Source: an optimization exercise on an open RTL-to-GDS flow (aim: small area, a short achievable clock period and few clock cycles). Production flows keep margins and buffers that such runs may drop. At most, simulation tests tie the RTL to the original design; equivalence was not proved. Not every run is shown, and edits may drop behaviour that the tests do not exercise. Function not checked in runs 2 to 4: the RTL went through the layout flow alone. Power is estimated from default activity; no workload was simulated.

Figure 1. Power grid (run 1).
Drawn at 1.5 px/um. Pins as bars on the die edge. Tap cells in grey.
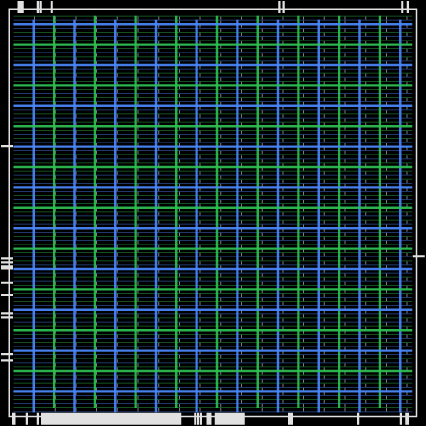
Figure 2. Placement by cell class (run 1).
Drawn at 1.5 px/um. Fill, decap, tap and diode cells in grey.
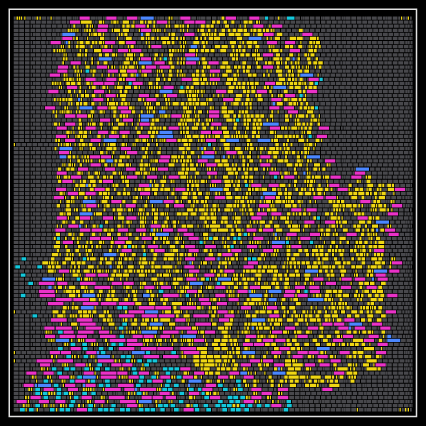
Figure 3. Clock distribution (run 1).
Drawn at 3 px/um.
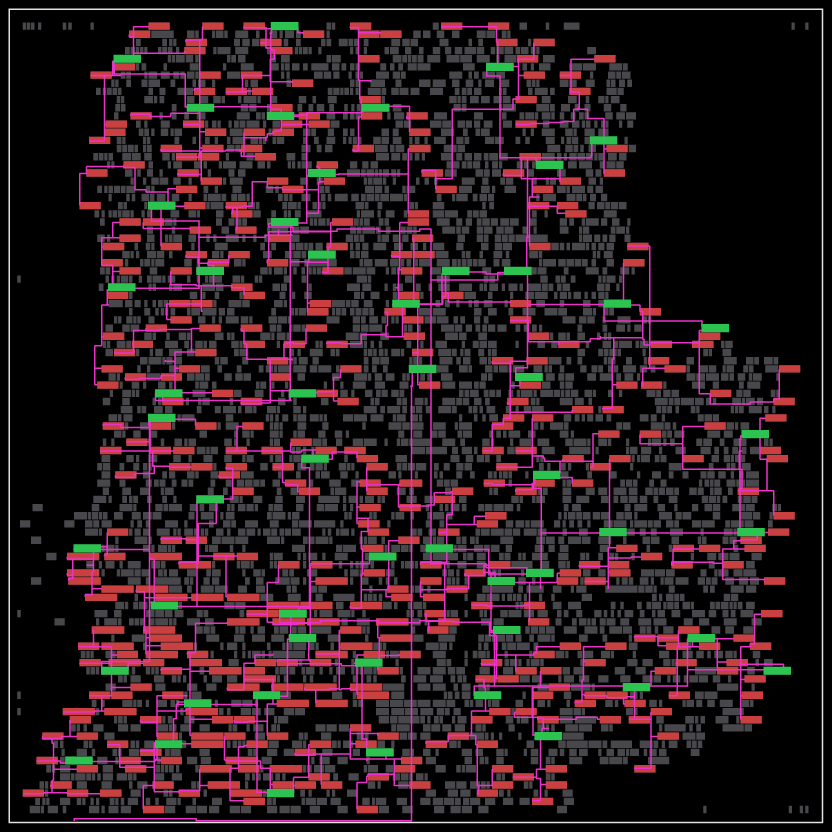
Figure 4. Signal wires by layer (run 1).
Drawn at 1.5 px/um.
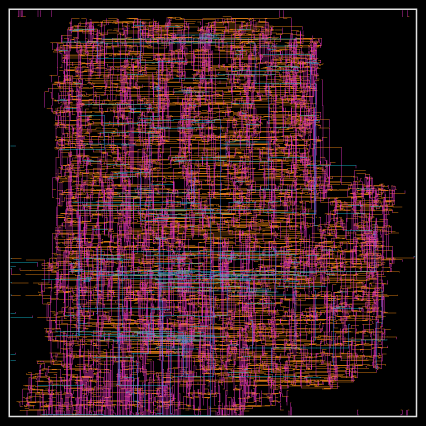
==> flow/design.v <==
module drawLine
    (
        output logic [18:0] addr  ,
        output logic [31:0] data  ,
        output logic        wr    ,
        input  logic        busy  ,
        input  logic        clk   ,  
        input  logic        reset ,
        input  logic        clk_en,
        input  logic        start ,
        output logic        done  ,
        input  logic [31:0] dataa ,
        input  logic [31:0] datab ,
        input  logic  [7:0] n     ,
        output logic [31:0] result
    );
    typedef enum logic[5:0] {FETCH_DATA, WRITE_TO_VGA, CALCUL_LINE, CALCUL_INIT, CALC_TRANS1, CALC_TRANS2, CALC_TRANS3, CALC_NEXT_COOR, FINISH} etat_t;
    etat_t etat;
    logic [31:0] x0_temp;
    logic [31:0] y0_temp;
    logic [31:0] x1_temp;
    logic [31:0] y1_temp;
    logic [31:0] color;
    logic signed [31:0] xDraw;
    logic signed [31:0] yDraw;
    logic signed [31:0] x0;
    logic signed [31:0] y0;
    logic signed [31:0] x1;
    logic signed [31:0] y1;
    logic signed [31:0] Dx;
    logic signed [31:0] Dy;
    logic signed [31:0] steep;
    logic signed [31:0] ystep;
    logic signed [31:0] xstep;
    logic signed [31:0] TwoDy;
    logic signed [31:0] TwoDx;
    logic signed [31:0] TwoDyTwoDx;
    logic signed [31:0] DiffE;
    logic signed [31:0] x;
    logic signed [31:0] y;
    logic signed [31:0] abs_Dx;
    logic signed [31:0] abs_Dy;
    always @(posedge clk) begin
        if(reset) begin
            wr         <= 1'b0;
            etat       <= FETCH_DATA;
            done       <= 1'b0;
            addr       <= {19{1'b0}};
            result     <= {32{1'b0}};
            data       <= {32{1'b0}};
            xDraw      <= 0;
            yDraw      <= 0;
            TwoDy      <= 0;
            TwoDx      <= 0;
            TwoDyTwoDx <= 0;
            DiffE      <= 0;
            x          <= 0;
            y          <= 0;
            x0         <= 0;
            y0         <= 0;
            x1         <= 0;
            y1         <= 0;
            Dx         <= 0;
            Dy         <= 0;    
            steep      <= 0;
            ystep      <= 0;
            xstep      <= 0;
            abs_Dx     <= 0;
            abs_Dy     <= 0;
            end else begin
            if(clk_en) begin
                case(etat)
                    FETCH_DATA:
                        begin
                            if( start == 1'b1 ) begin
                                x0_temp   <= 32'(dataa[9:0]);
                                y0_temp   <= 32'(dataa[19:10]);
                                x1_temp   <= 32'(dataa[29:20]);
                                y1_temp   <= 32'(datab[9:0]);
                                color     <= 32'(datab[19:10]);
                                x0        <= 32'(dataa[9:0]);
                                y0        <= 32'(dataa[19:10]);
                                x1        <= 32'(dataa[29:20]);
                                y1        <= 32'(datab[9:0]);
                                Dx        <= dataa[29:20] - dataa[9:0];
                                Dy        <= datab[9:0]   - dataa[19:10];
                                etat      <= (n==0) ? WRITE_TO_VGA : CALC_TRANS1;
                            end else begin
                                etat   <=  FETCH_DATA;
                            end;
                            done   <= 1'b0;
                            wr     <= 1'b0;
                        end
                    CALC_TRANS1:
                        begin
                            abs_Dy <= (signed'(Dy)<0) ? -Dy : Dy;
                            abs_Dx <= (signed'(Dx)<0) ? -Dx : Dx;
                            etat <= CALC_TRANS2;
                       end
                    CALC_TRANS2:
                        begin
                            steep  <= (abs_Dy >= abs_Dx) ? 1:0;
                            if (abs_Dy >= abs_Dx) begin
                                x0 <= y0_temp;
                                x1 <= y1_temp;
                                y0 <= x0_temp;
                                y1 <= x1_temp;
                                Dx <= (y1_temp - y0_temp);
                                Dy <= (x1_temp - x0_temp);
                            end
                            etat <= CALC_TRANS3;
                        end                     
                    CALC_TRANS3:
                        begin
                            if((signed'(Dx)<0)) begin
                                xstep <= -1;
                                Dx    <= -Dx;
                            end else begin
                                xstep <= 1;
                            end
                            if((signed'(Dy))<0) begin
                                ystep <= -1;
                                Dy    <= -Dy;
                            end else begin
                                ystep <= 1;
                            end
                            etat <= CALCUL_INIT;
                        end
                    CALCUL_INIT:
                        begin
                            TwoDyTwoDx <= (Dy<<1) - (Dx<<1);
                            DiffE      <= (Dy<<1) - Dx;
                            y          <= y0;
                            x          <= x0;
                            etat       <= CALCUL_LINE;
                        end
                    CALCUL_LINE:
                        begin
                            if(x != x1) begin
                                if(steep) begin
                                    xDraw <= y;
                                    yDraw <= x;
                                end else begin
                                    xDraw <= x;
                                    yDraw <= y;
                                end
                                etat <= WRITE_TO_VGA;
                            end else begin
                                etat <= FINISH;                            
                            end
                        end 
                    WRITE_TO_VGA:
                        begin
                            if( busy == 1'b0 ) begin 
                                if(n==0) begin
                                    done   <= 1'b1;
                                    wr     <= 1'b1;
                                    result <= datab;
                                    addr   <= 19'(x0_temp + (y0_temp<<9) + (y0_temp<<7)) ;
                                    data   <= 32'(color);
                                    etat   <= FETCH_DATA  ;
                                end else begin
                                    wr     <= 1'b1;
                                    result <= datab;
                                    addr   <= 19'(xDraw + (yDraw<<9) + (yDraw<<7)) ;
                                    data   <= 32'(color);
                                    etat   <= CALC_NEXT_COOR;
                                end
                            end else begin
                                etat   <=  WRITE_TO_VGA ;
                            end
                        end
                    CALC_NEXT_COOR:
                        begin
                            wr     <= 1'b0;
                            if(signed'(DiffE)>0) begin
                                DiffE <= DiffE + TwoDyTwoDx;
                                y     <= y + ystep;
                            end else begin
                                DiffE <= DiffE + (Dy<<1);
                            end
                            x      <= x + xstep;
                            etat   <= CALCUL_LINE;
                        end
                    FINISH:
                        begin
                            done   <= 1'b1;
                            etat   <= FETCH_DATA;
                        end
                endcase
            end
        end
    end
endmodule  
==> flow/run.sh <==
#!/bin/bash
# synth_recipe.tcl (not shown) runs the flow's synth.tcl, then flattens the netlist and writes it again
# the make line also repeats each setting of config.mk as NAME=value (left out here)
make -C /OpenROAD-flow-scripts/flow DESIGN_CONFIG=/design/flow/config.mk WORK_HOME=/design/flow/orfs CLKGATE_MAP_FILE= SYNTH_SCRIPT=/design/flow/synth_recipe.tcl finish
==> flow/config.mk <==
export PLATFORM = sky130hd
export DESIGN_NAME = drawLine
export DESIGN_NICKNAME = drawLine
export VERILOG_FILES = /design/flow/design.v
export SDC_FILE = /design/flow/constraint.sdc
export NUM_CORES = 4
export LEC_CHECK = 0
export CAP_MARGIN = 20
export CORE_MARGIN = 2
export CORE_UTILIZATION = 40
export PLACE_DENSITY = 0.6
export SLEW_MARGIN = 20
==> flow/constraint.sdc <==
create_clock -name core_clock -period 6.0 [get_ports {clk}]
set_input_delay 1.2000 -clock core_clock [delete_from_list [all_inputs] [get_ports {clk}]]
set_output_delay 1.2000 -clock core_clock [all_outputs]
set_load 0.01 [all_outputs]
==> flow_metrics.env, run 1 <==
export IMPL_worstSetupEndpoint="DiffE[29]$_SDFFE_PP0P_"
export IMPL_core_region_area_sq_um=70150
export IMPL_synth_xor_area_frac=0.07210
export IMPL_number_of_buffers_created_by_cts=52
export IMPL_cts_repair_resized=0
export IMPL_worstSkewPairLatency_ns=0.65
export IMPL_synth_yosys_warnings=1
export IMPL_outcome="complete, no violations"
export IMPL_synthesized_flop_and_latch_total=424
export IMPL_dieWidth_um=270.6
export IMPL_cp_top_family="compound AO/OA/AOI/OAI gates"
export IMPL_track_usage=0.2234
export IMPL_final_setup_viol_count=0
export IMPL_finalHoldViolCount=0
export IMPL_yosys_top_cells_area="sky130_fd_sc_hd__dfxtp_1, sky130_fd_sc_hd__ha_1, sky130_fd_sc_hd__nand2_1"
export IMPL_yosys_cell_count_top_type="sky130_fd_sc_hd__nand2_1"
export IMPL_cts_hold_buffers_added=0
export IMPL_yosys_top_cells_count="sky130_fd_sc_hd__nand2_1, sky130_fd_sc_hd__dfxtp_1, sky130_fd_sc_hd__nor2_1, sky130_fd_sc_hd__a21oi_1, sky130_fd_sc_hd__ha_1"
export IMPL_grt_max_degree=90
export IMPL_syn2layout_area_growth_pct=13.55
export IMPL_globalplace_congestion=0.8775
export IMPL_totalWireLength_um=83830
export IMPL_timing_rr_start="DiffE[3]$_SDFFE_PP0P_"
export IMPL_initialDrtViolationCount=1947
export IMPL_synth_cell_type_count=75
export IMPL_grt_pass1_wl_um=131800
export IMPL_ff_latch_area_sq_um=8990
export IMPL_finalCritPeriodShare=0.8399
export IMPL_cts_setup_buffers=0
export IMPL_worstSetupEndpointType="flop"
export IMPL_antenna_left=0
export IMPL_cpMaxStageDelayCell="sky130_fd_sc_hd__a221oi_1"
export IMPL_clkSinkCount=424
Testbench counts for the RTL of run 1, summed over its fixed seeds: cycles 202,584.
## Picture notes: Figure 1
[VSS] blue
[VDD] green
tap cells: 940
met4 straps: 19
signal pins: 162
rows: 97

## Picture notes: Figure 2
[clock drivers and dummy loads] blue | cells: 97
[all other logic] yellow | cells: 2,898
[other buffers and delay cells] cyan | cells: 174
[flops] magenta | cells: 424

## Picture notes: Figure 3
[clock wires] magenta | length: 6,590 um
[flip-flops] red | count: 424
[cells driving clock nets] green | count: 52
flops lie: all over the die

## Picture notes: Figure 4
[met4] blue | wire length: 1,890 um
[met2] magenta | wire length: 36.0 mm
[met3] cyan | wire length: 4,910 um
[met1] orange | wire length: 41.1 mm

## run 1: state kept, by name, indices dropped and copies added, names as in the netlist, 4 cells and up
signal and cells:
DiffE 32, Dx 32, Dy 32, TwoDyTwoDx 31
abs_Dx 32, abs_Dy 32, addr 19, color 10
data 10, etat 4, result 32, x 32
x0 10, x0_temp 10, x1 10, x1_temp 10
xDraw 19, y 19, y0 10, y0_temp 10
y1_temp 10, yDraw 12
## run 1: area by class of cell
class                   count  share of cell area
repair buffers            174             0.05124
clock buffers              75             0.04551
clock inverters            22            0.007249
well taps                 940             0.03644
flip-flops and latches    424              0.2785
inverters                 155             0.01802
diodes                      4           0.0003101
multi-input cells        2743              0.5627
## run 1: kinds of logic (layout without fill, tap and decap cells)
| kind of cell | count (synthesis) | count (layout) |
|---|---|---|
| simple gates | 1135 | 1135 |
| mux | 78 | 78 |
| flops | 424 | 424 |
| fa+ha+maj | 265 | 265 |
| xor+xnor | 234 | 234 |
| buf+inv | 358 | 426 |
| compound gates | 1009 | 1009 |
| other cells | 1 | 26 |
## run 1: per-layer routing
layer / global-route usage / share of wire / vias up
li1: - / - / 12640
met1: 0.3226 / 0.49 / 11590
met2: 0.3384 / 0.43 / 541
met3: 0.04154 / 0.059 / 116
met4: 0.06092 / 0.023 / 0
met5: 0 / 0 / -
## run 1: through the flow
| step | total power [mW] | cells | util | hold slack [ns] | worst slack (ns) |
|---|---|---|---|---|---|
| after floorplan | 6.372 | 3525 | - | 0.4294 | 0.8795 |
| after global placement | 7.403 | 4436 | 0.4356 | 0.4381 | 0.8947 |
| after detailed placement | 7.408 | 4436 | 0.4356 | 0.4440 | 0.9436 |
| after CTS | 10.60 | 4533 | 0.4599 | 0.4504 | 0.9334 |
| after global routing | 11.25 | 4537 | 0.4601 | 0.4646 | 0.4775 |
| final | 10.59 | 4537 | 0.4601 | 0.4486 | 0.9607 |
## run 1: report_power, final
group / switching (mW) / leakage, nW / internal [mW]
logic: 2.41 / 8.45 / 1.68
clock network: 1.33 / 0.832 / 1.84
registers: 0.271 / 3.48 / 3.07
==> inputs of run 2 (changes only) <==
==> flow/design.v (replaced) <==
module drawLine
    (
        output logic [18:0] addr  ,
        output logic [31:0] data  ,
        output logic        wr    ,
        input  logic        busy  ,
        input  logic        clk   ,
        input  logic        reset ,
        input  logic        clk_en,
        input  logic        start ,
        output logic        done  ,
        input  logic [31:0] dataa ,
        input  logic [31:0] datab ,
        input  logic  [7:0] n     ,
        output logic [31:0] result
    );
    logic        sb, sc, sd, se, sw, run;   
    logic        single;                    
    logic        first;                     
    logic        steep, sgx, sgy;
    logic  [9:0] mreg;                      
    logic [10:0] freg;                      
    logic  [9:0] dreg;                      
    logic  [9:0] cnt;                       
    wire idle = ~(sb | sc | sd | se | sw | run);
    wire [9:0] x0 = dataa[9:0];
    wire [9:0] y0 = dataa[19:10];
    wire [9:0] x1 = dataa[29:20];
    wire [9:0] y1 = datab[9:0];
    wire        cix = ~(sb & sgx);
    wire        ciy = ~(sb & sgy);
    wire [10:0] sx  = {1'b0, x1} + {1'b0, ~x0} + 11'(cix);
    wire [10:0] sy  = {1'b0, y1} + {1'b0, ~y0} + 11'(ciy);
    wire        cic = ~sd | steep;
    wire [10:0] sc_sum = {1'b0, cnt} + {1'b0, ~dreg} + 11'(cic);
    wire        zero = (dreg == 10'd0) && (cnt == 10'd0);
    wire  [9:0] bigD = steep ? cnt : dreg;
    wire        g    = ~freg[10];               
    wire        selk = run & g;
    wire [10:0] fop  = selk ? ~{1'b0, mreg} : {1'b0, dreg};
    wire [10:0] fsum = freg + fop + 11'(selk);
    wire        movx = ~steep | g;
    wire        movy = steep | g;
    wire [18:0] stepx = movx ? (sgx ? 19'h7FFFF : 19'd1) : 19'd0;
    wire [18:0] stepy = movy ? (sgy ? 19'(-640) : 19'd640) : 19'd0;
    wire [18:0] addend = sb ? {2'b00, mreg, 7'd0} :
                         sc ? {9'd0, freg[2:0], 7'd0} :
                         first ? 19'd0 : 19'(stepx + stepy);
    wire [18:0] asum = addr + addend;
    wire issue = ~busy;
    assign data = {22'd0, result[19:10]};
    always_ff @(posedge clk) begin
        if (reset) begin
            sb     <= 1'b0;
            sc     <= 1'b0;
            sd     <= 1'b0;
            se     <= 1'b0;
            sw     <= 1'b0;
            run    <= 1'b0;
            wr     <= 1'b0;
            done   <= 1'b0;
            result <= 32'd0;
        end else if (clk_en) begin
            wr   <= 1'b0;
            done <= 1'b0;
            if (idle && start) begin
                sb     <= 1'b1;
                single <= (n == 8'd0);
                sgx    <= ~sx[10];
                sgy    <= ~sy[10];
                addr   <= {y0, 2'b00, x0[6:0]};
                mreg   <= y0;
                freg   <= {8'd0, x0[9:7]};
            end
            if (sb) begin
                sb   <= 1'b0;
                sc   <= 1'b1;
                addr <= asum;
                dreg <= sx[9:0] ^ {10{sgx}};
                cnt  <= sy[9:0] ^ {10{sgy}};
            end
            if (sc) begin
                sc    <= 1'b0;
                addr  <= asum;
                steep <= sc_sum[10];
                if (single || !zero)
                    result <= datab;
                if (single) begin
                    if (issue) begin
                        wr   <= 1'b1;
                        done <= 1'b1;
                    end else begin
                        sw <= 1'b1;
                    end
                end else if (zero) begin
                    done <= 1'b1;
                end else begin
                    sd <= 1'b1;
                end
            end
            if (sw && issue) begin
                sw   <= 1'b0;
                wr   <= 1'b1;
                done <= 1'b1;
            end
            if (sd) begin
                sd   <= 1'b0;
                se   <= 1'b1;
                mreg <= sc_sum[9:0] ^ {10{~steep}};
                freg <= ~{2'b00, bigD[9:1]};
                if (!steep) begin
                    dreg <= cnt;
                    cnt  <= dreg;
                end
            end
            if (se) begin
                se   <= 1'b0;
                run  <= 1'b1;
                freg <= fsum;
                first <= 1'b1;
            end
            if ((se || run) && issue) begin
                wr    <= 1'b1;
                first <= 1'b0;
                cnt   <= cnt - 10'd1;
                if (cnt == 10'd1) begin
                    done <= 1'b1;
                    run  <= 1'b0;
                end
            end
            if (run && issue) begin
                addr <= asum;
                if (!first)
                    freg <= fsum;
            end
        end
    end
endmodule
--- a/flow/config.mk
+++ b/flow/config.mk
@@ -6,7 +6,9 @@
 export NUM_CORES = 4
 export LEC_CHECK = 0
+export ABC_CLOCK_PERIOD_IN_PS = 2500
 export CAP_MARGIN = 20
 export CORE_MARGIN = 2
 export CORE_UTILIZATION = 40
 export PLACE_DENSITY = 0.6
+export SETUP_SLACK_MARGIN = 3.3
 export SLEW_MARGIN = 20
Figure 5. Power grid (run 2).
Drawn at 3 px/um. Pins as bars on the die edge. Tap cells in grey.
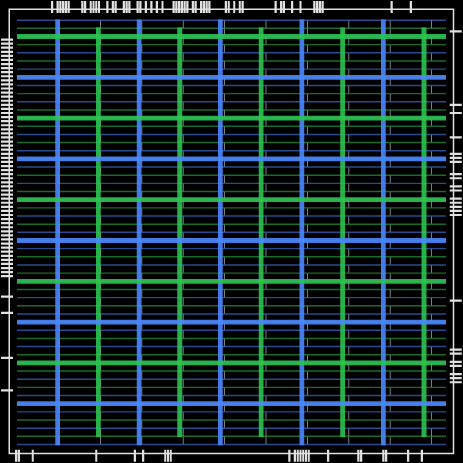
[VSS] blue
[VDD] green
met1 rails: 53
tap cells: 270

Figure 6. Signal wires by layer (run 2).
Drawn at 3 px/um.
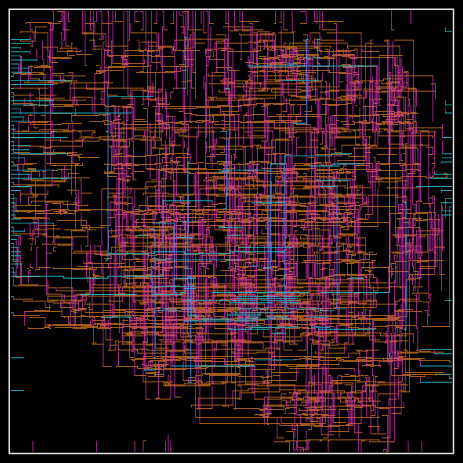
[met3] cyan | wire length: 1,330 um
[met1] orange | wire length: 11,100 um
[met4] blue | wire length: 690 um
[met2] magenta | wire length: 12,400 um

==> flow_metrics.env, run 2 <==
export IMPL_placedCellCount=1285
export IMPL_largest_register_ffs=32
export IMPL_synth_yosys_warnings=1
export IMPL_instances_no_fill=1381
export IMPL_cpMaxStageDelayCell="sky130_fd_sc_hd__edfxtp_1"
export IMPL_yosys_top_cells_area="sky130_fd_sc_hd__edfxtp_1, sky130_fd_sc_hd__dfxtp_1, sky130_fd_sc_hd__ha_1"
export IMPL_antenna_left=0
export IMPL_cp_top_family="compound AO/OA/AOI/OAI gates"
export IMPL_place_worst_setup_slack_ns=2.047
export IMPL_worstSkewPairLatency_ns=0.37
export IMPL_cts_repair_resized=167
export IMPL_track_usage=0.2266
export IMPL_synthesized_flop_and_latch_total=105
export IMPL_finalHoldViolCount=0
export IMPL_dieWidth_um=147.6
export IMPL_clkSinkCount=105
export IMPL_cts_hold_buffers_added=0
export IMPL_outcome="complete, no violations"
export IMPL_finalCritPeriodShare=0.5191
export IMPL_grt_pass1_wl_um=38920
export IMPL_cts_setup_buffers=54
export IMPL_finalWorstSetupSlack_ns=2.885
export IMPL_postLayoutCoreUtil=0.5712
export IMPL_holdWs_ns=0.4799
export IMPL_core_region_area_sq_um=20230
export IMPL_yosys_top_cells_count="sky130_fd_sc_hd__nor2_1, sky130_fd_sc_hd__nand2_1, sky130_fd_sc_hd__a21oi_1, sky130_fd_sc_hd__edfxtp_1, sky130_fd_sc_hd__o21ai_0"
export IMPL_reg_top3="result (32), addr (19), freg (11)"
export IMPL_antennaDiodeCount=0
export IMPL_syn2layout_area_growth_pct=40.21
export IMPL_yosys_cell_count_top_type="sky130_fd_sc_hd__nor2_1"
export IMPL_synth_xor_area_frac=0.08182
export IMPL_synth_cell_type_count=67
export IMPL_number_of_buffers_created_by_cts=9
Figure 7. Placement by cell class (run 2).
Drawn at 2 px/um. Fill, decap, tap and diode cells in grey.
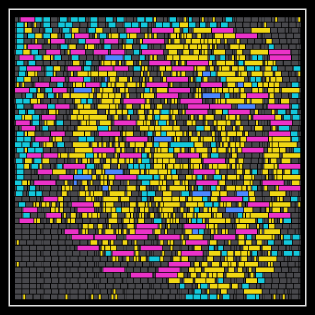
[flops] magenta | cells: 105
[other buffers and delay cells] cyan | cells: 223
[all other logic] yellow | cells: 767
[clock drivers and dummy loads] blue | cells: 16

==> run 2: changes by cell type in the layout (fill, tap and decap cells not counted), moves of 115 or more <==
| cell | change |
|---|---|
| sky130_fd_sc_hd__nand2_1 | -361 |
| sky130_fd_sc_hd__dfxtp_1 | -336 |
| sky130_fd_sc_hd__nor2_1 | -270 |
| sky130_fd_sc_hd__a21oi_1 | -244 |
| sky130_fd_sc_hd__ha_1 | -210 |
| sky130_fd_sc_hd__a211oi_1 | -156 |
| sky130_fd_sc_hd__inv_1 | -118 |
| sky130_fd_sc_hd__o21ai_0 | -115 |
==> run 2: per-layer routing <==
metal,track usage,routed length [um]
met5,0,0
met4,0.07837,690
met3,0.03920,1331
met2,0.3788,12430
met1,0.2966,11110
==> run 2: kinds of logic (layout without fill, tap and decap cells) <==
kind of cell    count (synthesis)  count (layout)
simple gates                  257             259
xor+xnor                       77              77
buf+inv                       128             288
fa+ha+maj                      67              67
other cells                     1              22
flops                         105             105
compound gates                247             247
mux                            46              46
==> run 2: how the worst max path moves through the flow <==
stage	start	end	slack, ns	cells after the start
after global routing	steep$_DFFE_PP_	addr[17]$_DFFE_PP_	2.77	15
final	steep$_DFFE_PP_	addr[17]$_DFFE_PP_	2.89	15
after floorplan	dataa[20]	dreg[8]$_DFFE_PP_	2.73	9
after detailed placement	dataa[0]	dreg[8]$_DFFE_PP_	2.05	11
after CTS	dataa[0]	dreg[8]$_DFFE_PP_	2.81	11
after global placement	dataa[0]	dreg[8]$_DFFE_PP_	2.07	11
==> run 2: layout make-up <==
class                   count  area (sq um)
fillers                  1780          8677
multi-input cells         718          5831
flip-flops and latches    105          2761
repair buffers            223          2128
well taps                 270         337.8
clock buffers              10         229.0
inverters                  49         211.5
clock inverters             6         58.81
==> run 2: where the power goes <==
| part | switching, mW | internal, mW | leakage, nW | total, mW |
|---|---|---|---|---|
| Sequential | 0.0419 | 0.802 | 0.931 | 0.844 |
| Combinational | 0.329 | 0.346 | 3.61 | 0.675 |
| Clock | 0.308 | 0.292 | 0.142 | 0.600 |
==> run 2: through the flow <==
step	area (sq um)	power, mW
3_5_place_dp	9762	1.373
3_3_place_gp	9762	1.371
6_report	11560	2.119
4_1_cts	11120	2.069
2_1_floorplan	8514	1.214
5_1_grt	11560	2.212
==> inputs of run 3 (changes only) <==
--- a/flow/config.mk
+++ b/flow/config.mk
@@ -6,9 +6,7 @@
 export NUM_CORES = 4
 export LEC_CHECK = 0
-export ABC_CLOCK_PERIOD_IN_PS = 2500
 export CAP_MARGIN = 20
 export CORE_MARGIN = 2
 export CORE_UTILIZATION = 40
 export PLACE_DENSITY = 0.6
-export SETUP_SLACK_MARGIN = 3.3
 export SLEW_MARGIN = 20
Figure 8. Clock distribution (run 3).
Drawn at 4 px/um.
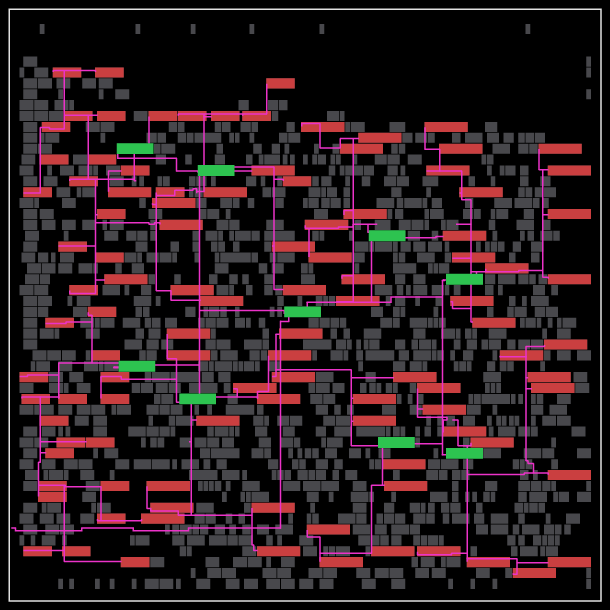
[clock wires] magenta | length: 1,630 um
[flip-flops] red | count: 105
[cells driving clock nets] green | count: 9
routed clock nets: 10

Figure 9. Signal wires by layer (run 3).
Drawn at 3 px/um.
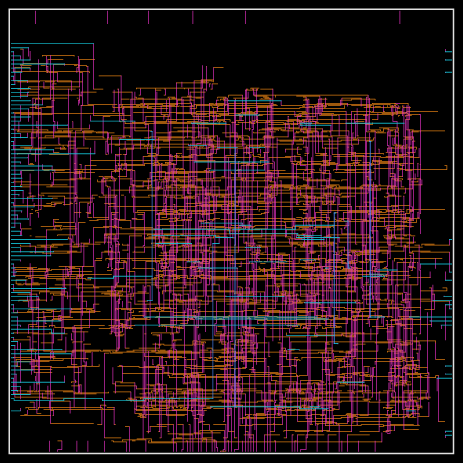
[met1] orange | wire length: 10,600 um
[met4] blue | wire length: 312 um
[met3] cyan | wire length: 1,390 um
[met2] magenta | wire length: 10,300 um

==> flow_metrics.env, run 3 <==
export IMPL_outcome="complete, no violations"
export IMPL_antennaDiodeCount=0
export IMPL_p_comb_frac=0.260
export IMPL_grt_pass1_wl_um=35960
export IMPL_clkSinkCount=105
export IMPL_largest_register_ffs=32
export IMPL_worstPathBufferInverterCount=1
export IMPL_reg_top3="result (32), addr (19), freg (11)"
export IMPL_finalCritPeriodShare=0.6625
export IMPL_finalWorstSetupSlack_ns=2.025
export IMPL_syn2layout_area_growth_pct=20.04
export IMPL_synth_yosys_warnings=1
export IMPL_dieWidth_um=147.6
export IMPL_synthesized_flop_and_latch_total=105
export IMPL_cts_setup_buffers=0
export IMPL_core_region_area_sq_um=20230
export IMPL_finalHoldViolCount=0
export IMPL_pwr_share_seq=0.433
export IMPL_cts_repair_resized=0
export IMPL_slew_viol_final=0
export IMPL_cp_slowest_stage_delay_ns=0.49
export IMPL_power_clock_fraction=0.308
export IMPL_net_switching_power_uw=600.3
export IMPL_final_setup_skew_ns=0.007008
export IMPL_leakage_nw=4.062
export IMPL_synth_cell_type_count=67
export IMPL_power_share_switching=0.3109
export IMPL_yosys_top_cells_area="sky130_fd_sc_hd__edfxtp_1, sky130_fd_sc_hd__dfxtp_1, sky130_fd_sc_hd__ha_1"
export IMPL_place_worst_setup_slack_ns=1.817
export IMPL_synth_xor_area_frac=0.08182
export IMPL_final_critical_delay_including_setup_and_external_delays_ns=3.975
export IMPL_final_setup_viol_count=0
export IMPL_n_fill_cell=1980
export IMPL_ff_latch_area_sq_um=2753
export IMPL_post_route_drc_count=0
export IMPL_yosys_top_cells_count="sky130_fd_sc_hd__nor2_1, sky130_fd_sc_hd__nand2_1, sky130_fd_sc_hd__a21oi_1, sky130_fd_sc_hd__edfxtp_1, sky130_fd_sc_hd__o21ai_0"
export IMPL_cp_top_family="compound AO/OA/AOI/OAI gates"
export IMPL_p_int_mw=1.331
export IMPL_placementRows=52
export IMPL_multi_input_area_sq_um=4902
export IMPL_yosys_cell_count_top_type="sky130_fd_sc_hd__nor2_1"
export IMPL_worstSetupPathDepth=13
export IMPL_timing_max_slew_rel_slack=0.3397
export IMPL_worstSkewPairLatency_ns=0.36
Figure 10. The routed nets (run 3).
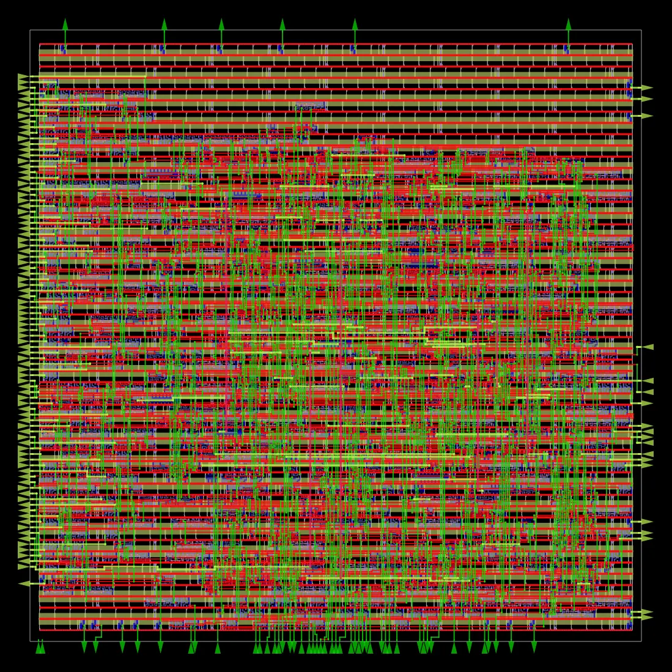
all-layer global routing usage: 0.2106
detailed-route wire length per cell: 17.39 um
met2 wire length: 10,310 um
Met3 Wirelength: 1391 um
Top Metal Used: met4

-- run 3: layout make-up --
cell class                      instances  area share
Multi-Input combinational cell        716      0.4954
Clock buffer                           10     0.02314
Inverter                               49     0.01859
Clock inverter                          6    0.005058
Sequential cell                       105      0.2782
Timing Repair Buffer                  146      0.1454
Tap cell                              270     0.03414
-- run 3: per-layer routing --
| layer | wire length (um) | share of wire | GRT usage | vias to the layer above |
|---|---|---|---|---|
| met4 | 312 | 0.014 | 0.05000 | 0 |
| met2 | 10310 | 0.46 | 0.3391 | 204 |
| li1 | - | - | - | 3433 |
| met5 | 0 | 0 | 0 | - |
| met3 | 1391 | 0.061 | 0.04568 | 16 |
| met1 | 10640 | 0.47 | 0.2897 | 3198 |
-- run 3: final timing paths --
check | startpoint | end | slack [ns]
hold / removal | done$_SDFFE_PP0P_ | done$_SDFFE_PP0P_ | 0.49
hold reg to reg | done$_SDFFE_PP0P_ | done$_SDFFE_PP0P_ | 0.49
setup / recovery | freg[10]$_DFFE_PP_ | freg[10]$_DFFE_PP_ | 2.02
setup reg to reg | freg[10]$_DFFE_PP_ | freg[10]$_DFFE_PP_ | 2.02
-- run 3: per-stage QoR --
stage / cells / hold WS (ns) / total power, mW / cell area, sq um / utilization
floorplan: 949 / 0.4953 / 1.198 / 8322 / -
global placement: 1286 / 0.4632 / 1.347 / 9615 / 0.4752
detailed placement: 1286 / 0.4731 / 1.353 / 9615 / 0.4752
CTS: 1302 / 0.4910 / 1.947 / 9894 / 0.4890
global route: 1302 / 0.5230 / 2.033 / 9894 / 0.4890
finish: 1302 / 0.4867 / 1.931 / 9894 / 0.4890
-- run 3: cells by family after synthesis --
logic type	count (synthesis)
AOI/OAI and AO/OA	247
xor gates and xnor gates	77
adders and majority gates	67
buffers and inverters	128
DFF	105
muxes	46
other	1
and+or+nand+nor	257
-- run 3: power by group through the flow --
stage	combinational (mW)	clock, mW	sequential (mW)
floorplan	0.358	0	0.840
global placement	0.496	0	0.851
detailed placement	0.502	0	0.851
CTS	0.504	0.608	0.835
global route	0.561	0.633	0.839
finish	0.502	0.594	0.836
-- run 3: worst min-delay path, cell delays in order (launching register included) --
cell                      delay (ns)
sky130_fd_sc_hd__dfxtp_1        0.32
sky130_fd_sc_hd__nor2_1         0.08
sky130_fd_sc_hd__nor3_1         0.04
==> inputs of run 4 (changes only) <==
==> flow/design.v (replaced) <==
module drawLine
    (
        output logic [18:0] addr  ,
        output logic [31:0] data  ,
        output logic        wr    ,
        input  logic        busy  ,
        input  logic        clk   ,
        input  logic        reset ,
        input  logic        clk_en,
        input  logic        start ,
        output logic        done  ,
        input  logic [31:0] dataa ,
        input  logic [31:0] datab ,
        input  logic  [7:0] n     ,
        output logic [31:0] result
    );
    logic        sb, sc, sd, se, sw, run;   
    logic        single;                    
    logic        first;                     
    logic        steep, sgx, sgy;
    logic [10:0] freg;                      
    logic  [9:0] cnt;                       
    wire [9:0] ra = result[9:0];            
    wire [9:0] rb = result[29:20];          
    wire idle = ~(sb | sc | sd | se | sw | run);
    wire [9:0] x0 = dataa[9:0];
    wire [9:0] y0 = dataa[19:10];
    wire [9:0] x1 = dataa[29:20];
    wire [9:0] y1 = datab[9:0];
    wire        cix = ~(sb & sgx);
    wire        ciy = ~(sb & sgy);
    wire [11:0] sxw = {1'b0, x1, 1'b1} + {1'b0, ~x0, cix};
    wire [11:0] syw = {1'b0, y1, 1'b1} + {1'b0, ~y0, ciy};
    wire        empty = (x0 == x1) && (y0 == y1) && (n != 8'd0);
    wire        cic = ~sd | steep;
    wire [11:0] ccw = {1'b0, cnt, 1'b1} + {1'b0, ~rb, cic};
    wire  [9:0] bigD = steep ? cnt : rb;
    wire        g    = ~freg[10];               
    wire        selk = run & g;
    wire [10:0] fop  = selk ? ~{1'b0, ra} : {1'b0, rb};
    wire [11:0] fsw  = {freg, 1'b1} + {fop, selk};
    wire        movx = ~steep | g;
    wire        movy = steep | g;
    logic [18:0] step;
    always_comb begin
        case ({movx, sgx, movy, sgy})
            4'b1000, 4'b1001: step = 19'd1;
            4'b1100, 4'b1101: step = 19'h7FFFF;
            4'b0010, 4'b0110: step = 19'd640;
            4'b0011, 4'b0111: step = 19'(-640);
            4'b1010:          step = 19'd641;
            4'b1011:          step = 19'(-639);
            4'b1110:          step = 19'd639;
            4'b1111:          step = 19'(-641);
            default:          step = 19'd0;
        endcase
    end
    wire [18:0] addend = sb ? {2'b00, ra, 7'd0} :
                         sc ? {9'd0, freg[2:0], 7'd0} :
                         first ? 19'd0 : step;
    wire [18:0] asum = addr + addend;
    wire issue = ~busy;
    assign data = {22'd0, result[19:10]};
    always_ff @(posedge clk) begin
        if (reset) begin
            sb     <= 1'b0;
            sc     <= 1'b0;
            sd     <= 1'b0;
            se     <= 1'b0;
            sw     <= 1'b0;
            run    <= 1'b0;
            wr     <= 1'b0;
            done   <= 1'b0;
            result <= 32'd0;
        end else if (clk_en) begin
            wr   <= 1'b0;
            done <= 1'b0;
            if (idle && start) begin
                if (empty) begin
                    done <= 1'b1;
                end else begin
                    sb             <= 1'b1;
                    single         <= (n == 8'd0);
                    sgx            <= ~sxw[11];
                    sgy            <= ~syw[11];
                    addr           <= {y0, 2'b00, x0[6:0]};
                    result[9:0]    <= y0;
                    result[19:10]  <= datab[19:10];
                    freg           <= {8'd0, x0[9:7]};
                end
            end
            if (sb) begin
                sb             <= 1'b0;
                sc             <= 1'b1;
                addr           <= asum;
                result[29:20]  <= sxw[10:1] ^ {10{sgx}};
                cnt            <= syw[10:1] ^ {10{sgy}};
            end
            if (sc) begin
                sc    <= 1'b0;
                addr  <= asum;
                steep <= ccw[11];
                if (single) begin
                    if (issue) begin
                        wr     <= 1'b1;
                        done   <= 1'b1;
                        result <= datab;
                    end else begin
                        sw <= 1'b1;
                    end
                end else begin
                    sd <= 1'b1;
                end
            end
            if (sw && issue) begin
                sw     <= 1'b0;
                wr     <= 1'b1;
                done   <= 1'b1;
                result <= datab;
            end
            if (sd) begin
                sd          <= 1'b0;
                se          <= 1'b1;
                result[9:0] <= ccw[10:1] ^ {10{~steep}};
                freg        <= ~{2'b00, bigD[9:1]};
                if (!steep) begin
                    result[29:20] <= cnt;
                    cnt           <= rb;
                end
            end
            if (se) begin
                se    <= 1'b0;
                run   <= 1'b1;
                freg  <= fsw[11:1];
                first <= 1'b1;
            end
            if ((se || run) && issue) begin
                wr    <= 1'b1;
                first <= 1'b0;
                cnt   <= cnt - 10'd1;
                if (cnt == 10'd1) begin
                    done   <= 1'b1;
                    run    <= 1'b0;
                    result <= datab;
                end
            end
            if (run && issue) begin
                addr <= asum;
                if (!first)
                    freg <= fsw[11:1];
            end
        end
    end
endmodule
--- a/flow/config.mk
+++ b/flow/config.mk
@@ -6,7 +6,9 @@
 export NUM_CORES = 4
 export LEC_CHECK = 0
+export ABC_CLOCK_PERIOD_IN_PS = 2500
 export CAP_MARGIN = 20
 export CORE_MARGIN = 2
 export CORE_UTILIZATION = 40
 export PLACE_DENSITY = 0.6
+export SETUP_SLACK_MARGIN = 3.3
 export SLEW_MARGIN = 20
Figure 11. The routed nets (run 4).
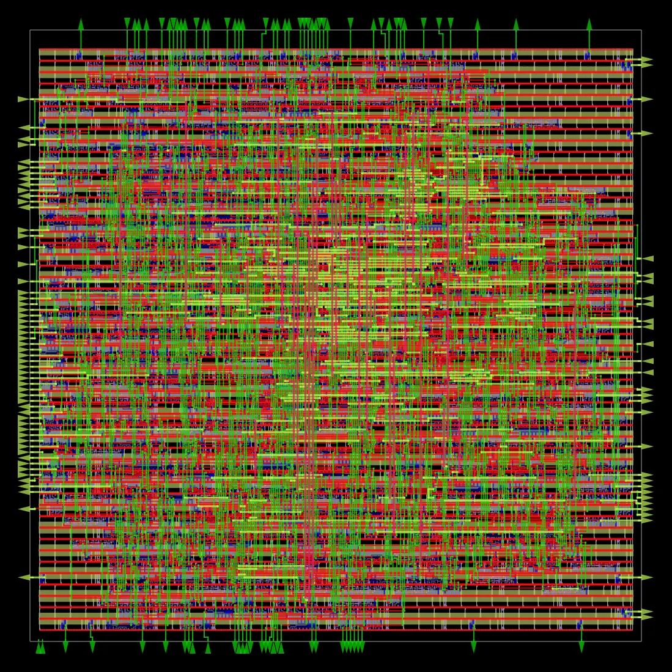
Met3 Wirelength: 2885 um
DRT Wirelength: 31,720 um
wl on met1: 12,990 um

Figure 12. Clock distribution (run 4).
Drawn at 4 px/um.
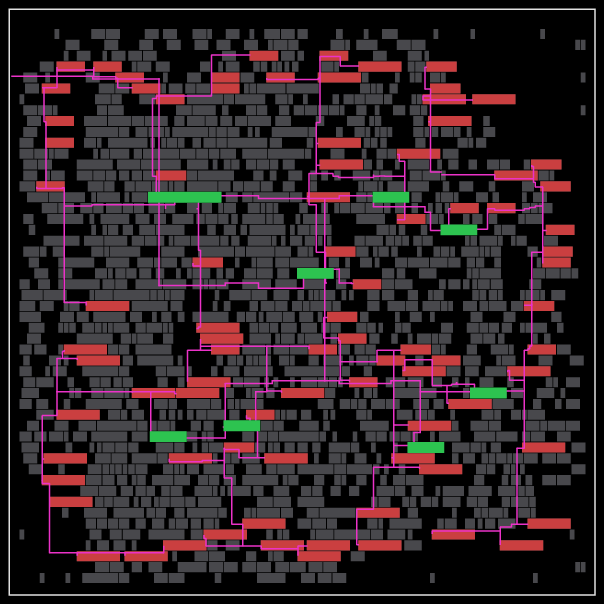
[flip-flops] red | count: 85
[clock wires] magenta | length: 1,490 um
[cells driving clock nets] green | count: 9
flops lie: all over the die

==> flow_metrics.env, run 4 <==
export IMPL_finalCritPeriodShare=0.5409
export IMPL_grt_pass1_wl_um=46570
export IMPL_multi_input_area_sq_um=6614
export IMPL_n_fill_cell=1698
export IMPL_final_critical_delay_including_setup_and_external_delays_ns=3.245
export IMPL_reg_top3="result (32), addr (19), freg (11)"
export IMPL_yosys_cell_count_top_type="sky130_fd_sc_hd__nor2_1"
export IMPL_synth_cell_type_count=82
export IMPL_crit_path_start="steep$_DFFE_PP_"
export IMPL_worstSkewPairLatency_ns=0.36
export IMPL_timing_hold_worst_start="result[31]$_SDFFE_PP0P_"
export IMPL_ff_latch_area_sq_um=2167
export IMPL_post_route_drc_count=0
export IMPL_outcome="complete, no violations"
export IMPL_dieWidth_um=146.1
export IMPL_postLayoutCoreUtil=0.6264
export IMPL_syn2layout_area_growth_pct=52.45
export IMPL_timing_max_slew_rel_slack=0.3251
export IMPL_final_setup_skew_ns=0.01103
export IMPL_synth_yosys_warnings=1
export IMPL_finalHoldViolCount=0
export IMPL_slew_viol_final=0
export IMPL_cp_slowest_stage_delay_ns=0.52
export IMPL_synthesized_flop_and_latch_total=85
export IMPL_yosys_top_cells_area="sky130_fd_sc_hd__edfxtp_1, sky130_fd_sc_hd__dfxtp_1, sky130_fd_sc_hd__ha_1"
export IMPL_leakage_nw=4.968
export IMPL_yosys_top_cells_count="sky130_fd_sc_hd__nor2_1, sky130_fd_sc_hd__a21oi_1, sky130_fd_sc_hd__nand2_1, sky130_fd_sc_hd__o21ai_0, sky130_fd_sc_hd__ha_1"
export IMPL_track_usage=0.2799
export IMPL_post_drt_wl_per_cell_um=21.26
export IMPL_cp_top_family="compound AO/OA/AOI/OAI gates"
export IMPL_timing_reg2reg_setup_slack_ns=2.75
export IMPL_placementRows=51
Figure 13. Signal wires by layer (run 4).
Drawn at 3 px/um.
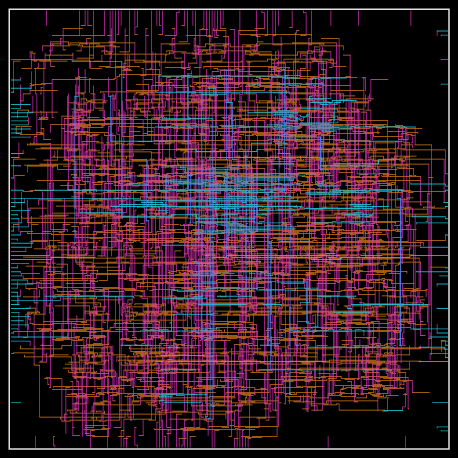
[met3] cyan | wire length: 2,890 um
[met4] blue | wire length: 1,360 um
[met1] orange | wire length: 13,000 um
[met2] magenta | wire length: 14,500 um

==> run 4: cell count changes in the layout (fill, tap and decap cells not counted), moves of 24 or more <==
cell | previous run | this run
sky130_fd_sc_hd__ha_1 | 58 | 31
sky130_fd_sc_hd__buf_6 | 0 | 45
sky130_fd_sc_hd__ha_4 | 0 | 29
sky130_fd_sc_hd__buf_4 | 9 | 101
sky130_fd_sc_hd__clkdlybuf4s50_1 | 137 | 86
sky130_fd_sc_hd__o21ai_0 | 64 | 40
==> run 4: routing by layer <==
metal	up-vias	wire length, um	track usage
met3	87	2885	0.06219
met1	4089	12990	0.3724
met4	0	1362	0.1010
met2	471	14470	0.4474
li1	4044	-	-
met5	-	0	0
==> run 4: cell families after synthesis <==
kind of cell    Yosys count  synth area share
compound gates          323            0.2668
xor+xnor                 73           0.07918
fa+ha+maj                65            0.1054
buf+inv                 140           0.08367
flops                    85            0.2665
mux                      27           0.03455
other cells               1         0.0004644
simple gates            280            0.1635
==> run 4: area by class of cell <==
| type | count | area share |
|---|---|---|
| Multi-Input combinational cell | 792 | 0.5372 |
| Timing Repair Buffer | 274 | 0.2123 |
| Sequential cell | 85 | 0.1760 |
| Tap cell | 265 | 0.02693 |
| Inverter | 59 | 0.02368 |
| Clock buffer | 9 | 0.01829 |
| Clock inverter | 7 | 0.005285 |
| Antenna cell | 1 | 0.0002033 |
==> run 4: per-stage QoR <==
stage	worst slack [ns]	power [mW]	hold WS, ns	cell area, sq um	instances
floorplan	2.919	1.139	0.4805	8688	1015
global placement	1.566	1.356	0.4486	9968	1346
detailed placement	1.487	1.359	0.4501	9968	1346
CTS	2.810	2.052	0.4588	11370	1443
global route	2.618	2.259	0.4915	12310	1492
finish	2.755	2.165	0.4593	12310	1492
==> run 4: power breakdown <==
part / switching [mW] / leakage (nW) / internal [mW]
Clock: 0.263 / 0.143 / 0.321
Sequential: 0.0527 / 0.753 / 0.651
Combinational: 0.438 / 4.07 / 0.439
Total: 0.754 / 4.97 / 1.41
==> run 4: path summary, 6_finish.rpt <==
path,to,cells after the start
max reg2reg,addr[18]$_DFFE_PP_,14
max,addr[18]$_DFFE_PP_,14
min,result[31]$_SDFFE_PP0P_,2
min reg2reg,result[31]$_SDFFE_PP0P_,2
==> run 4: repair_timing <==
item                       in CTS  in global routing
setup endpoints to repair     108                 96
cloned                          4                  2
pin swaps                     108                 98
resized for setup             306                137
buffers inserted               77                 46
==> inputs of run 5 (changes only) <==
==> flow/design.v (replaced) <==
module drawLine
    (
        output logic [18:0] addr  ,
        output logic [31:0] data  ,
        output logic        wr    ,
        input  logic        busy  ,
        input  logic        clk   ,
        input  logic        reset ,
        input  logic        clk_en,
        input  logic        start ,
        output logic        done  ,
        input  logic [31:0] dataa ,
        input  logic [31:0] datab ,
        input  logic  [7:0] n     ,
        output logic [31:0] result
    );
    logic        s1, s2, run;     
    logic        single;          
    logic        first;           
    logic        steep, sgx, sgy;
    logic [10:0] kreg;            
    logic [11:0] ereg;            
    logic  [9:0] dreg;            
    logic  [9:0] cnt;             
    wire idle = ~(s1 | s2 | run);
    wire [9:0] x0 = dataa[9:0];
    wire [9:0] y0 = dataa[19:10];
    wire [9:0] x1 = dataa[29:20];
    wire [9:0] y1 = datab[9:0];
    wire [9:0] adx  = kreg[10] ? 10'(-kreg[9:0]) : kreg[9:0];
    wire [9:0] ady  = ereg[10] ? 10'(-ereg[9:0]) : ereg[9:0];
    wire       zero = (kreg == 11'd0) && (ereg[10:0] == 11'd0);
    wire [10:0] dyx   = {1'b0, cnt} - {1'b0, dreg};
    wire [10:0] dxy   = {1'b0, dreg} - {1'b0, cnt};
    wire        stp   = ~dyx[10];
    wire [11:0] e_st  = {1'b0, dreg, 1'b0} - {2'b0, cnt} - 12'd1;
    wire [11:0] e_fl  = {1'b0, cnt, 1'b0} - {2'b0, dreg} - 12'd1;
    wire  [9:0] bigD  = stp ? cnt : dreg;
    wire  [9:0] smalld = stp ? dreg : cnt;
    wire        d_is1 = ((dreg | cnt) == 10'd1);
    wire        g    = ~ereg[11];               
    wire        movx = ~steep | g;
    wire        movy = steep | g;
    wire [18:0] stepx = movx ? (sgx ? 19'h7FFFF : 19'd1) : 19'd0;
    wire [18:0] stepy = movy ? (sgy ? 19'(-640) : 19'd640) : 19'd0;
    wire [18:0] addend = first ? 19'd0 : 19'(stepx + stepy);
    wire [11:0] einc = g ? {kreg, 1'b0} : {1'b0, dreg, 1'b0};
    assign data = {22'd0, result[19:10]};
    always_ff @(posedge clk) begin
        if (reset) begin
            s1     <= 1'b0;
            s2     <= 1'b0;
            run    <= 1'b0;
            wr     <= 1'b0;
            done   <= 1'b0;
            result <= 32'd0;
        end else if (clk_en) begin
            wr   <= 1'b0;
            done <= 1'b0;
            if (idle) begin
                if (start) begin
                    s1         <= 1'b1;
                    single     <= (n == 8'd0);
                    kreg       <= {1'b0, x1} - {1'b0, x0};
                    ereg       <= {2'b0, y1} - {2'b0, y0};
                    addr[18:7] <= 12'({y0, 2'b00} + {2'b00, y0});
                    addr[6:0]  <= x0[6:0];
                end
            end
            if (s1) begin
                s1         <= 1'b0;
                addr[18:7] <= addr[18:7] + 12'(x0[9:7]);
                sgx        <= kreg[10];
                sgy        <= ereg[10];
                dreg       <= adx;
                cnt        <= single ? 10'd1 : ady;
                if (single || !zero)
                    result <= datab;
                if (single) begin
                    if (!busy) begin
                        wr   <= 1'b1;
                        done <= 1'b1;
                    end else begin
                        run   <= 1'b1;
                        first <= 1'b1;
                    end
                end else if (zero) begin
                    done <= 1'b1;
                end else begin
                    s2 <= 1'b1;
                end
            end
            if (s2) begin
                s2    <= 1'b0;
                steep <= stp;
                ereg  <= stp ? e_st : e_fl;
                kreg  <= stp ? dxy : dyx;
                dreg  <= smalld;
                if (!busy) begin
                    wr    <= 1'b1;
                    cnt   <= bigD - 10'd1;
                    first <= 1'b0;
                    if (d_is1) done <= 1'b1;
                    else       run  <= 1'b1;
                end else begin
                    cnt   <= bigD;
                    first <= 1'b1;
                    run   <= 1'b1;
                end
            end
            if (run && !busy) begin
                wr    <= 1'b1;
                addr  <= addr + addend;
                first <= 1'b0;
                if (!first)
                    ereg <= ereg + einc;
                cnt   <= cnt - 10'd1;
                if (cnt == 10'd1) begin
                    done <= 1'b1;
                    run  <= 1'b0;
                end
            end
        end
    end
endmodule
--- a/flow/config.mk
+++ b/flow/config.mk
@@ -6,9 +6,7 @@
 export NUM_CORES = 4
 export LEC_CHECK = 0
-export ABC_CLOCK_PERIOD_IN_PS = 2500
 export CAP_MARGIN = 20
 export CORE_MARGIN = 2
 export CORE_UTILIZATION = 40
 export PLACE_DENSITY = 0.6
-export SETUP_SLACK_MARGIN = 3.3
 export SLEW_MARGIN = 20
Figure 14. Power grid (run 5).
Drawn at 3 px/um. Pins as bars on the die edge. Tap cells in grey.
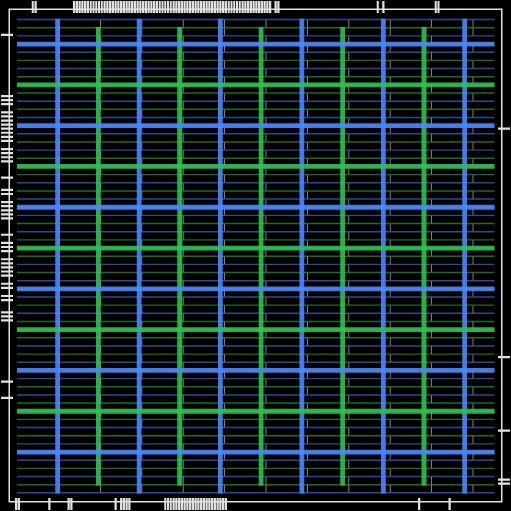
[VDD] green
[VSS] blue
met4 straps: 11
rows: 58
met5 straps: 11
signal pins: 162

Figure 15. Signal wires by layer (run 5).
Drawn at 3 px/um.
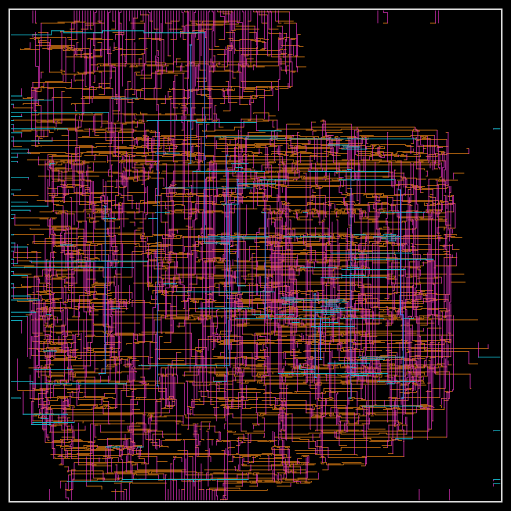
[met2] magenta | wire length: 14,000 um
[met4] blue | wire length: 642 um
[met3] cyan | wire length: 1,450 um
[met1] orange | wire length: 14,100 um

==> flow_metrics.env, run 5 <==
export IMPL_outcome="complete, no violations"
export IMPL_n_fill_cell=2494
export IMPL_grtUsageMet3=0.03022
export IMPL_multiInputCombCellCount=1004
export IMPL_yosys_top_cells_area="sky130_fd_sc_hd__edfxtp_1, sky130_fd_sc_hd__ha_1, sky130_fd_sc_hd__dfxtp_1"
export IMPL_final_critical_delay_including_setup_and_external_delays_ns=4.284
export IMPL_slew_viol_final=0
export IMPL_gr_usage_met1=0.3202
export IMPL_grt_pass1_wl_um=47550
export IMPL_ff_latch_area_sq_um=2754
export IMPL_cp_slowest_stage_delay_ns=0.55
export IMPL_yosys_top_cells_count="sky130_fd_sc_hd__nand2_1, sky130_fd_sc_hd__a21oi_1, sky130_fd_sc_hd__ha_1, sky130_fd_sc_hd__inv_1, sky130_fd_sc_hd__o21ai_0"
export IMPL_fraction_of_area_in_multi_input_gates=0.5609
export IMPL_well_tap_count=330
export IMPL_final_clk_cell_share=0.02548
export IMPL_cp_top_family="compound AO/OA/AOI/OAI gates"
export IMPL_dieWidth_um=163.7
export IMPL_layout_non_clock_buffers=155
export IMPL_grt_most_used_layer="met2"
export IMPL_post_route_drc_count=0
export IMPL_track_usage=0.2260
export IMPL_hold_path_endpoint="result[28]$_SDFFE_PP0P_"
export IMPL_placementRows=58
export IMPL_finalHoldViolCount=0
export IMPL_timing_hold_worst_start="result[28]$_SDFFE_PP0P_"
export IMPL_p_total_mw=2.040
export IMPL_cts_repair_resized=0
export IMPL_timing_max_slew_rel_slack=0.3621
export IMPL_antennaDiodeCount=0
export IMPL_placedCellCount=1678
export IMPL_leakage_nw=4.753
Testbench counts for the RTL of run 5, summed over its fixed seeds: cycles 73,697.
Figure 16. Placement by cell class (run 5).
Drawn at 2 px/um. Fill, decap, tap and diode cells in grey.
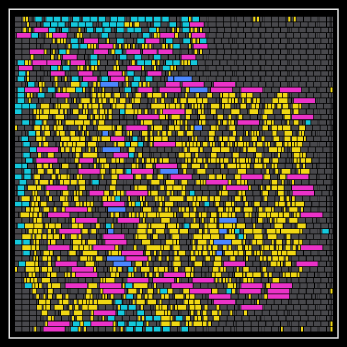
[clock drivers and dummy loads] blue | cells: 16
[flops] magenta | cells: 104
[all other logic] yellow | cells: 1,090
[other buffers and delay cells] cyan | cells: 155

## run 5: changes by cell type in the layout (fill, tap and decap cells not counted), moves of 34 or more
cell and change:
sky130_fd_sc_hd__buf_6 -45, sky130_fd_sc_hd__clkdlybuf4s50_1 +51, sky130_fd_sc_hd__buf_4 -83, sky130_fd_sc_hd__ha_1 +81, sky130_fd_sc_hd__nand2_1 +93, sky130_fd_sc_hd__a21oi_1 +75
sky130_fd_sc_hd__inv_1 +52, sky130_fd_sc_hd__o21ai_0 +34
## run 5: cell families (layout without fill, tap and decap cells)
family                   count (synthesis)  count (layout)  synth area share
XOR/XNOR                               104             104           0.08932
multiplexers                            22              22           0.02258
adder cells (fa/ha/maj)                122             122            0.1571
other                                    1              22         0.0003677
AO/OA/AOI/OAI                          335             335            0.2029
AND/OR/NAND/NOR                        399             399            0.1840
buffers and inverters                  165             257           0.07374
flip-flops                             104             104            0.2699
## run 5: where the power goes
| part | leakage (nW) | total (mW) | switching, mW | internal, mW |
|---|---|---|---|---|
| clock network | 0.152 | 0.627 | 0.309 | 0.317 |
| logic | 3.69 | 0.577 | 0.310 | 0.267 |
| registers | 0.915 | 0.836 | 0.0343 | 0.802 |
## run 5: metal layers
| layer | vias to the layer above | part of all wire |
|---|---|---|
| li1 | 4626 | - |
| met1 | 4315 | 0.47 |
| met2 | 256 | 0.46 |
| met3 | 27 | 0.048 |
| met4 | 0 | 0.021 |
| met5 | - | 0 |
## run 5: worst max-delay path by stage
stage,end,cells after the start,slack [ns]
2_1_floorplan,cnt[6]$_DFFE_PP_,15,2.18
3_3_place_gp,ereg[10]$_DFFE_PP_,11,1.63
3_5_place_dp,ereg[10]$_DFFE_PP_,11,1.59
4_1_cts,cnt[6]$_DFFE_PP_,16,1.73
5_1_grt,cnt[6]$_DFFE_PP_,16,1.47
6_report,cnt[6]$_DFFE_PP_,16,1.72
## run 5: metrics by stage
| stage | setup WS [ns] | hold slack (ns) | utilization | cell area, sq um |
|---|---|---|---|---|
| 6_report | 1.716 | 0.4531 | 0.4810 | 12080 |
| 3_5_place_dp | 1.593 | 0.4462 | 0.4685 | 11760 |
| 4_1_cts | 1.725 | 0.4555 | 0.4807 | 12070 |
| 2_1_floorplan | 2.181 | 0.4490 | - | 10280 |
| 5_1_grt | 1.473 | 0.4767 | 0.4810 | 12080 |
| 3_3_place_gp | 1.625 | 0.4414 | 0.4685 | 11760 |
==> run 6: a larger rewrite; changed files in full <==
removed: flow/run.sh
==> flow/design.v <==
module drawLine
    (
        output logic [18:0] addr  ,
        output logic [31:0] data  ,
        output logic        wr    ,
        input  logic        busy  ,
        input  logic        clk   ,
        input  logic        reset ,
        input  logic        clk_en,
        input  logic        start ,
        output logic        done  ,
        input  logic [31:0] dataa ,
        input  logic [31:0] datab ,
        input  logic  [7:0] n     ,
        output logic [31:0] result
    );
    logic        sa, sb, sc, sd, se, sf, sg, sw, run;   
    logic        single;                            
    logic        first;                             
    logic        steep, sgx, sgy;
    logic [10:0] freg;
    logic  [9:0] cnt;
    wire [9:0] rp = result[9:0];
    wire [9:0] rq = result[29:20];
    wire idle = ~(sa | sb | sc | sd | se | sf | sg | sw | run);
    wire [9:0] x0 = dataa[9:0];
    wire [9:0] y0 = dataa[19:10];
    wire [9:0] x1 = dataa[29:20];
    wire [9:0] y1 = datab[9:0];
    wire       empty = (x0 == x1) && (y0 == y1) && (n != 8'd0);
    wire        cci = sb | (sc & ~sgx) | (sf & ~steep);
    wire [11:0] ccw = {1'b0, cnt, 1'b1} + {1'b0, ~rq, cci};
    wire        ccout = ccw[11];
    wire  [9:0] cc = ccw[10:1];
    wire        g    = ~freg[10];               
    wire        fsel = sb | sc | g;
    wire        fci  = sb | g;
    wire [10:0] fop  = fsel ? ~{1'b0, rp} : {1'b0, rq};
    wire [11:0] fsw  = {freg, 1'b1} + {fop, fci};
    wire [10:0] fs   = fsw[11:1];
    wire  [9:0] bigD = steep ? rq : cnt;
    wire        mx  = ~first & (~steep | g);
    wire        my  = ~first & (steep | g);
    wire        xn  = mx & sgx;
    wire        h0  = my ^ xn;
    wire        h1  = my ? sgy : xn;
    wire        h2  = my ? ~sgy : xn;
    wire [18:0] addend = {{9{h1}}, h2, h1, h0, {6{xn}}, mx}
                       | {2'b00, rp & {10{sb}}, 7'd0}
                       | {9'd0, rq[9:7] & {3{sc}}, 7'd0};
    wire [10:0] alo   = {1'b0, addr[9:0]} + {1'b0, addend[9:0]};
    wire  [8:0] ahi0  = addr[18:10] + addend[18:10];
    wire  [8:0] ahi1  = addr[18:10] + addend[18:10] + 9'd1;
    wire [18:0] asum  = {alo[10] ? ahi1 : ahi0, alo[9:0]};
    wire issue = ~busy;
    wire start_e = idle & start;
    wire ev_run  = (sg | run) & issue;           
    wire last    = (cnt == 10'd1);
    wire ev_one  = ((sc & single) | sw) & issue;  
    wire fin     = (ev_run & last) | ev_one;      
    wire        en_cnt  = start_e | sc | (sf & steep) | ev_run;
    wire  [9:0] d_cnt   = (sg | run) ? cnt - 10'd1 :
                          sc ? cc ^ {10{sgx}} :
                          sf ? rq : x1;
    wire        en_freg = start_e | sb | sc | sf | sg | (run & issue & ~first);
    wire [10:0] d_freg  = sf ? ~{2'b00, bigD[9:1]} :
                          idle ? {1'b0, y1} : fs;
    wire        en_addr = start_e | sb | sc | (run & issue);
    wire [18:0] d_addr  = idle ? {y0, 2'b00, x0[6:0]} : asum;
    wire        en_rp   = sa | sb | sf | fin;
    wire  [9:0] d_rp    = sa ? y0 : sb ? 10'd0 : sf ? cc ^ {10{steep}} : datab[9:0];
    wire        en_rq   = sa | sd | (sf & steep) | fin;
    wire  [9:0] d_rq    = sa ? x0 : sd ? freg[9:0] ^ {10{sgy}} : sf ? cnt : datab[29:20];
    wire        en_col  = sa | fin;
    assign data = {22'd0, result[19:10]};
    always_ff @(posedge clk) begin
        if (reset) begin
            sa     <= 1'b0;
            sb     <= 1'b0;
            sc     <= 1'b0;
            sd     <= 1'b0;
            se     <= 1'b0;
            sf     <= 1'b0;
            sg     <= 1'b0;
            sw     <= 1'b0;
            run    <= 1'b0;
            wr     <= 1'b0;
            done   <= 1'b0;
            result <= 32'd0;
        end else if (clk_en) begin
            sa   <= start_e & ~empty;
            sb   <= sa;
            sc   <= sb;
            sd   <= sc & ~single;
            se   <= sd;
            sf   <= se;
            sg   <= sf;
            sw   <= ((sc & single) | sw) & ~issue;
            run  <= (sg | run) & ~(issue & last);
            wr   <= ev_run | ev_one;
            done <= (start_e & empty) | fin;
            if (en_rp)  result[9:0]   <= d_rp;
            if (en_col) result[19:10] <= datab[19:10];
            if (en_rq)  result[29:20] <= d_rq;
            if (fin)    result[31:30] <= datab[31:30];
        end
    end
    always_ff @(posedge clk) begin
        if (clk_en) begin
            if (start_e) begin
                single <= (n == 8'd0);
            end
            if (start_e | ev_run)
                first <= start_e;
            if (sb)
                sgx <= ~ccout;
            if (sc)
                sgy <= freg[10];
            if (se)
                steep <= ~ccout;
            if (en_cnt)
                cnt <= d_cnt;
            if (en_freg)
                freg <= d_freg;
            if (en_addr)
                addr <= d_addr;
        end
    end
endmodule
==> flow/flow/run.sh <==
#!/bin/bash
# Standard layout, with the port buffers made of the smallest buffer cell
# (the resizer upsizes them where timing needs it).
set -euo pipefail
export BUFFER_PORTS_ARGS="-buffer_cell sky130_fd_sc_hd__buf_1"
bash standard.sh finish > make_finish.log 2>&1
==> flow/standard.sh <==
#!/bin/bash
# synth_recipe.tcl (not shown) runs the flow's synth.tcl, then flattens the netlist and writes it again
# the make line also repeats each setting of config.mk as NAME=value (left out here)
make -C /OpenROAD-flow-scripts/flow DESIGN_CONFIG=/design/flow/config.mk WORK_HOME=/design/flow/orfs CLKGATE_MAP_FILE= SYNTH_SCRIPT=/design/flow/synth_recipe.tcl "${@:-finish}"
==> flow/config.mk <==
export PLATFORM = sky130hd
export DESIGN_NAME = drawLine
export DESIGN_NICKNAME = drawLine
export VERILOG_FILES = /design/flow/design.v
export SDC_FILE = /design/flow/constraint.sdc
export NUM_CORES = 4
export LEC_CHECK = 0
export ABC_CLOCK_PERIOD_IN_PS = 2500
export CAP_MARGIN = 20
export CORE_MARGIN = 2
export CORE_UTILIZATION = 40
export PLACE_DENSITY = 0.6
export SETUP_SLACK_MARGIN = 3.2
export SLEW_MARGIN = 20
Figure 17. Clock distribution (run 6).
Drawn at 6 px/um.
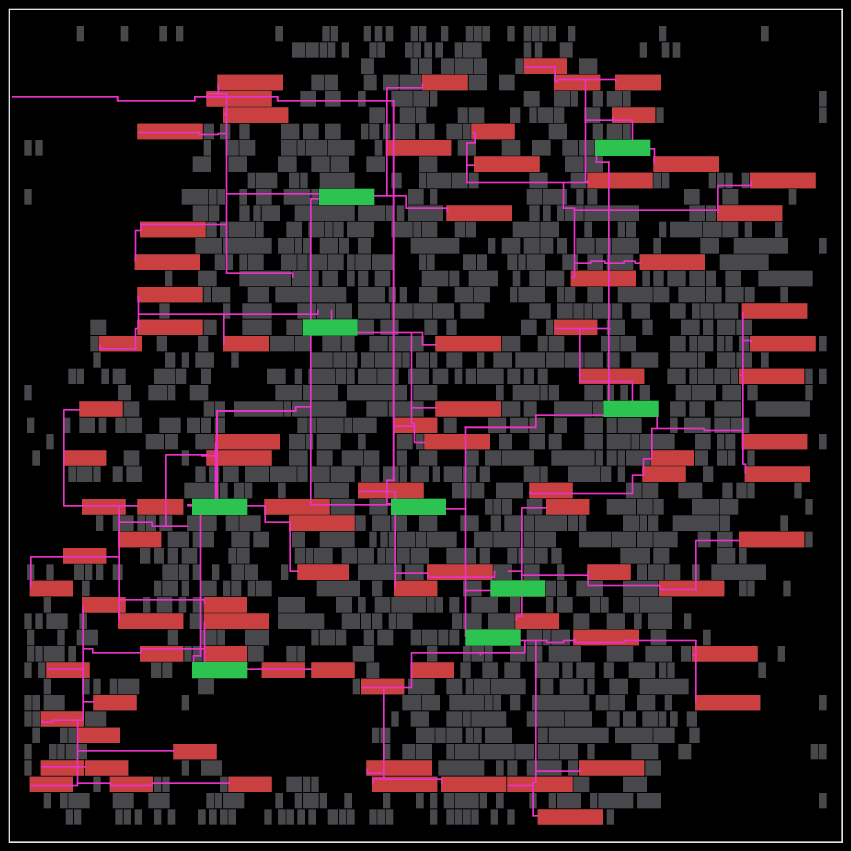
[clock wires] magenta | length: 1,480 um
[flip-flops] red | count: 88
[cells driving clock nets] green | count: 9
routed clock nets: 10
flops lie: all over the die

Figure 18. Placement by cell class (run 6).
Drawn at 3 px/um. Fill, decap, tap and diode cells in grey.
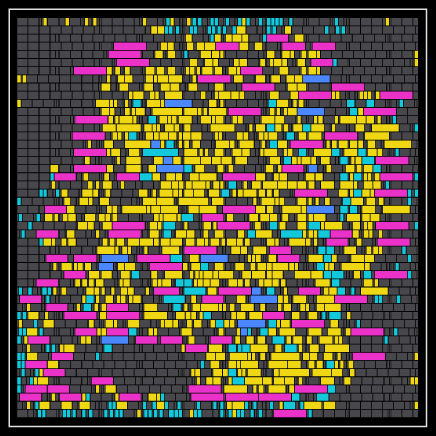
[all other logic] yellow | cells: 718
[flops] magenta | cells: 88
[other buffers and delay cells] cyan | cells: 213
[clock drivers and dummy loads] blue | cells: 16

==> flow_metrics.env, run 6 <==
export IMPL_antenna_left=0
export IMPL_cp_top_family="compound AO/OA/AOI/OAI gates"
export IMPL_dpl_instance_area_sq_um=7876
export IMPL_registers_top_by_ff_count="result"
export IMPL_slew_viol_final=0
export IMPL_critical_path_class="reg -> reg"
export IMPL_yosys_top_cells_area="sky130_fd_sc_hd__edfxtp_1, sky130_fd_sc_hd__dfxtp_1, sky130_fd_sc_hd__xnor2_1"
export IMPL_wirelength_met1_um=10530
export IMPL_finish_instance_area_sq_um=9315
export IMPL_timing_max_slew_rel_slack=0.2947
export IMPL_route_met3_wl_um=1813
export IMPL_p_int_mw=1.288
export IMPL_timing_hold_worst_start="result[30]$_SDFFE_PP0P_"
export IMPL_place_detailed_hpwl_um=17160
export IMPL_finalHoldViolCount=0
export IMPL_finalWorstSetupSlack_ns=2.828
export IMPL_core_region_area_sq_um=17840
export IMPL_power_per_cell_area_nw_per_um2=212.1
export IMPL_track_usage=0.2513
export IMPL_worst_hold_path_type="reg -> reg"
export IMPL_placedCellCount=1177
export IMPL_drive_gt1_frac=0.2058
export IMPL_dieWidth_um=138.6
export IMPL_net_switching_power_uw=686.9
export IMPL_cpMaxStageDelayCell="sky130_fd_sc_hd__edfxtp_1"
export IMPL_holdWs_ns=0.5055
export IMPL_p_comb_frac=0.333
export IMPL_antennaDiodeCount=0
export IMPL_chipHeight_um=138.6
export IMPL_pwr_share_seq=0.359
export IMPL_synth_largest_area_cell="sky130_fd_sc_hd__edfxtp_1"
export IMPL_outcome="complete, no violations"
export IMPL_n_fill_cell=1683
export IMPL_place_worst_setup_slack_ns=2.313
export IMPL_port_buffer_count=137
export IMPL_post_route_drc_count=0
export IMPL_postLayoutCoreUtil=0.5221
export IMPL_yosys_top_cells_count="sky130_fd_sc_hd__nor2_1, sky130_fd_sc_hd__a21oi_1, sky130_fd_sc_hd__xnor2_1, sky130_fd_sc_hd__nand2_1, sky130_fd_sc_hd__a211oi_1"
export IMPL_first_pass_iters=5
export IMPL_timing_max_cap_violations=0
export IMPL_leakage_nw=3.568
export IMPL_detailroute_wirelength_met2_um=11770
export IMPL_postSynth_topFlopCell="sky130_fd_sc_hd__edfxtp_1"
export IMPL_commonest_non_fill_non_tap_cell_in_the_layout="sky130_fd_sc_hd__buf_1"
export IMPL_grt_pass1_wl_um=37490
export IMPL_critical_path_most_common_cell="sky130_fd_sc_hd__buf_6"
export IMPL_placementRows=49
export IMPL_topRoutingLayerUsed="met4"
export IMPL_cp_slowest_stage_delay_ns=0.38
export IMPL_worstSetupEndpointType="flop"
export IMPL_min_delay_path_depth=2
export IMPL_hold_path_endpoint="result[30]$_SDFFE_PP0P_"
export IMPL_p_total_mw=1.975
export IMPL_power_share_switching=0.3477
export IMPL_ff_latch_area_sq_um=2222
export IMPL_final_critical_delay_including_setup_and_external_delays_ns=3.172
export IMPL_power_clock_fraction=0.308
Testbench counts for the RTL of run 6, summed over its fixed seeds: cycles 75,107.
Figure 19. Signal wires by layer (run 6).
Drawn at 3 px/um.
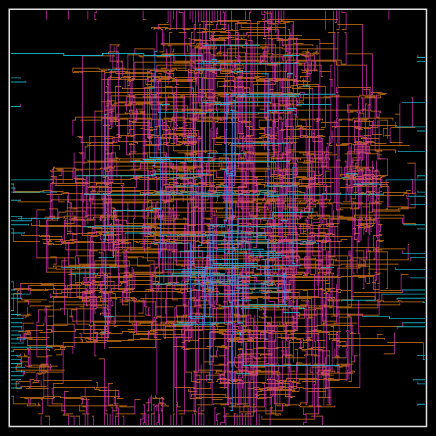
[met2] magenta | wire length: 11,800 um
[met1] orange | wire length: 10,500 um
[met4] blue | wire length: 1,030 um
[met3] cyan | wire length: 1,810 um

run 6: cell types whose count changed after synthesis, sizes merged, moves of 14 or more:
cell / previous run / this run
o21ai: 75 / 39
a21oi: 134 / 96
nand2: 163 / 52
nand3: 25 / 11
nor3: 40 / 17
inv: 85 / 32
mux2i: 14 / 30
ha: 112 / 42
o211ai: 17 / 2
nor2: 72 / 104
edfxtp: 67 / 45
a211oi: 12 / 46
run 6: layout make-up:
cell class	count	area share
sequential	88	0.2385
inverter	32	0.01397
timing repair buffer	213	0.1291
clock buffer	11	0.02834
clock inverter	5	0.004433
tap	229	0.03076
multi-input combinational	686	0.5549
run 6: kinds of logic (layout without fill, tap and decap cells):
| group | after synthesis | in the layout | share of synthesized area |
|---|---|---|---|
| flops | 88 | 88 | 0.3054 |
| fa+ha+maj | 46 | 46 | 0.08359 |
| compound gates | 242 | 242 | 0.2114 |
| xor+xnor | 95 | 95 | 0.1168 |
| other cells | 1 | 22 | 0.0005176 |
| simple gates | 243 | 245 | 0.1568 |
| buf+inv | 110 | 261 | 0.07479 |
| mux | 36 | 36 | 0.05078 |
run 6: worst max-delay path by stage:
stage / from / endpoint / slack (ns) / cells after the start
final: steep$_DFFE_PP_ / addr[18]$_DFFE_PP_ / 2.83 / 14
after global routing: steep$_DFFE_PP_ / addr[18]$_DFFE_PP_ / 2.63 / 14
after CTS: steep$_DFFE_PP_ / addr[18]$_DFFE_PP_ / 2.88 / 16
after detailed placement: sgx$_DFFE_PP_ / addr[18]$_DFFE_PP_ / 2.31 / 13
after global placement: sgx$_DFFE_PP_ / addr[18]$_DFFE_PP_ / 2.33 / 13
after floorplan: steep$_DFFE_PP_ / addr[18]$_DFFE_PP_ / 2.99 / 14
run 6: timing repair:
action	in CTS	in global routing
pin swaps	54	59
cloned	3	0
setup buffers	52	16
gates resized for setup	74	59
endpoints found under the setup margin	92	72
run 6: power groups by stage:
stage	combinational [mW]	clock, mW	sequential, mW
4_1_cts	0.584	0.606	0.709
3_5_place_dp	0.507	0	0.725
3_3_place_gp	0.504	0	0.723
6_report	0.658	0.608	0.710
5_1_grt	0.714	0.630	0.713
2_1_floorplan	0.386	0	0.717
run 6: routing by layer:
metal | GRT usage | vias to the layer above
met5 | 0 | -
met4 | 0.1155 | 0
met3 | 0.04144 | 69
met2 | 0.3992 | 314
met1 | 0.3368 | 3261
li1 | - | 3361
==> inputs of run 7 (changes only) <==
--- a/flow/config.mk
+++ b/flow/config.mk
@@ -11,4 +11,4 @@
 export CORE_UTILIZATION = 40
 export PLACE_DENSITY = 0.6
-export SETUP_SLACK_MARGIN = 3.2
+export SETUP_SLACK_MARGIN = 2.7
 export SLEW_MARGIN = 20
Figure 20. The routed nets (run 7).
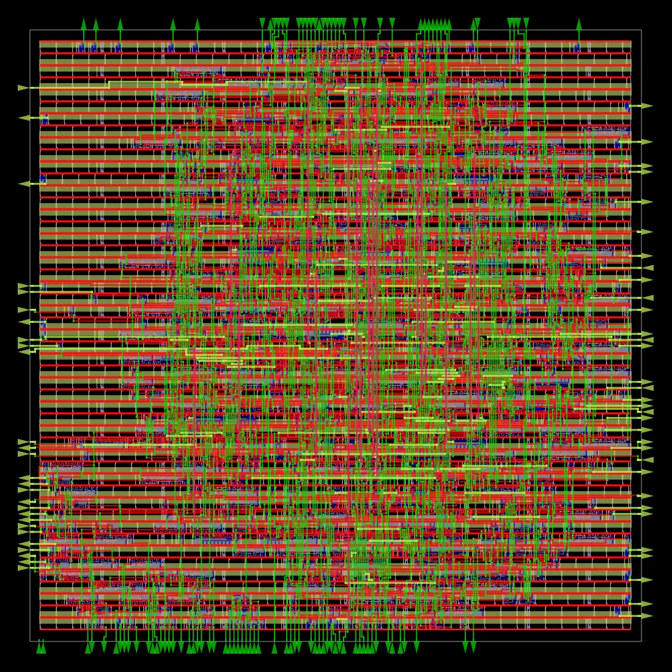
met2 wire length: 10,720 um
vias after detailed routing: 6,695

Figure 21. Placement by cell class (run 7).
Drawn at 3 px/um. Fill, decap, tap and diode cells in grey.
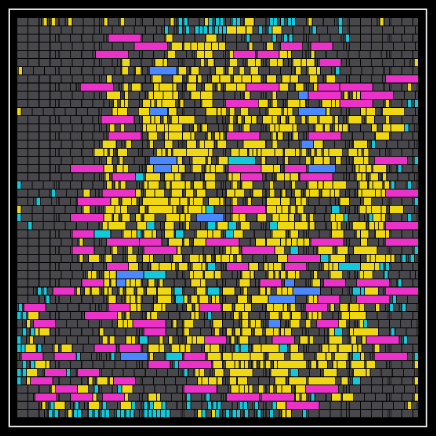
[all other logic] yellow | cells: 717
[other buffers and delay cells] cyan | cells: 165
[clock drivers and dummy loads] blue | cells: 16
[flops] magenta | cells: 88

==> flow_metrics.env, run 7 <==
export IMPL_min_delay_path_depth=2
export IMPL_final_critical_delay_including_setup_and_external_delays_ns=3.244
export IMPL_worstSetupPathDepth=16
export IMPL_antennaDiodeCount=0
export IMPL_first_pass_iters=5
export IMPL_n_fill_cell=1766
export IMPL_overflow=0
export IMPL_timing_reg2reg_setup_slack_ns=2.76
export IMPL_ff_latch_area_sq_um=2213
export IMPL_finalWorstSetupSlack_ns=2.756
export IMPL_p_total_mw=1.843
export IMPL_yosys_top_cells_area="sky130_fd_sc_hd__edfxtp_1, sky130_fd_sc_hd__dfxtp_1, sky130_fd_sc_hd__xnor2_1"
export IMPL_worstSetupEndpoint="addr[18]$_DFFE_PP_"
export IMPL_finalHoldViolCount=0
export IMPL_cp_slowest_stage_delay_ns=0.45
export IMPL_crit_path_start="steep$_DFFE_PP_"
export IMPL_place_worst_setup_slack_ns=2.239
export IMPL_post_route_drc_count=0
export IMPL_cp_top_family="simple AND/OR/NAND/NOR gates"
export IMPL_synth_largest_area_cell="sky130_fd_sc_hd__edfxtp_1"
export IMPL_power_per_cell_area_nw_per_um2=217.8
export IMPL_postLayoutCoreUtil=0.4742
export IMPL_commonest_non_fill_non_tap_cell_in_the_layout="sky130_fd_sc_hd__buf_1"
export IMPL_grt_pass1_wl_um=34540
export IMPL_yosys_top_cells_count="sky130_fd_sc_hd__nor2_1, sky130_fd_sc_hd__a21oi_1, sky130_fd_sc_hd__xnor2_1, sky130_fd_sc_hd__nand2_1, sky130_fd_sc_hd__a211oi_1"
export IMPL_outcome="complete, no violations"
export IMPL_track_usage=0.2311
export IMPL_timing_max_slew_rel_slack=0.2930
export IMPL_placementRows=49
export IMPL_grt_max_degree=64
export IMPL_worstSetupEndpointType="flop"
export IMPL_chipHeight_um=138.6
export IMPL_netlist_area_before_placement_sq_um=7244
export IMPL_slew_viol_final=0
export IMPL_worst_hold_path_type="reg -> reg"
export IMPL_critical_path_most_common_cell="sky130_fd_sc_hd__inv_2"
export IMPL_postSynth_topFlopCell="sky130_fd_sc_hd__edfxtp_1"
export IMPL_registers_top_by_ff_count="result"
export IMPL_timing_max_cap_violations=0
export IMPL_dieWidth_um=138.6
export IMPL_drive_gt1_frac=0.09838
export IMPL_place_detailed_hpwl_um=17040
export IMPL_port_buffer_count=137
export IMPL_leakage_nw=3.204
Figure 22. Clock distribution (run 7).
Drawn at 6 px/um.
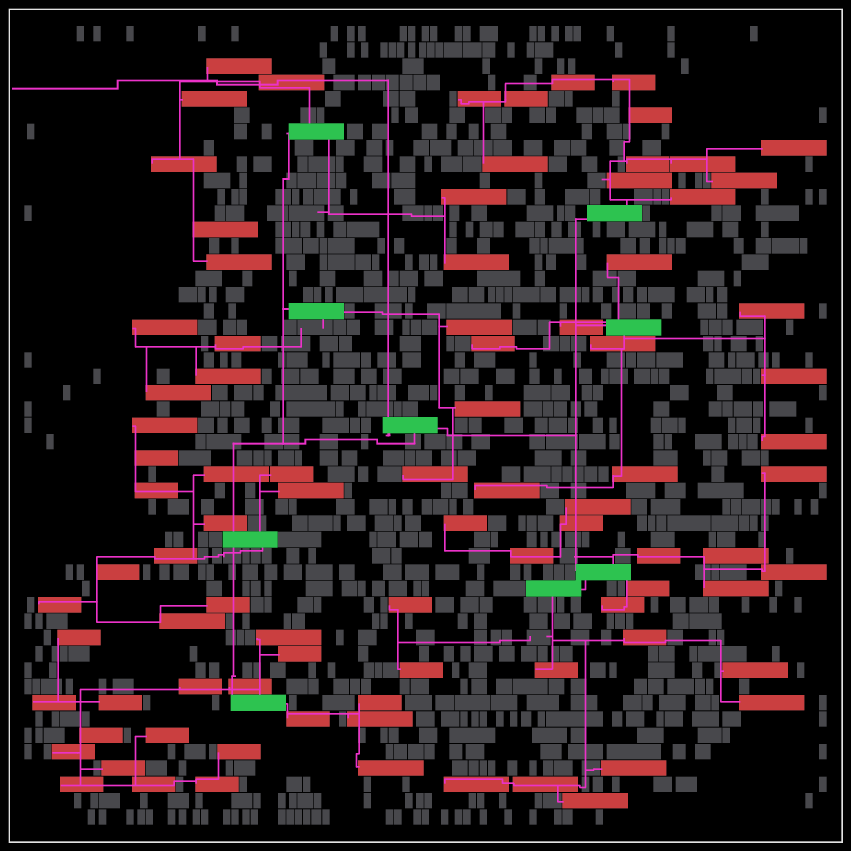
[flip-flops] red | count: 88
[clock wires] magenta | length: 1,410 um
[cells driving clock nets] green | count: 9
routed clock nets: 10

[run 7: cell counts after synthesis]
No cell type changed its count.
[run 7: layout make-up]
cell class	instances	share of cell area
sequential	88	0.2616
clock buffer	9	0.02662
timing repair buffer	165	0.09302
tap	229	0.03387
inverter	32	0.01464
clock inverter	7	0.009613
multi-input combinational	685	0.5606
[run 7: report_power, final]
group | total, mW | internal (mW) | switching (mW) | leakage (nW)
logic | 0.538 | 0.222 | 0.316 | 2.28
registers | 0.709 | 0.672 | 0.0369 | 0.771
clock network | 0.595 | 0.299 | 0.296 | 0.150
total | 1.84 | 1.19 | 0.650 | 3.20
[run 7: timing repair]
item | CTS | global route
resized for setup | 18 | 27
pin swaps | 5 | 9
gates cloned | 0 | 2
setup buffers | 5 | 13
setup endpoints to repair | 14 | 8
[run 7: layer usage]
layer / vias up / GRT usage / wire [um]
li1: 3264 / - / -
met1: 3160 / 0.3117 / 10140
met2: 226 / 0.3661 / 10720
met3: 45 / 0.02970 / 1229
met4: 0 / 0.1160 / 948
met5: - / 0 / 0
[run 7: worst min path at each step]
stage	start	end	slack, ns
finish	result[31]$_SDFFE_PP0P_	result[31]$_SDFFE_PP0P_	0.50
global route	result[31]$_SDFFE_PP0P_	result[31]$_SDFFE_PP0P_	0.53
CTS	result[30]$_SDFFE_PP0P_	result[30]$_SDFFE_PP0P_	0.50
detailed placement	result[30]$_SDFFE_PP0P_	result[30]$_SDFFE_PP0P_	0.48
global placement	wr$_SDFFE_PP0P_	wr$_SDFFE_PP0P_	0.47
floorplan	se$_SDFFE_PP0P_	se$_SDFFE_PP0P_	0.48
[run 7: kinds of logic after synthesis]
logic type                 count (synthesis)  synth area share
DFF                                       88            0.3054
muxes                                     36           0.05078
other                                      1         0.0005176
xor gates and xnor gates                  95            0.1168
adders and majority gates                 46           0.08359
and+or+nand+nor                          243            0.1568
buffers and inverters                    110           0.07479
AOI/OAI and AO/OA                        242            0.2114
[run 7: stage by stage]
stage	instance area, sq um	instances	hold WS, ns
detailed placement	7777	1178	0.4835
global route	8461	1215	0.5270
global placement	7777	1178	0.4740
floorplan	7326	882	0.4767
finish	8461	1215	0.5033
CTS	8217	1199	0.5047
==> inputs of run 8 (changes only) <==
--- a/flow/config.mk
+++ b/flow/config.mk
@@ -11,4 +11,4 @@
 export CORE_UTILIZATION = 40
 export PLACE_DENSITY = 0.6
-export SETUP_SLACK_MARGIN = 2.7
+export SETUP_SLACK_MARGIN = 3.0
 export SLEW_MARGIN = 20
Figure 23. Signal wires by layer (run 8).
Drawn at 3 px/um.
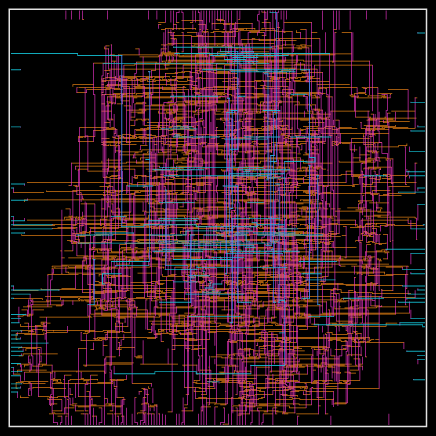
[met2] magenta | wire length: 11,500 um
[met4] blue | wire length: 821 um
[met3] cyan | wire length: 1,650 um
[met1] orange | wire length: 10,600 um

Figure 24. Clock distribution (run 8).
Drawn at 6 px/um.
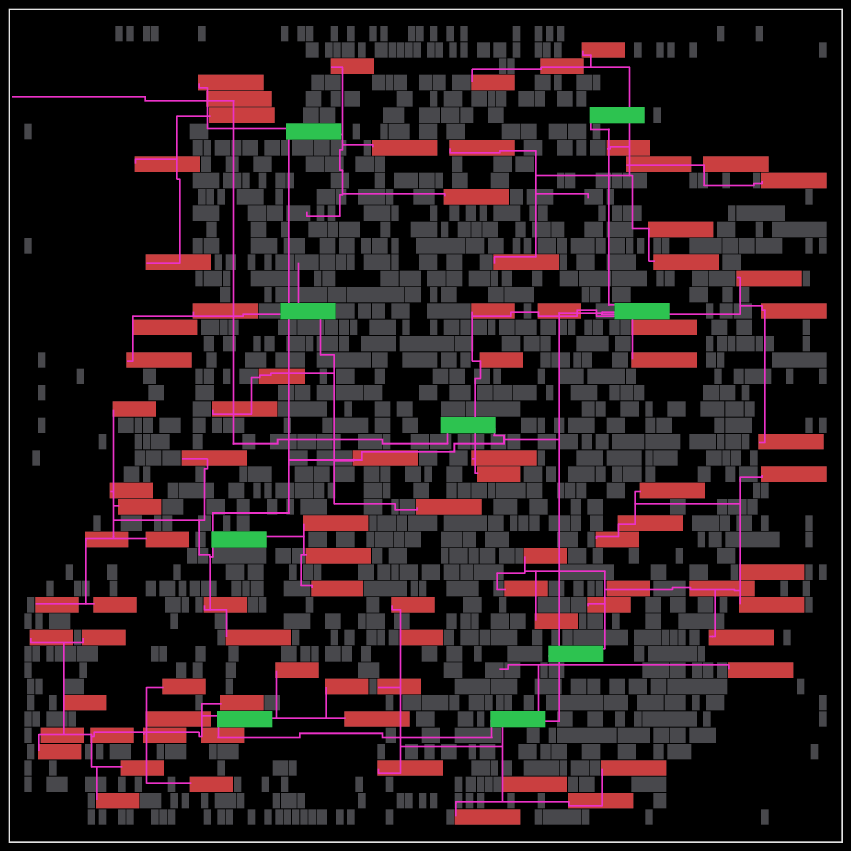
[flip-flops] red | count: 88
[cells driving clock nets] green | count: 9
[clock wires] magenta | length: 1,570 um
flops lie: all over the die

==> flow_metrics.env, run 8 <==
export IMPL_holdWs_ns=0.5066
export IMPL_chipHeight_um=138.6
export IMPL_hold_path_endpoint="result[31]$_SDFFE_PP0P_"
export IMPL_grt_most_used_layer="met2"
export IMPL_worstSetupEndpoint="addr[18]$_DFFE_PP_"
export IMPL_met2_usage=0.3851
export IMPL_finish_instance_area_sq_um=9017
export IMPL_grt_pass1_wl_um=35890
export IMPL_worstSetupEndpointType="flop"
export IMPL_n_fill_cell=1746
export IMPL_postSynth_topFlopCell="sky130_fd_sc_hd__edfxtp_1"
export IMPL_outcome="complete, no violations"
export IMPL_finalWorstSetupSlack_ns=2.826
export IMPL_place_worst_setup_slack_ns=2.360
export IMPL_worst_hold_path_type="reg -> reg"
export IMPL_yosys_top_cells_area="sky130_fd_sc_hd__edfxtp_1, sky130_fd_sc_hd__dfxtp_1, sky130_fd_sc_hd__xnor2_1"
export IMPL_postLayoutCoreUtil=0.5054
export IMPL_dr_total_vias=6905
export IMPL_timing_hold_worst_start="result[31]$_SDFFE_PP0P_"
export IMPL_timing_reg2reg_setup_slack_ns=2.83
export IMPL_timing_max_cap_violations=0
export IMPL_dieWidth_um=138.6
export IMPL_placementRows=49
export IMPL_commonest_non_fill_non_tap_cell_in_the_layout="sky130_fd_sc_hd__buf_1"
export IMPL_dpl_instance_area_sq_um=7856
export IMPL_finalHoldViolCount=0
export IMPL_place_detailed_hpwl_um=17190
Figure 25. Power grid (run 8).
Drawn at 3 px/um. Pins as bars on the die edge. Tap cells in grey.
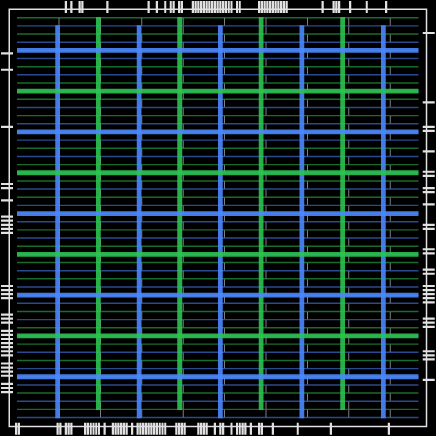
[VSS] blue
[VDD] green
met1 rails: 50
tap cells: 229
signal pins: 162

[run 8: cell counts after synthesis]
No cell type changed its count.
[run 8: worst max-delay path: stages (launching register included)]
cell                       delay [ns]
sky130_fd_sc_hd__edfxtp_1        0.47
sky130_fd_sc_hd__nor2b_4         0.18
sky130_fd_sc_hd__mux2i_2         0.17
sky130_fd_sc_hd__nor2_4          0.24
sky130_fd_sc_hd__a21o_1          0.12
sky130_fd_sc_hd__ha_2            0.18
sky130_fd_sc_hd__inv_2           0.04
sky130_fd_sc_hd__fa_2            0.33
sky130_fd_sc_hd__nand3b_1        0.20
sky130_fd_sc_hd__nand2_4         0.12
sky130_fd_sc_hd__xor2_4          0.21
sky130_fd_sc_hd__nand3_4         0.12
sky130_fd_sc_hd__nor4_4          0.30
sky130_fd_sc_hd__xnor2_1         0.15
sky130_fd_sc_hd__a21oi_1         0.08
[run 8: area by class of cell]
cell class                      count  area [sq um]  share of cell area
Clock buffer                       11         275.3             0.03053
Timing Repair Buffer              193          1026              0.1138
Tap cell                          229         286.5             0.03177
Inverter                           32         128.9             0.01429
Sequential cell                    88          2217              0.2459
Clock inverter                      5         48.80            0.005411
Multi-Input combinational cell    685          5035              0.5583
[run 8: metal layers]
layer  vias up  wire length [um]
li1       3313                 -
met1      3276             10580
met2       271             11540
met3        45              1654
met4         0               821
met5         -                 0
[run 8: repair_timing]
item | in CTS | in global routing
pin swaps | 17 | 47
gates resized for setup | 28 | 66
gates cloned | 1 | 3
endpoints found under the setup margin | 29 | 48
buffers inserted | 17 | 28
[run 8: power breakdown]
group | total (mW) | internal (mW) | switching [mW]
logic | 0.616 | 0.268 | 0.348
clock network | 0.637 | 0.342 | 0.296
registers | 0.711 | 0.672 | 0.0396
total | 1.96 | 1.28 | 0.683
[run 8: cell families (layout without fill, tap and decap cells)]
kind of cell,Yosys count,count (layout),synth area share
multiplexers,36,36,0.05078
flip-flops,88,88,0.3054
XOR/XNOR,95,95,0.1168
AND/OR/NAND/NOR,243,244,0.1568
buffers and inverters,110,241,0.07479
adder cells (fa/ha/maj),46,46,0.08359
AO/OA/AOI/OAI,242,242,0.2114
other,1,22,0.0005176
==> inputs of run 9 (changes only) <==
--- a/flow/config.mk
+++ b/flow/config.mk
@@ -11,4 +11,4 @@
 export CORE_UTILIZATION = 40
 export PLACE_DENSITY = 0.6
-export SETUP_SLACK_MARGIN = 3.0
+export SETUP_SLACK_MARGIN = 2.8
 export SLEW_MARGIN = 20
Figure 26. Placement by cell class (run 9).
Drawn at 3 px/um. Fill, decap, tap and diode cells in grey.
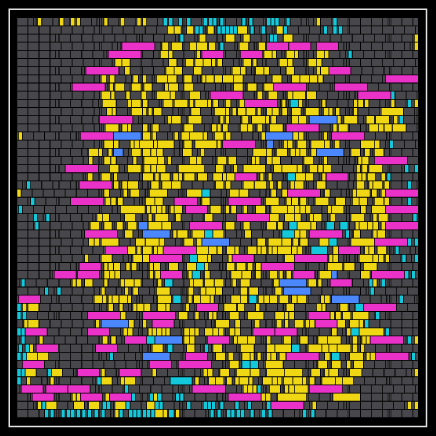
[all other logic] yellow | cells: 717
[flops] magenta | cells: 88
[other buffers and delay cells] cyan | cells: 161
[clock drivers and dummy loads] blue | cells: 16

Figure 27. The routed nets (run 9).
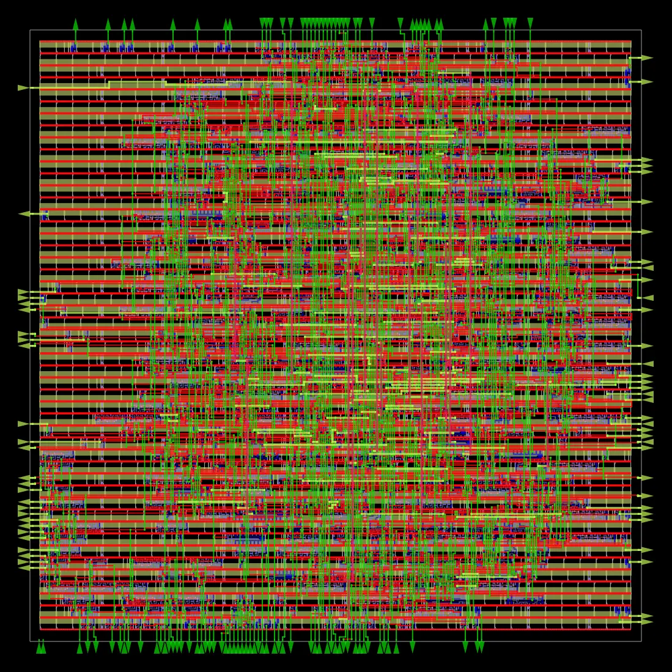
vias after detailed routing: 6,615
Met3 Wirelength: 1339 um
DRT Wirelength: 23,010 um
all-layer global routing usage: 0.2313
met2 wire length: 10,750 um

==> flow_metrics.env, run 9 <==
export IMPL_timing_max_cap_violations=0
export IMPL_synth_largest_area_cell="sky130_fd_sc_hd__edfxtp_1"
export IMPL_dpl_instance_area_sq_um=7789
export IMPL_dieWidth_um=138.6
export IMPL_core_region_area_sq_um=17840
export IMPL_commonest_non_fill_non_tap_cell_in_the_layout="sky130_fd_sc_hd__buf_1"
export IMPL_finish_instance_area_sq_um=8411
export IMPL_critical_path_startpoint_type="flop"
export IMPL_finish_net_count=1100
export IMPL_antennaDiodeCount=0
export IMPL_path_cells="nor2b_2 -> mux2i_2 -> nor2_4 -> a21o_1 -> ha_2 -> inv_2 -> fa_2 -> nand3b_1 -> nand2_2 -> a221oi_4 -> buf_4 -> o21bai_1 -> a21oi_1 -> xnor2_1 -> xnor2_1 -> a21oi_1"
export IMPL_yosys_top_cells_area="sky130_fd_sc_hd__edfxtp_1, sky130_fd_sc_hd__dfxtp_1, sky130_fd_sc_hd__xnor2_1"
export IMPL_worst_hold_path_type="reg -> reg"
export IMPL_multi_input_area_sq_um=4741
export IMPL_place_detailed_hpwl_um=17130
export IMPL_reg_top3="result (32), addr (19), freg (11)"
export IMPL_antenna_left=0
export IMPL_synth_cell_type_count=61
export IMPL_finalHoldViolCount=0
export IMPL_postSynth_topFlopCell="sky130_fd_sc_hd__edfxtp_1"
export IMPL_slew_viol_final=0
export IMPL_place_worst_setup_slack_ns=2.303
export IMPL_drive_gt1_frac=0.09572
export IMPL_worstSkewPairLatency_ns=0.36
export IMPL_clk_transition_reported_paths_ns=0.07
export IMPL_maximum_achievable_frequency_mhz=312.6
export IMPL_placementRows=49
export IMPL_postLayoutCoreUtil=0.4714
export IMPL_worst_path_max_fanout=7
export IMPL_final_setup_viol_count=0
export IMPL_chipHeight_um=138.6
export IMPL_post_route_drc_count=0
export IMPL_mean_instance_size_in_the_synthesized_netlist_sq_um=8.414
export IMPL_holdWs_ns=0.5094
export IMPL_worstSetupEndpointType="flop"
export IMPL_cpMaxStageDelayCell="sky130_fd_sc_hd__edfxtp_1"
export IMPL_totalNegativeSetupSlack_ns=0
export IMPL_clockRootBuffer="sky130_fd_sc_hd__clkbuf_16"
export IMPL_outcome="complete, no violations"
export IMPL_synthArstFlopShare=0
export IMPL_cp_required_ns=6.08
export IMPL_timing_max_slew_rel_slack=0.2992
export IMPL_grt_pass1_wl_um=34530
export IMPL_grt_max_degree=64
export IMPL_cp_slowest_stage_delay_ns=0.50
export IMPL_ff_latch_area_sq_um=2213
export IMPL_finalWorstSetupSlack_ns=2.801
export IMPL_n_fill_cell=1791
Figure 28. Clock distribution (run 9).
Drawn at 6 px/um.
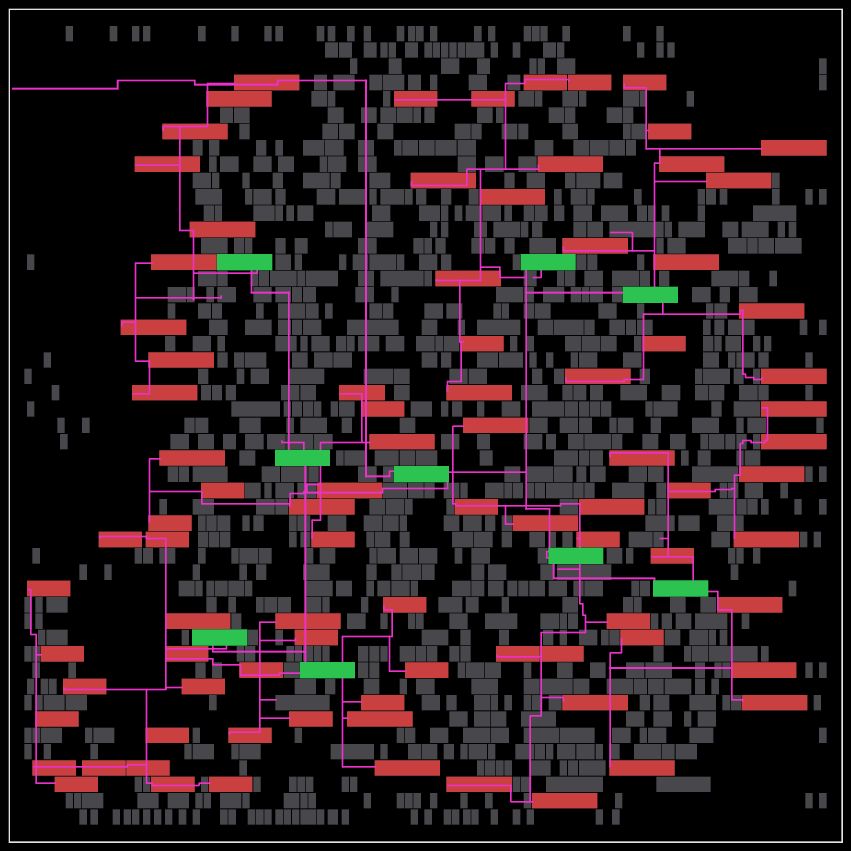
[clock wires] magenta | length: 1,450 um
[cells driving clock nets] green | count: 9
[flip-flops] red | count: 88
flops lie: all over the die

run 9: cell counts after synthesis:
Identical to the previous run, type by type.
run 9: where the power goes:
group | internal, mW | switching [mW]
combinational | 0.222 | 0.315
sequential | 0.672 | 0.0368
clock | 0.358 | 0.267
run 9: cell type report:
class,instances,share of cell area
inverters,32,0.01428
multi-input cells,685,0.5637
clock inverters,4,0.003422
clock buffers,12,0.03570
flip-flops and latches,88,0.2632
repair buffers,161,0.08569
well taps,229,0.03407
run 9: per-layer routing:
metal / track usage / up-vias / part of all wire
met5: 0 / - / 0
met4: 0.09506 / 0 / 0.033
met3: 0.03177 / 41 / 0.058
met2: 0.3713 / 261 / 0.47
met1: 0.3151 / 3058 / 0.44
li1: - / 3255 / -
run 9: timing repair:
action,in CTS,in global routing
setup buffers,8,7
resized for setup,14,28
endpoints found under the setup margin,17,19
endpoints found under the hold margin,0,0
pin swaps,4,18
cloned,1,0
run 9: cell families after synthesis:
kind of cell	share of synthesized area
other	0.0005176
flip-flops	0.3054
AO/OA/AOI/OAI	0.2114
XOR/XNOR	0.1168
multiplexers	0.05078
adder cells (fa/ha/maj)	0.08359
buffers and inverters	0.07479
AND/OR/NAND/NOR	0.1568
run 9: worst max-delay path, delay by kind of cell, from the launching register on:
family,cells,cell delay [ns]
AO/OA/AOI/OAI,5,0.76
AND/OR/NAND/NOR,4,0.51
flip-flops,1,0.50
adder cells (fa/ha/maj),2,0.38
XOR/XNOR,2,0.29
multiplexers,1,0.28
buffers and inverters,2,0.21
run 9: worst paths after layout:
kind	slack [ns]	cells after the start	start	to
setup reg to reg	2.80	16	steep$_DFFE_PP_	addr[18]$_DFFE_PP_
setup / recovery	2.80	16	steep$_DFFE_PP_	addr[18]$_DFFE_PP_
hold / removal	0.51	2	result[31]$_SDFFE_PP0P_	result[31]$_SDFFE_PP0P_
hold reg to reg	0.51	2	result[31]$_SDFFE_PP0P_	result[31]$_SDFFE_PP0P_
==> inputs of run 10 (changes only) <==
--- a/flow/config.mk
+++ b/flow/config.mk
@@ -6,9 +6,8 @@
 export NUM_CORES = 4
 export LEC_CHECK = 0
-export ABC_CLOCK_PERIOD_IN_PS = 2500
 export CAP_MARGIN = 20
 export CORE_MARGIN = 2
 export CORE_UTILIZATION = 40
 export PLACE_DENSITY = 0.6
-export SETUP_SLACK_MARGIN = 2.8
+export SETUP_SLACK_MARGIN = 2.85
 export SLEW_MARGIN = 20
Figure 29. Signal wires by layer (run 10).
Drawn at 3 px/um.
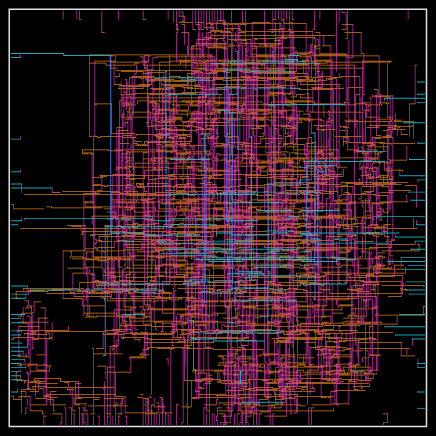
[met1] orange | wire length: 10,300 um
[met4] blue | wire length: 726 um
[met3] cyan | wire length: 1,590 um
[met2] magenta | wire length: 11,300 um

Figure 30. Power grid (run 10).
Drawn at 3 px/um. Pins as bars on the die edge. Tap cells in grey.
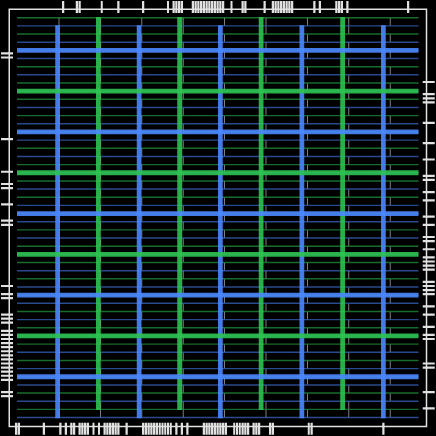
[VDD] green
[VSS] blue
met4 straps: 9
signal pins: 162
met1 rails: 50
met5 straps: 9

==> flow_metrics.env, run 10 <==
export IMPL_synth_compound_area_frac=0.2114
export IMPL_antenna_left=0
export IMPL_synth_largest_area_cell="sky130_fd_sc_hd__edfxtp_1"
export IMPL_clockRootBuffer="sky130_fd_sc_hd__clkbuf_16"
export IMPL_drive_gt1_frac=0.1350
export IMPL_timing_max_cap_violations=0
export IMPL_cp_required_ns=6.11
export IMPL_final_setup_viol_count=0
export IMPL_core_region_area_sq_um=17840
export IMPL_dpl_instance_area_sq_um=7780
export IMPL_path_cells="nor2b_2 -> mux2i_2 -> nor2_4 -> a21o_1 -> ha_1 -> a211oi_2 -> a21oi_2 -> o41ai_2 -> xor2_1 -> nor4_4 -> xnor2_1 -> a21oi_1"
export IMPL_timing_rr_start="steep$_DFFE_PP_"
export IMPL_maximum_achievable_frequency_mhz=305.8
export IMPL_track_usage=0.2338
export IMPL_hold_path_endpoint="result[31]$_SDFFE_PP0P_"
export IMPL_timing_reg2reg_setup_slack_ns=2.73
export IMPL_totalNegativeSetupSlack_ns=0
export IMPL_postSynth_topFlopCell="sky130_fd_sc_hd__edfxtp_1"
export IMPL_grt_most_used_layer="met2"
export IMPL_worstPathBufferInverterCount=0
export IMPL_clk_transition_reported_paths_ns=0.08
export IMPL_dr_total_vias=6832
export IMPL_place_detailed_hpwl_um=16910
export IMPL_cp_top_family="compound AO/OA/AOI/OAI gates"
export IMPL_met2_usage=0.3841
export IMPL_cp_slowest_stage_delay_ns=0.50
export IMPL_post_route_drc_count=0
export IMPL_postLayoutCoreUtil=0.4953
export IMPL_grtUsageMet3=0.03315
export IMPL_mean_instance_size_in_the_synthesized_netlist_sq_um=8.414
export IMPL_finish_instance_area_sq_um=8836
export IMPL_synth_cell_type_count=61
export IMPL_timing_max_slew_rel_slack=0.2980
export IMPL_placementRows=49
export IMPL_synthArstFlopShare=0
export IMPL_worst_hold_path_type="reg -> reg"
export IMPL_finish_net_count=1133
export IMPL_antennaDiodeCount=0
export IMPL_post_synth_and_or_nand_nor_area_fraction=0.1568
export IMPL_main_combinational_cell_family_by_area_after_synthesis="compound AO/OA/AOI/OAI gates"
export IMPL_critical_path_startpoint_type="flop"
export IMPL_synth_xor_area_frac=0.1168
export IMPL_slew_viol_final=0
export IMPL_worstSetupEndpointType="flop"
export IMPL_finalHoldViolCount=0
export IMPL_min_delay_path_depth=2
export IMPL_dieWidth_um=138.6
export IMPL_outcome="complete, no violations"
export IMPL_grt_pass1_wl_um=34890
export IMPL_worst_path_max_fanout=5
export IMPL_reg_top3="result (32), addr (19), freg (11)"
export IMPL_critical_path_reg2reg_endpoint="addr[18]$_DFFE_PP_"
export IMPL_grt_max_degree=64
export IMPL_worst_r2r_path_depth=12
export IMPL_gr_usage_met1=0.3162
export IMPL_cpMaxStageDelayCell="sky130_fd_sc_hd__edfxtp_1"
Figure 31. Clock distribution (run 10).
Drawn at 6 px/um.
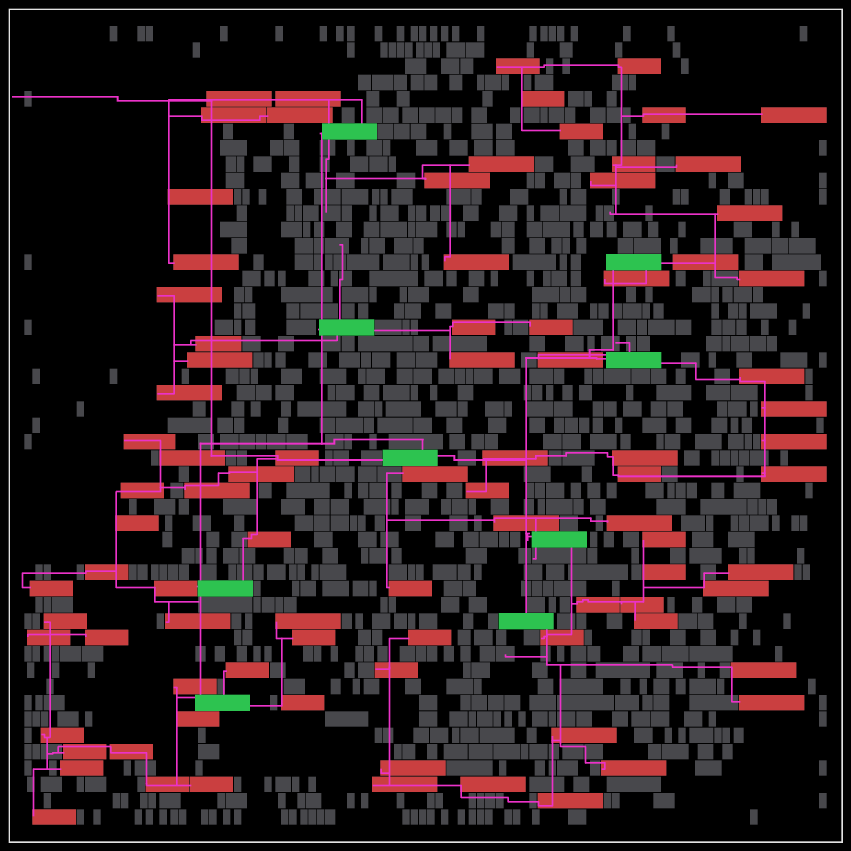
[cells driving clock nets] green | count: 9
[flip-flops] red | count: 88
[clock wires] magenta | length: 1,450 um
routed clock nets: 10

## run 10: worst register-to-register path, delay by kind of cell, from the launching register on
kind	cells	cell delay, ns
compound gates	5	0.92
xor+xnor	2	0.37
fa+ha+maj	1	0.33
flops	1	0.50
mux	1	0.28
simple gates	3	0.62
## run 10: cells by family (layout without fill, tap and decap cells)
group,after synthesis,after routing
and+or+nand+nor,243,244
AOI/OAI and AO/OA,242,242
buffers and inverters,110,242
xor gates and xnor gates,95,95
DFF,88,88
adders and majority gates,46,46
muxes,36,36
other,1,22
## run 10: how the worst max path moves through the flow
stage / startpoint / to / slack (ns) / cells past startpoint
6_report: steep$_DFFE_PP_ / addr[18]$_DFFE_PP_ / 2.73 / 12
5_1_grt: steep$_DFFE_PP_ / addr[18]$_DFFE_PP_ / 2.68 / 13
4_1_cts: steep$_DFFE_PP_ / addr[18]$_DFFE_PP_ / 2.80 / 12
3_5_place_dp: sgx$_DFFE_PP_ / addr[18]$_DFFE_PP_ / 2.15 / 13
3_3_place_gp: sgx$_DFFE_PP_ / addr[18]$_DFFE_PP_ / 2.19 / 14
2_1_floorplan: steep$_DFFE_PP_ / addr[15]$_DFFE_PP_ / 2.85 / 13
## run 10: power by group
part	switching, mW	total, mW	internal, mW
Sequential	0.0376	0.709	0.672
Combinational	0.328	0.571	0.243
Clock	0.279	0.617	0.338
Total	0.644	1.90	1.25
## run 10: timing repair
item / 4_1_cts / 5_1_grt
hold buffers: 0 / 0
buffers inserted: 14 / 32
hold endpoints to repair: 0 / 0
resized for setup: 24 / 44
pin swaps: 9 / 24
setup endpoints to repair: 22 / 20
gates cloned: 1 / 3
## run 10: layout make-up
cell class                      instances  area, sq um
Tap cell                              229        286.5
Sequential cell                        88         2217
Fill cell                            1733         9005
Multi-Input combinational cell        685         4823
Timing Repair Buffer                  194         1067
Inverter                               32        123.9
Clock buffer                           11        275.3
Clock inverter                          5        42.54
## run 10: per-stage QoR
step	setup WS [ns]	hold slack (ns)
floorplan	2.852	0.4767
detailed placement	2.149	0.4932
global route	2.677	0.5469
global placement	2.191	0.4732
CTS	2.803	0.5177
finish	2.730	0.5105
## run 10: layer usage
metal | vias up | share of wire
li1 | 3323 | -
met1 | 3207 | 0.43
met2 | 268 | 0.47
met3 | 34 | 0.067
met4 | 0 | 0.030
met5 | - | 0
==> inputs of run 11 (changes only) <==
--- a/flow/config.mk
+++ b/flow/config.mk
@@ -10,4 +10,4 @@
 export CORE_UTILIZATION = 40
 export PLACE_DENSITY = 0.6
-export SETUP_SLACK_MARGIN = 2.85
+export SETUP_SLACK_MARGIN = 2.95
 export SLEW_MARGIN = 20
Figure 32. Placement by cell class (run 11).
Drawn at 3 px/um. Fill, decap, tap and diode cells in grey.
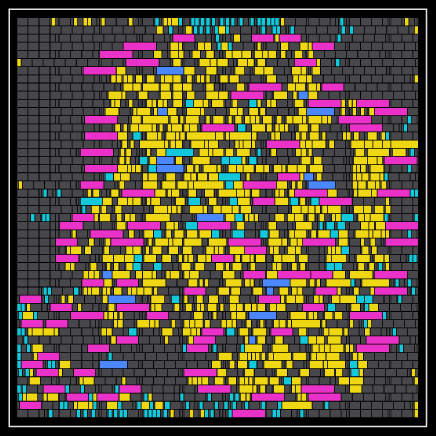
[all other logic] yellow | cells: 717
[clock drivers and dummy loads] blue | cells: 16
[other buffers and delay cells] cyan | cells: 182
[flops] magenta | cells: 88

Figure 33. Power grid (run 11).
Drawn at 3 px/um. Pins as bars on the die edge. Tap cells in grey.
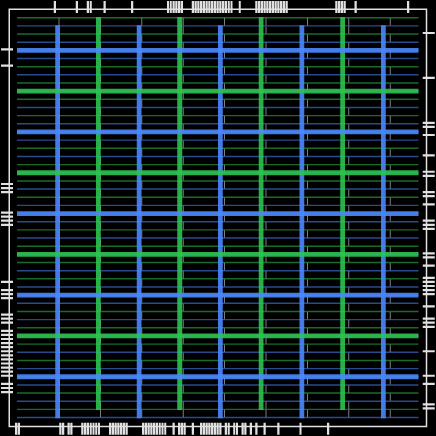
[VDD] green
[VSS] blue
met1 rails: 50
met4 straps: 9
rows: 49

==> flow_metrics.env, run 11 <==
export IMPL_cpMaxStageDelayCell="sky130_fd_sc_hd__edfxtp_1"
export IMPL_postSynth_topFlopCell="sky130_fd_sc_hd__edfxtp_1"
export IMPL_critical_path_startpoint_type="flop"
export IMPL_synth_yosys_warnings=1
export IMPL_postLayoutCoreUtil=0.4908
export IMPL_clockRootBuffer="sky130_fd_sc_hd__clkbuf_16"
export IMPL_holdWs_ns=0.5015
export IMPL_placementRows=49
export IMPL_synth_cell_type_count=61
export IMPL_place_worst_setup_slack_ns=2.277
export IMPL_power_share_switching=0.3523
export IMPL_maximum_achievable_frequency_mhz=309.5
export IMPL_finalWorstSetupSlack_ns=2.769
export IMPL_synthArstFlopShare=0
export IMPL_clkSinkCount=88
export IMPL_path_cells="buf_4 -> buf_6 -> buf_6 -> buf_12 -> nor2b_4 -> nor3_2 -> inv_1 -> fa_2 -> a21o_4 -> a221oi_4 -> o21a_1 -> buf_6 -> o21ai_4 -> xnor2_1 -> nand2_1 -> o211ai_1 -> o21ai_1"
export IMPL_worst_path_max_fanout=4
export IMPL_clk_transition_reported_paths_ns=0.07
export IMPL_mean_instance_size_in_the_synthesized_netlist_sq_um=8.414
export IMPL_initialDrtViolationCount=609
export IMPL_track_usage=0.2369
export IMPL_drive_gt1_frac=0.1426
export IMPL_dieWidth_um=138.6
export IMPL_worst_slew_pin_slew_ns=1.023
export IMPL_synth_largest_area_cell="sky130_fd_sc_hd__edfxtp_1"
export IMPL_timing_max_slew_rel_slack=0.3180
export IMPL_outcome="complete, no violations"
export IMPL_totalWireLength_um=23900
export IMPL_final_setup_skew_ns=0.009577
export IMPL_totalNegativeSetupSlack_ns=0
export IMPL_dr_total_vias=6870
export IMPL_antennaDiodeCount=0
export IMPL_finish_instance_area_sq_um=8757
export IMPL_critical_path_most_common_cell="sky130_fd_sc_hd__buf_6"
export IMPL_cts_hold_buffers_added=0
export IMPL_core_region_area_sq_um=17840
export IMPL_worst_hold_path_type="reg -> reg"
export IMPL_place_detailed_hpwl_um=17030
export IMPL_final_critical_delay_including_setup_and_external_delays_ns=3.231
export IMPL_power_per_cell_area_nw_per_um2=213.0
export IMPL_pwr_share_seq=0.381
export IMPL_worstSetupEndpointType="flop"
export IMPL_cp_required_ns=6.09
export IMPL_post_route_drc_count=0
export IMPL_finalHoldViolCount=0
export IMPL_dpl_instance_area_sq_um=7826
export IMPL_grt_pass1_wl_um=35330
export IMPL_power_clock_fraction=0.309
export IMPL_grt_max_degree=64
export IMPL_finish_net_count=1121
export IMPL_p_comb_frac=0.310
export IMPL_p_int_mw=1.208
export IMPL_slew_viol_final=0
export IMPL_reg_top3="result (32), addr (19), freg (11)"
export IMPL_net_switching_power_uw=657.1
Figure 34. Clock distribution (run 11).
Drawn at 6 px/um.
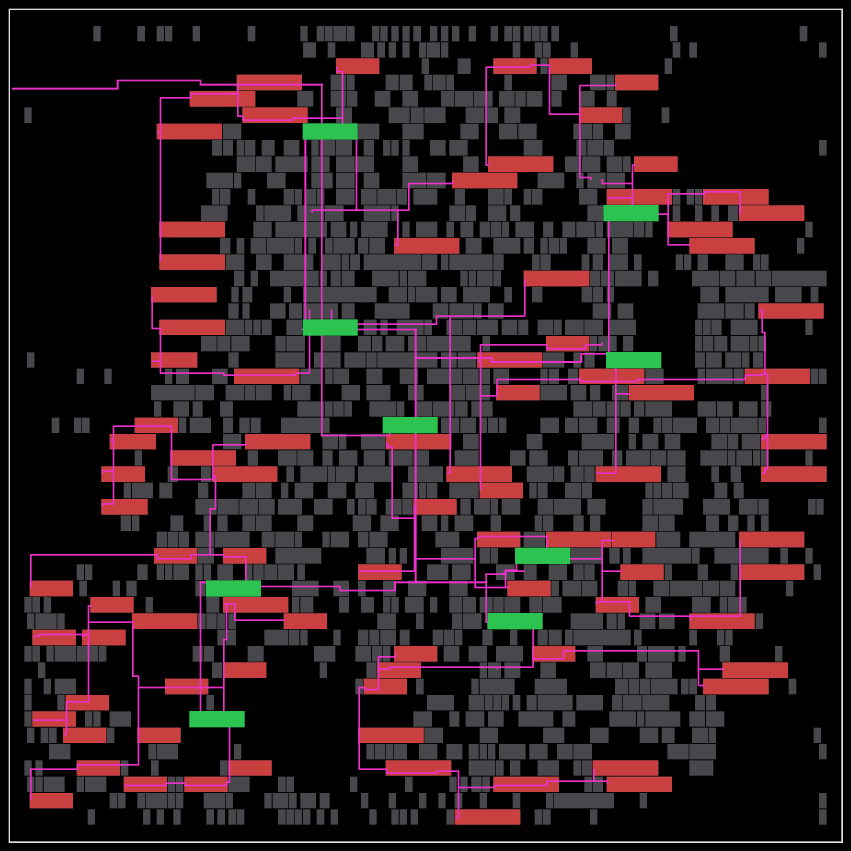
[clock wires] magenta | length: 1,480 um
[cells driving clock nets] green | count: 9
[flip-flops] red | count: 88
flops lie: all over the die

## run 11: area by class of cell
cell class	count	area (sq um)	area share
Multi-Input combinational cell	685	4923	0.5622
Sequential cell	88	2216	0.2530
Timing Repair Buffer	182	915.9	0.1046
Tap cell	229	286.5	0.03272
Clock buffer	9	225.2	0.02572
Inverter	32	126.4	0.01443
Clock inverter	7	63.81	0.007287
## run 11: power by group through the flow
stage	sequential [mW]	clock (mW)	combinational (mW)
global placement	0.722	0	0.497
finish	0.710	0.577	0.578
CTS	0.709	0.585	0.530
global route	0.713	0.602	0.633
detailed placement	0.723	0	0.499
floorplan	0.717	0	0.376
## run 11: metal layers
metal	vias to the layer above	part of all wire	routed length, um	global-route usage
met2	324	0.47	11190	0.3762
met5	-	0	0	0
met4	0	0.037	880	0.1101
met3	48	0.075	1783	0.03695
met1	3202	0.42	10040	0.3182
li1	3296	-	-	-
## run 11: what timing repair did
| action | in CTS | in global routing |
|---|---|---|
| resized for setup | 35 | 45 |
| pin swaps | 19 | 37 |
| setup buffers | 24 | 12 |
| endpoints found under the setup margin | 45 | 43 |
| gates cloned | 1 | 1 |
## run 11: worst paths after layout
| check | startpoint | end | cells past startpoint | slack (ns) |
|---|---|---|---|---|
| setup / recovery | steep$_DFFE_PP_ | cnt[9]$_DFFE_PP_ | 17 | 2.77 |
| hold / removal | wr$_SDFFE_PP0P_ | wr$_SDFFE_PP0P_ | 2 | 0.50 |
| setup reg to reg | steep$_DFFE_PP_ | cnt[9]$_DFFE_PP_ | 17 | 2.77 |
| hold reg to reg | wr$_SDFFE_PP0P_ | wr$_SDFFE_PP0P_ | 2 | 0.50 |
## run 11: kinds of logic after synthesis
family,after synthesis,synth area share
simple gates,243,0.1568
compound gates,242,0.2114
buf+inv,110,0.07479
xor+xnor,95,0.1168
flops,88,0.3054
fa+ha+maj,46,0.08359
mux,36,0.05078
other cells,1,0.0005176
## run 11: worst max-delay path: cells and delay by family (launching register included)
kind	cells	cell delay, ns
AOI/OAI and AO/OA	6	0.98
xor gates and xnor gates	1	0.17
adders and majority gates	1	0.41
buffers and inverters	6	0.66
DFF	1	0.52
and+or+nand+nor	3	0.21
==> inputs of run 12 (changes only) <==
--- a/flow/config.mk
+++ b/flow/config.mk
@@ -6,8 +6,9 @@
 export NUM_CORES = 4
 export LEC_CHECK = 0
+export ABC_CLOCK_PERIOD_IN_PS = 2500
 export CAP_MARGIN = 20
 export CORE_MARGIN = 2
 export CORE_UTILIZATION = 40
 export PLACE_DENSITY = 0.6
-export SETUP_SLACK_MARGIN = 2.95
+export SETUP_SLACK_MARGIN = 2.5
 export SLEW_MARGIN = 20
Figure 35. The routed nets (run 12).
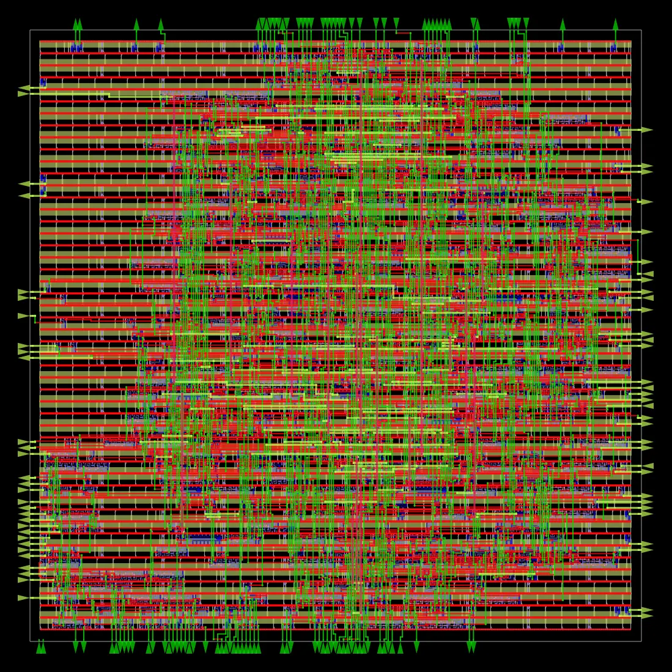
Met3 Wirelength: 1428 um
all-layer global routing usage: 0.2286
met2 wire length: 10,540 um

Figure 36. Signal wires by layer (run 12).
Drawn at 3 px/um.
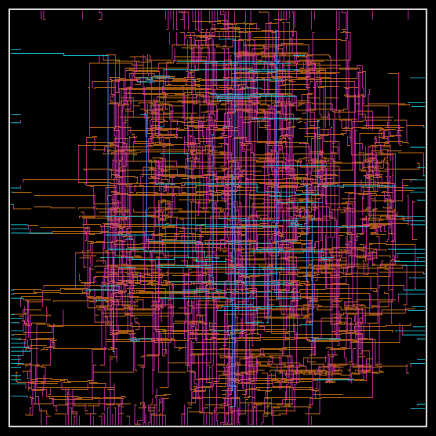
[met2] magenta | wire length: 10,500 um
[met3] cyan | wire length: 1,430 um
[met4] blue | wire length: 658 um
[met1] orange | wire length: 9,840 um

==> flow_metrics.env, run 12 <==
export IMPL_outcome="complete, no violations"
export IMPL_power_clock_fraction=0.320
export IMPL_ff_latch_area_sq_um=2213
export IMPL_cp_required_ns=6.10
export IMPL_totalNegativeSetupSlack_ns=0
export IMPL_worst_hold_path_type="reg -> reg"
export IMPL_finalWorstSetupSlack_ns=2.609
export IMPL_p_comb_frac=0.285
export IMPL_dpl_instance_area_sq_um=7785
export IMPL_core_region_area_sq_um=17840
export IMPL_totalWireLength_um=22460
export IMPL_finalHoldViolCount=0
export IMPL_power_per_cell_area_nw_per_um2=219.5
export IMPL_clkSinkCount=88
export IMPL_dieWidth_um=138.6
export IMPL_timing_max_slew_rel_slack=0.3334
export IMPL_grt_max_degree=64
export IMPL_final_critical_delay_including_setup_and_external_delays_ns=3.391
export IMPL_postSynth_topFlopCell="sky130_fd_sc_hd__edfxtp_1"
export IMPL_mean_instance_size_in_the_synthesized_netlist_sq_um=8.414
export IMPL_holdWs_ns=0.5139
export IMPL_initialDrtViolationCount=672
export IMPL_finish_instance_area_sq_um=8178
export IMPL_finish_net_count=1090
export IMPL_drive_gt1_frac=0.06379
export IMPL_reg_top3="result (32), addr (19), freg (11)"
export IMPL_worst_path_max_fanout=6
export IMPL_place_detailed_hpwl_um=17110
export IMPL_worst_slew_pin_slew_ns=0.9999
export IMPL_worstPathBufferInverterCount=2
export IMPL_cp_top_family="simple AND/OR/NAND/NOR gates"
export IMPL_dr_total_vias=6588
export IMPL_net_switching_power_uw=614.9
export IMPL_multi_input_area_sq_um=4623
Figure 37. Placement by cell class (run 12).
Drawn at 3 px/um. Fill, decap, tap and diode cells in grey.
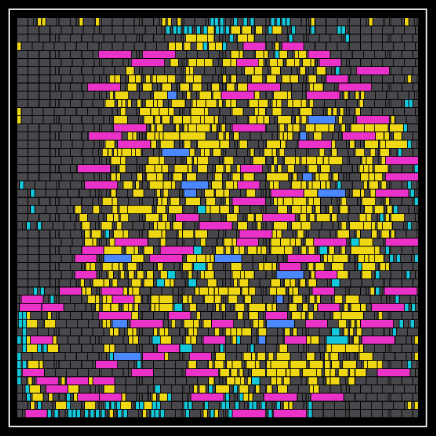
[other buffers and delay cells] cyan | cells: 152
[clock drivers and dummy loads] blue | cells: 16
[flops] magenta | cells: 88
[all other logic] yellow | cells: 716

-- run 12: changes by cell type in the layout (fill, tap and decap cells not counted), sizes merged --
cell      change
clkinvlp      -1
inv           +2
clkinv        -2
clkbuf        -1
nand2         -1
buf          -28
-- run 12: layout make-up --
class / count / share of cell area
clock buffers: 10 / 0.02922
flip-flops and latches: 88 / 0.2707
multi-input cells: 684 / 0.5653
repair buffers: 152 / 0.07925
clock inverters: 6 / 0.005814
well taps: 229 / 0.03504
inverters: 32 / 0.01469
-- run 12: cell families (layout without fill, tap and decap cells) --
logic type,Yosys count,after routing,share of synthesized area
compound gates,242,242,0.2114
xor+xnor,95,95,0.1168
fa+ha+maj,46,46,0.08359
buf+inv,110,200,0.07479
flops,88,88,0.3054
mux,36,36,0.05078
other cells,1,22,0.0005176
simple gates,243,243,0.1568
-- run 12: power groups by stage --
stage / clock network, mW / registers [mW] / logic, mW
global placement: 0 / 0.723 / 0.493
CTS: 0.585 / 0.709 / 0.501
global route: 0.612 / 0.712 / 0.564
floorplan: 0 / 0.716 / 0.370
finish: 0.575 / 0.709 / 0.511
detailed placement: 0 / 0.723 / 0.496
-- run 12: worst paths after layout --
check | from | to | cells after the start
setup / recovery | steep$_DFFE_PP_ | addr[18]$_DFFE_PP_ | 14
hold / removal | result[30]$_SDFFE_PP0P_ | result[30]$_SDFFE_PP0P_ | 2
setup reg to reg | steep$_DFFE_PP_ | addr[18]$_DFFE_PP_ | 14
hold reg to reg | result[30]$_SDFFE_PP0P_ | result[30]$_SDFFE_PP0P_ | 2
-- run 12: layer usage --
metal  global-route usage  part of all wire
met1               0.3124              0.44
met3              0.03108             0.064
met5                    0                 0
met2               0.3739              0.47
met4              0.07680             0.029
-- run 12: what timing repair did --
item,4_1_cts,5_1_grt
hold buffers,0,0
pin swaps,0,3
endpoints found under the setup margin,4,10
buffers inserted,1,5
resized for setup,3,9
-- run 12: tightest hold or removal path, cell delays in order (launching register included) --
cell                      delay, ns
sky130_fd_sc_hd__dfxtp_1       0.33
sky130_fd_sc_hd__mux2i_1       0.07
sky130_fd_sc_hd__nor2_1        0.08
==> inputs of run 13 (changes only) <==
--- a/flow/config.mk
+++ b/flow/config.mk
@@ -11,4 +11,4 @@
 export CORE_UTILIZATION = 40
 export PLACE_DENSITY = 0.6
-export SETUP_SLACK_MARGIN = 2.5
+export SETUP_SLACK_MARGIN = 2.9
 export SLEW_MARGIN = 20
Figure 38. Placement by cell class (run 13).
Drawn at 3 px/um. Fill, decap, tap and diode cells in grey.
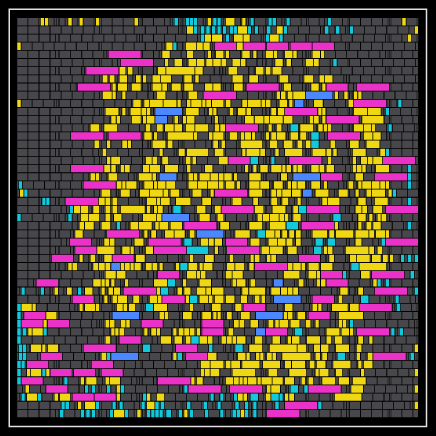
[all other logic] yellow | cells: 717
[other buffers and delay cells] cyan | cells: 166
[flops] magenta | cells: 88
[clock drivers and dummy loads] blue | cells: 16

Figure 39. Signal wires by layer (run 13).
Drawn at 3 px/um.
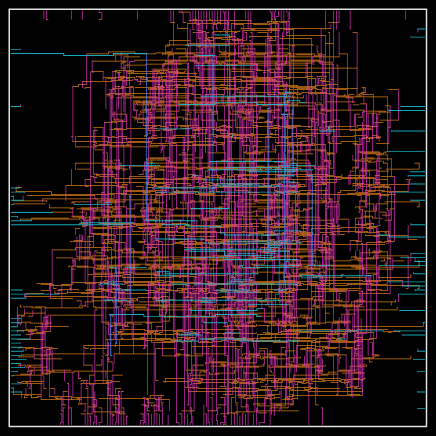
[met1] orange | wire length: 9,900 um
[met4] blue | wire length: 535 um
[met3] cyan | wire length: 1,590 um
[met2] magenta | wire length: 11,100 um

==> flow_metrics.env, run 13 <==
export IMPL_totalNegativeSetupSlack_ns=0
export IMPL_postSynth_topFlopCell="sky130_fd_sc_hd__edfxtp_1"
export IMPL_holdWs_ns=0.5065
export IMPL_instances_no_fill=1216
export IMPL_initialDrtViolationCount=579
export IMPL_min_delay_path_depth=2
export IMPL_drive_gt1_frac=0.1074
export IMPL_critical_path_reg2reg_endpoint="addr[18]$_DFFE_PP_"
export IMPL_synthArstFlopShare=0
export IMPL_cp_required_ns=6.10
export IMPL_portion_of_netlist_area_occupied_by_mux_cells=0.05078
export IMPL_timing_rr_start="steep$_DFFE_PP_"
export IMPL_dpl_instance_area_sq_um=7809
export IMPL_final_critical_delay_including_setup_and_external_delays_ns=3.170
export IMPL_worst_hold_path_type="reg -> reg"
export IMPL_worst_path_max_fanout=7
export IMPL_hold_path_endpoint="result[30]$_SDFFE_PP0P_"
export IMPL_synth_xor_area_frac=0.1168
export IMPL_synth_compound_area_frac=0.2114
export IMPL_synth_yosys_warnings=1
export IMPL_dieWidth_um=138.6
export IMPL_place_detailed_hpwl_um=17200
export IMPL_boundaryPins=162
export IMPL_post_synth_and_or_nand_nor_area_fraction=0.1568
export IMPL_reg_top3="result (32), addr (19), freg (11)"
export IMPL_synth_fa_ha_area_frac=0.08359
export IMPL_finalHoldViolCount=0
export IMPL_finish_net_count=1105
export IMPL_finalWorstSetupSlack_ns=2.830
export IMPL_worst_slew_pin_slew_ns=1.066
export IMPL_worst_r2r_path_depth=12
export IMPL_timing_hold_worst_start="result[30]$_SDFFE_PP0P_"
export IMPL_core_region_area_sq_um=17840
export IMPL_clkSinkCount=88
export IMPL_timing_max_slew_rel_slack=0.2893
export IMPL_cts_hold_buffers_added=0
export IMPL_outcome="complete, no violations"
export IMPL_finish_instance_area_sq_um=8481
Figure 40. The routed nets (run 13).
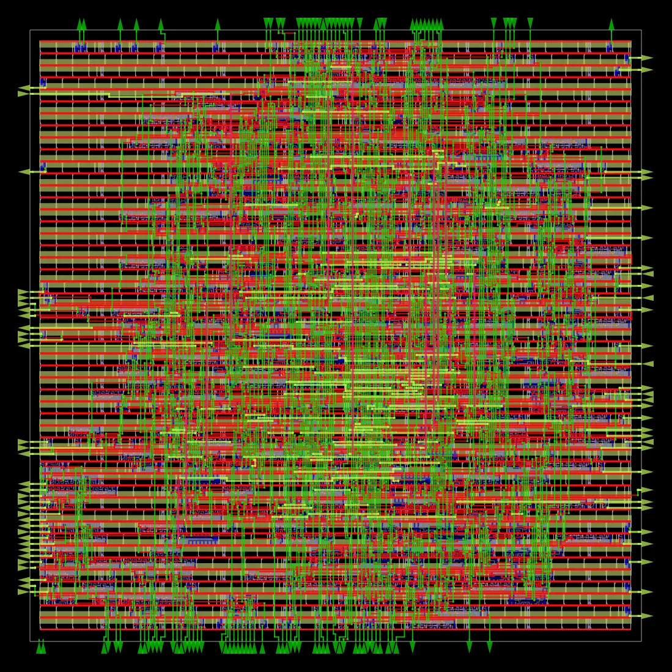
DRT Wirelength: 23,130 um
wl on met1: 9901 um
detailed-route wire length per cell: 19.02 um
all-layer global routing usage: 0.2354
vias after detailed routing: 6,632

==> run 13: cell counts after synthesis <==
No cell type changed its count.
==> run 13: how the worst max path moves through the flow <==
stage,from,end,slack [ns],cells past startpoint
floorplan,steep$_DFFE_PP_,addr[18]$_DFFE_PP_,2.91,13
global placement,sgx$_DFFE_PP_,addr[18]$_DFFE_PP_,2.28,13
detailed placement,sgx$_DFFE_PP_,addr[18]$_DFFE_PP_,2.25,13
CTS,steep$_DFFE_PP_,addr[18]$_DFFE_PP_,2.90,15
global route,steep$_DFFE_PP_,addr[18]$_DFFE_PP_,2.72,13
finish,steep$_DFFE_PP_,addr[18]$_DFFE_PP_,2.83,12
==> run 13: worst max-delay path: stages, from the launching register on <==
cell	delay, ns
sky130_fd_sc_hd__edfxtp_1	0.48
sky130_fd_sc_hd__nor2b_2	0.20
sky130_fd_sc_hd__mux2i_2	0.29
sky130_fd_sc_hd__nor2_4	0.09
sky130_fd_sc_hd__buf_4	0.15
sky130_fd_sc_hd__a221o_1	0.31
sky130_fd_sc_hd__ha_4	0.30
sky130_fd_sc_hd__nand2_2	0.06
sky130_fd_sc_hd__o31ai_4	0.33
sky130_fd_sc_hd__nand3_2	0.18
sky130_fd_sc_hd__nor4_4	0.29
sky130_fd_sc_hd__xnor2_1	0.14
sky130_fd_sc_hd__a21oi_1	0.09
==> run 13: final cells by class <==
class	count	area (sq um)	area share
sequential	88	2213	0.2610
multi-input combinational	685	4813	0.5676
clock inverter	7	71.32	0.008410
inverter	32	120.1	0.01416
clock buffer	9	225.2	0.02656
timing repair buffer	166	750.7	0.08852
tap	229	286.5	0.03379
==> run 13: timing repair <==
item / CTS / global route
endpoints found under the setup margin: 20 / 22
pin swaps: 11 / 12
resized for setup: 26 / 24
setup buffers: 13 / 8
gates cloned: 1 / 0
==> run 13: routing by layer <==
layer  share of wire  global-route usage  wire length, um
met4           0.023             0.07250              535
met5               0                   0                0
met2            0.48              0.3851            11100
met1            0.43              0.3175             9901
met3           0.069             0.04282             1594
==> run 13: power breakdown <==
group          internal (mW)  switching [mW]
Combinational          0.231           0.322
Clock                  0.295           0.295
Sequential             0.672          0.0374
Total                   1.20           0.655

## separate check: timing with driven ports
No port has a modelled driver above. Below, the same layouts with a new extraction and two added sets of constraints.
Step 1 assumes that a clkbuf_16 drives the clock port and a buf_2 every other input.
Step 2, shift: input delay + t, output delay - t, t = (earliest + latest rising clock arrival at the registers) / 2. This alone moves slack from input paths to output paths.
Slacks: ideal ports / drivers / drivers and shift; pairs: ideal ports / drivers.
run | t, ns | setup WS [ns]
run 1 | 0.674 | 0.961 / 0.961 / 0.961
run 2 | 0.398 | 2.885 / 2.885 / 2.492
run 3 | 0.403 | 2.025 / 2.025 / 1.810
run 4 | 0.401 | 2.755 / 2.755 / 2.394
run 5 | 0.410 | 1.716 / 1.716 / 1.515
run 6 | 0.407 | 2.828 / 2.828 / 2.828
run 7 | 0.404 | 2.756 / 2.756 / 2.508
run 8 | 0.416 | 2.826 / 2.826 / 2.826
run 9 | 0.401 | 2.801 / 2.801 / 2.801
run 10 | 0.400 | 2.730 / 2.730 / 2.730
run 11 | 0.401 | 2.769 / 2.769 / 2.769
run 12 | 0.402 | 2.609 / 2.609 / 2.508
run 13 | 0.402 | 2.830 / 2.830 / 2.830
After both steps every run listed still meets setup and hold.
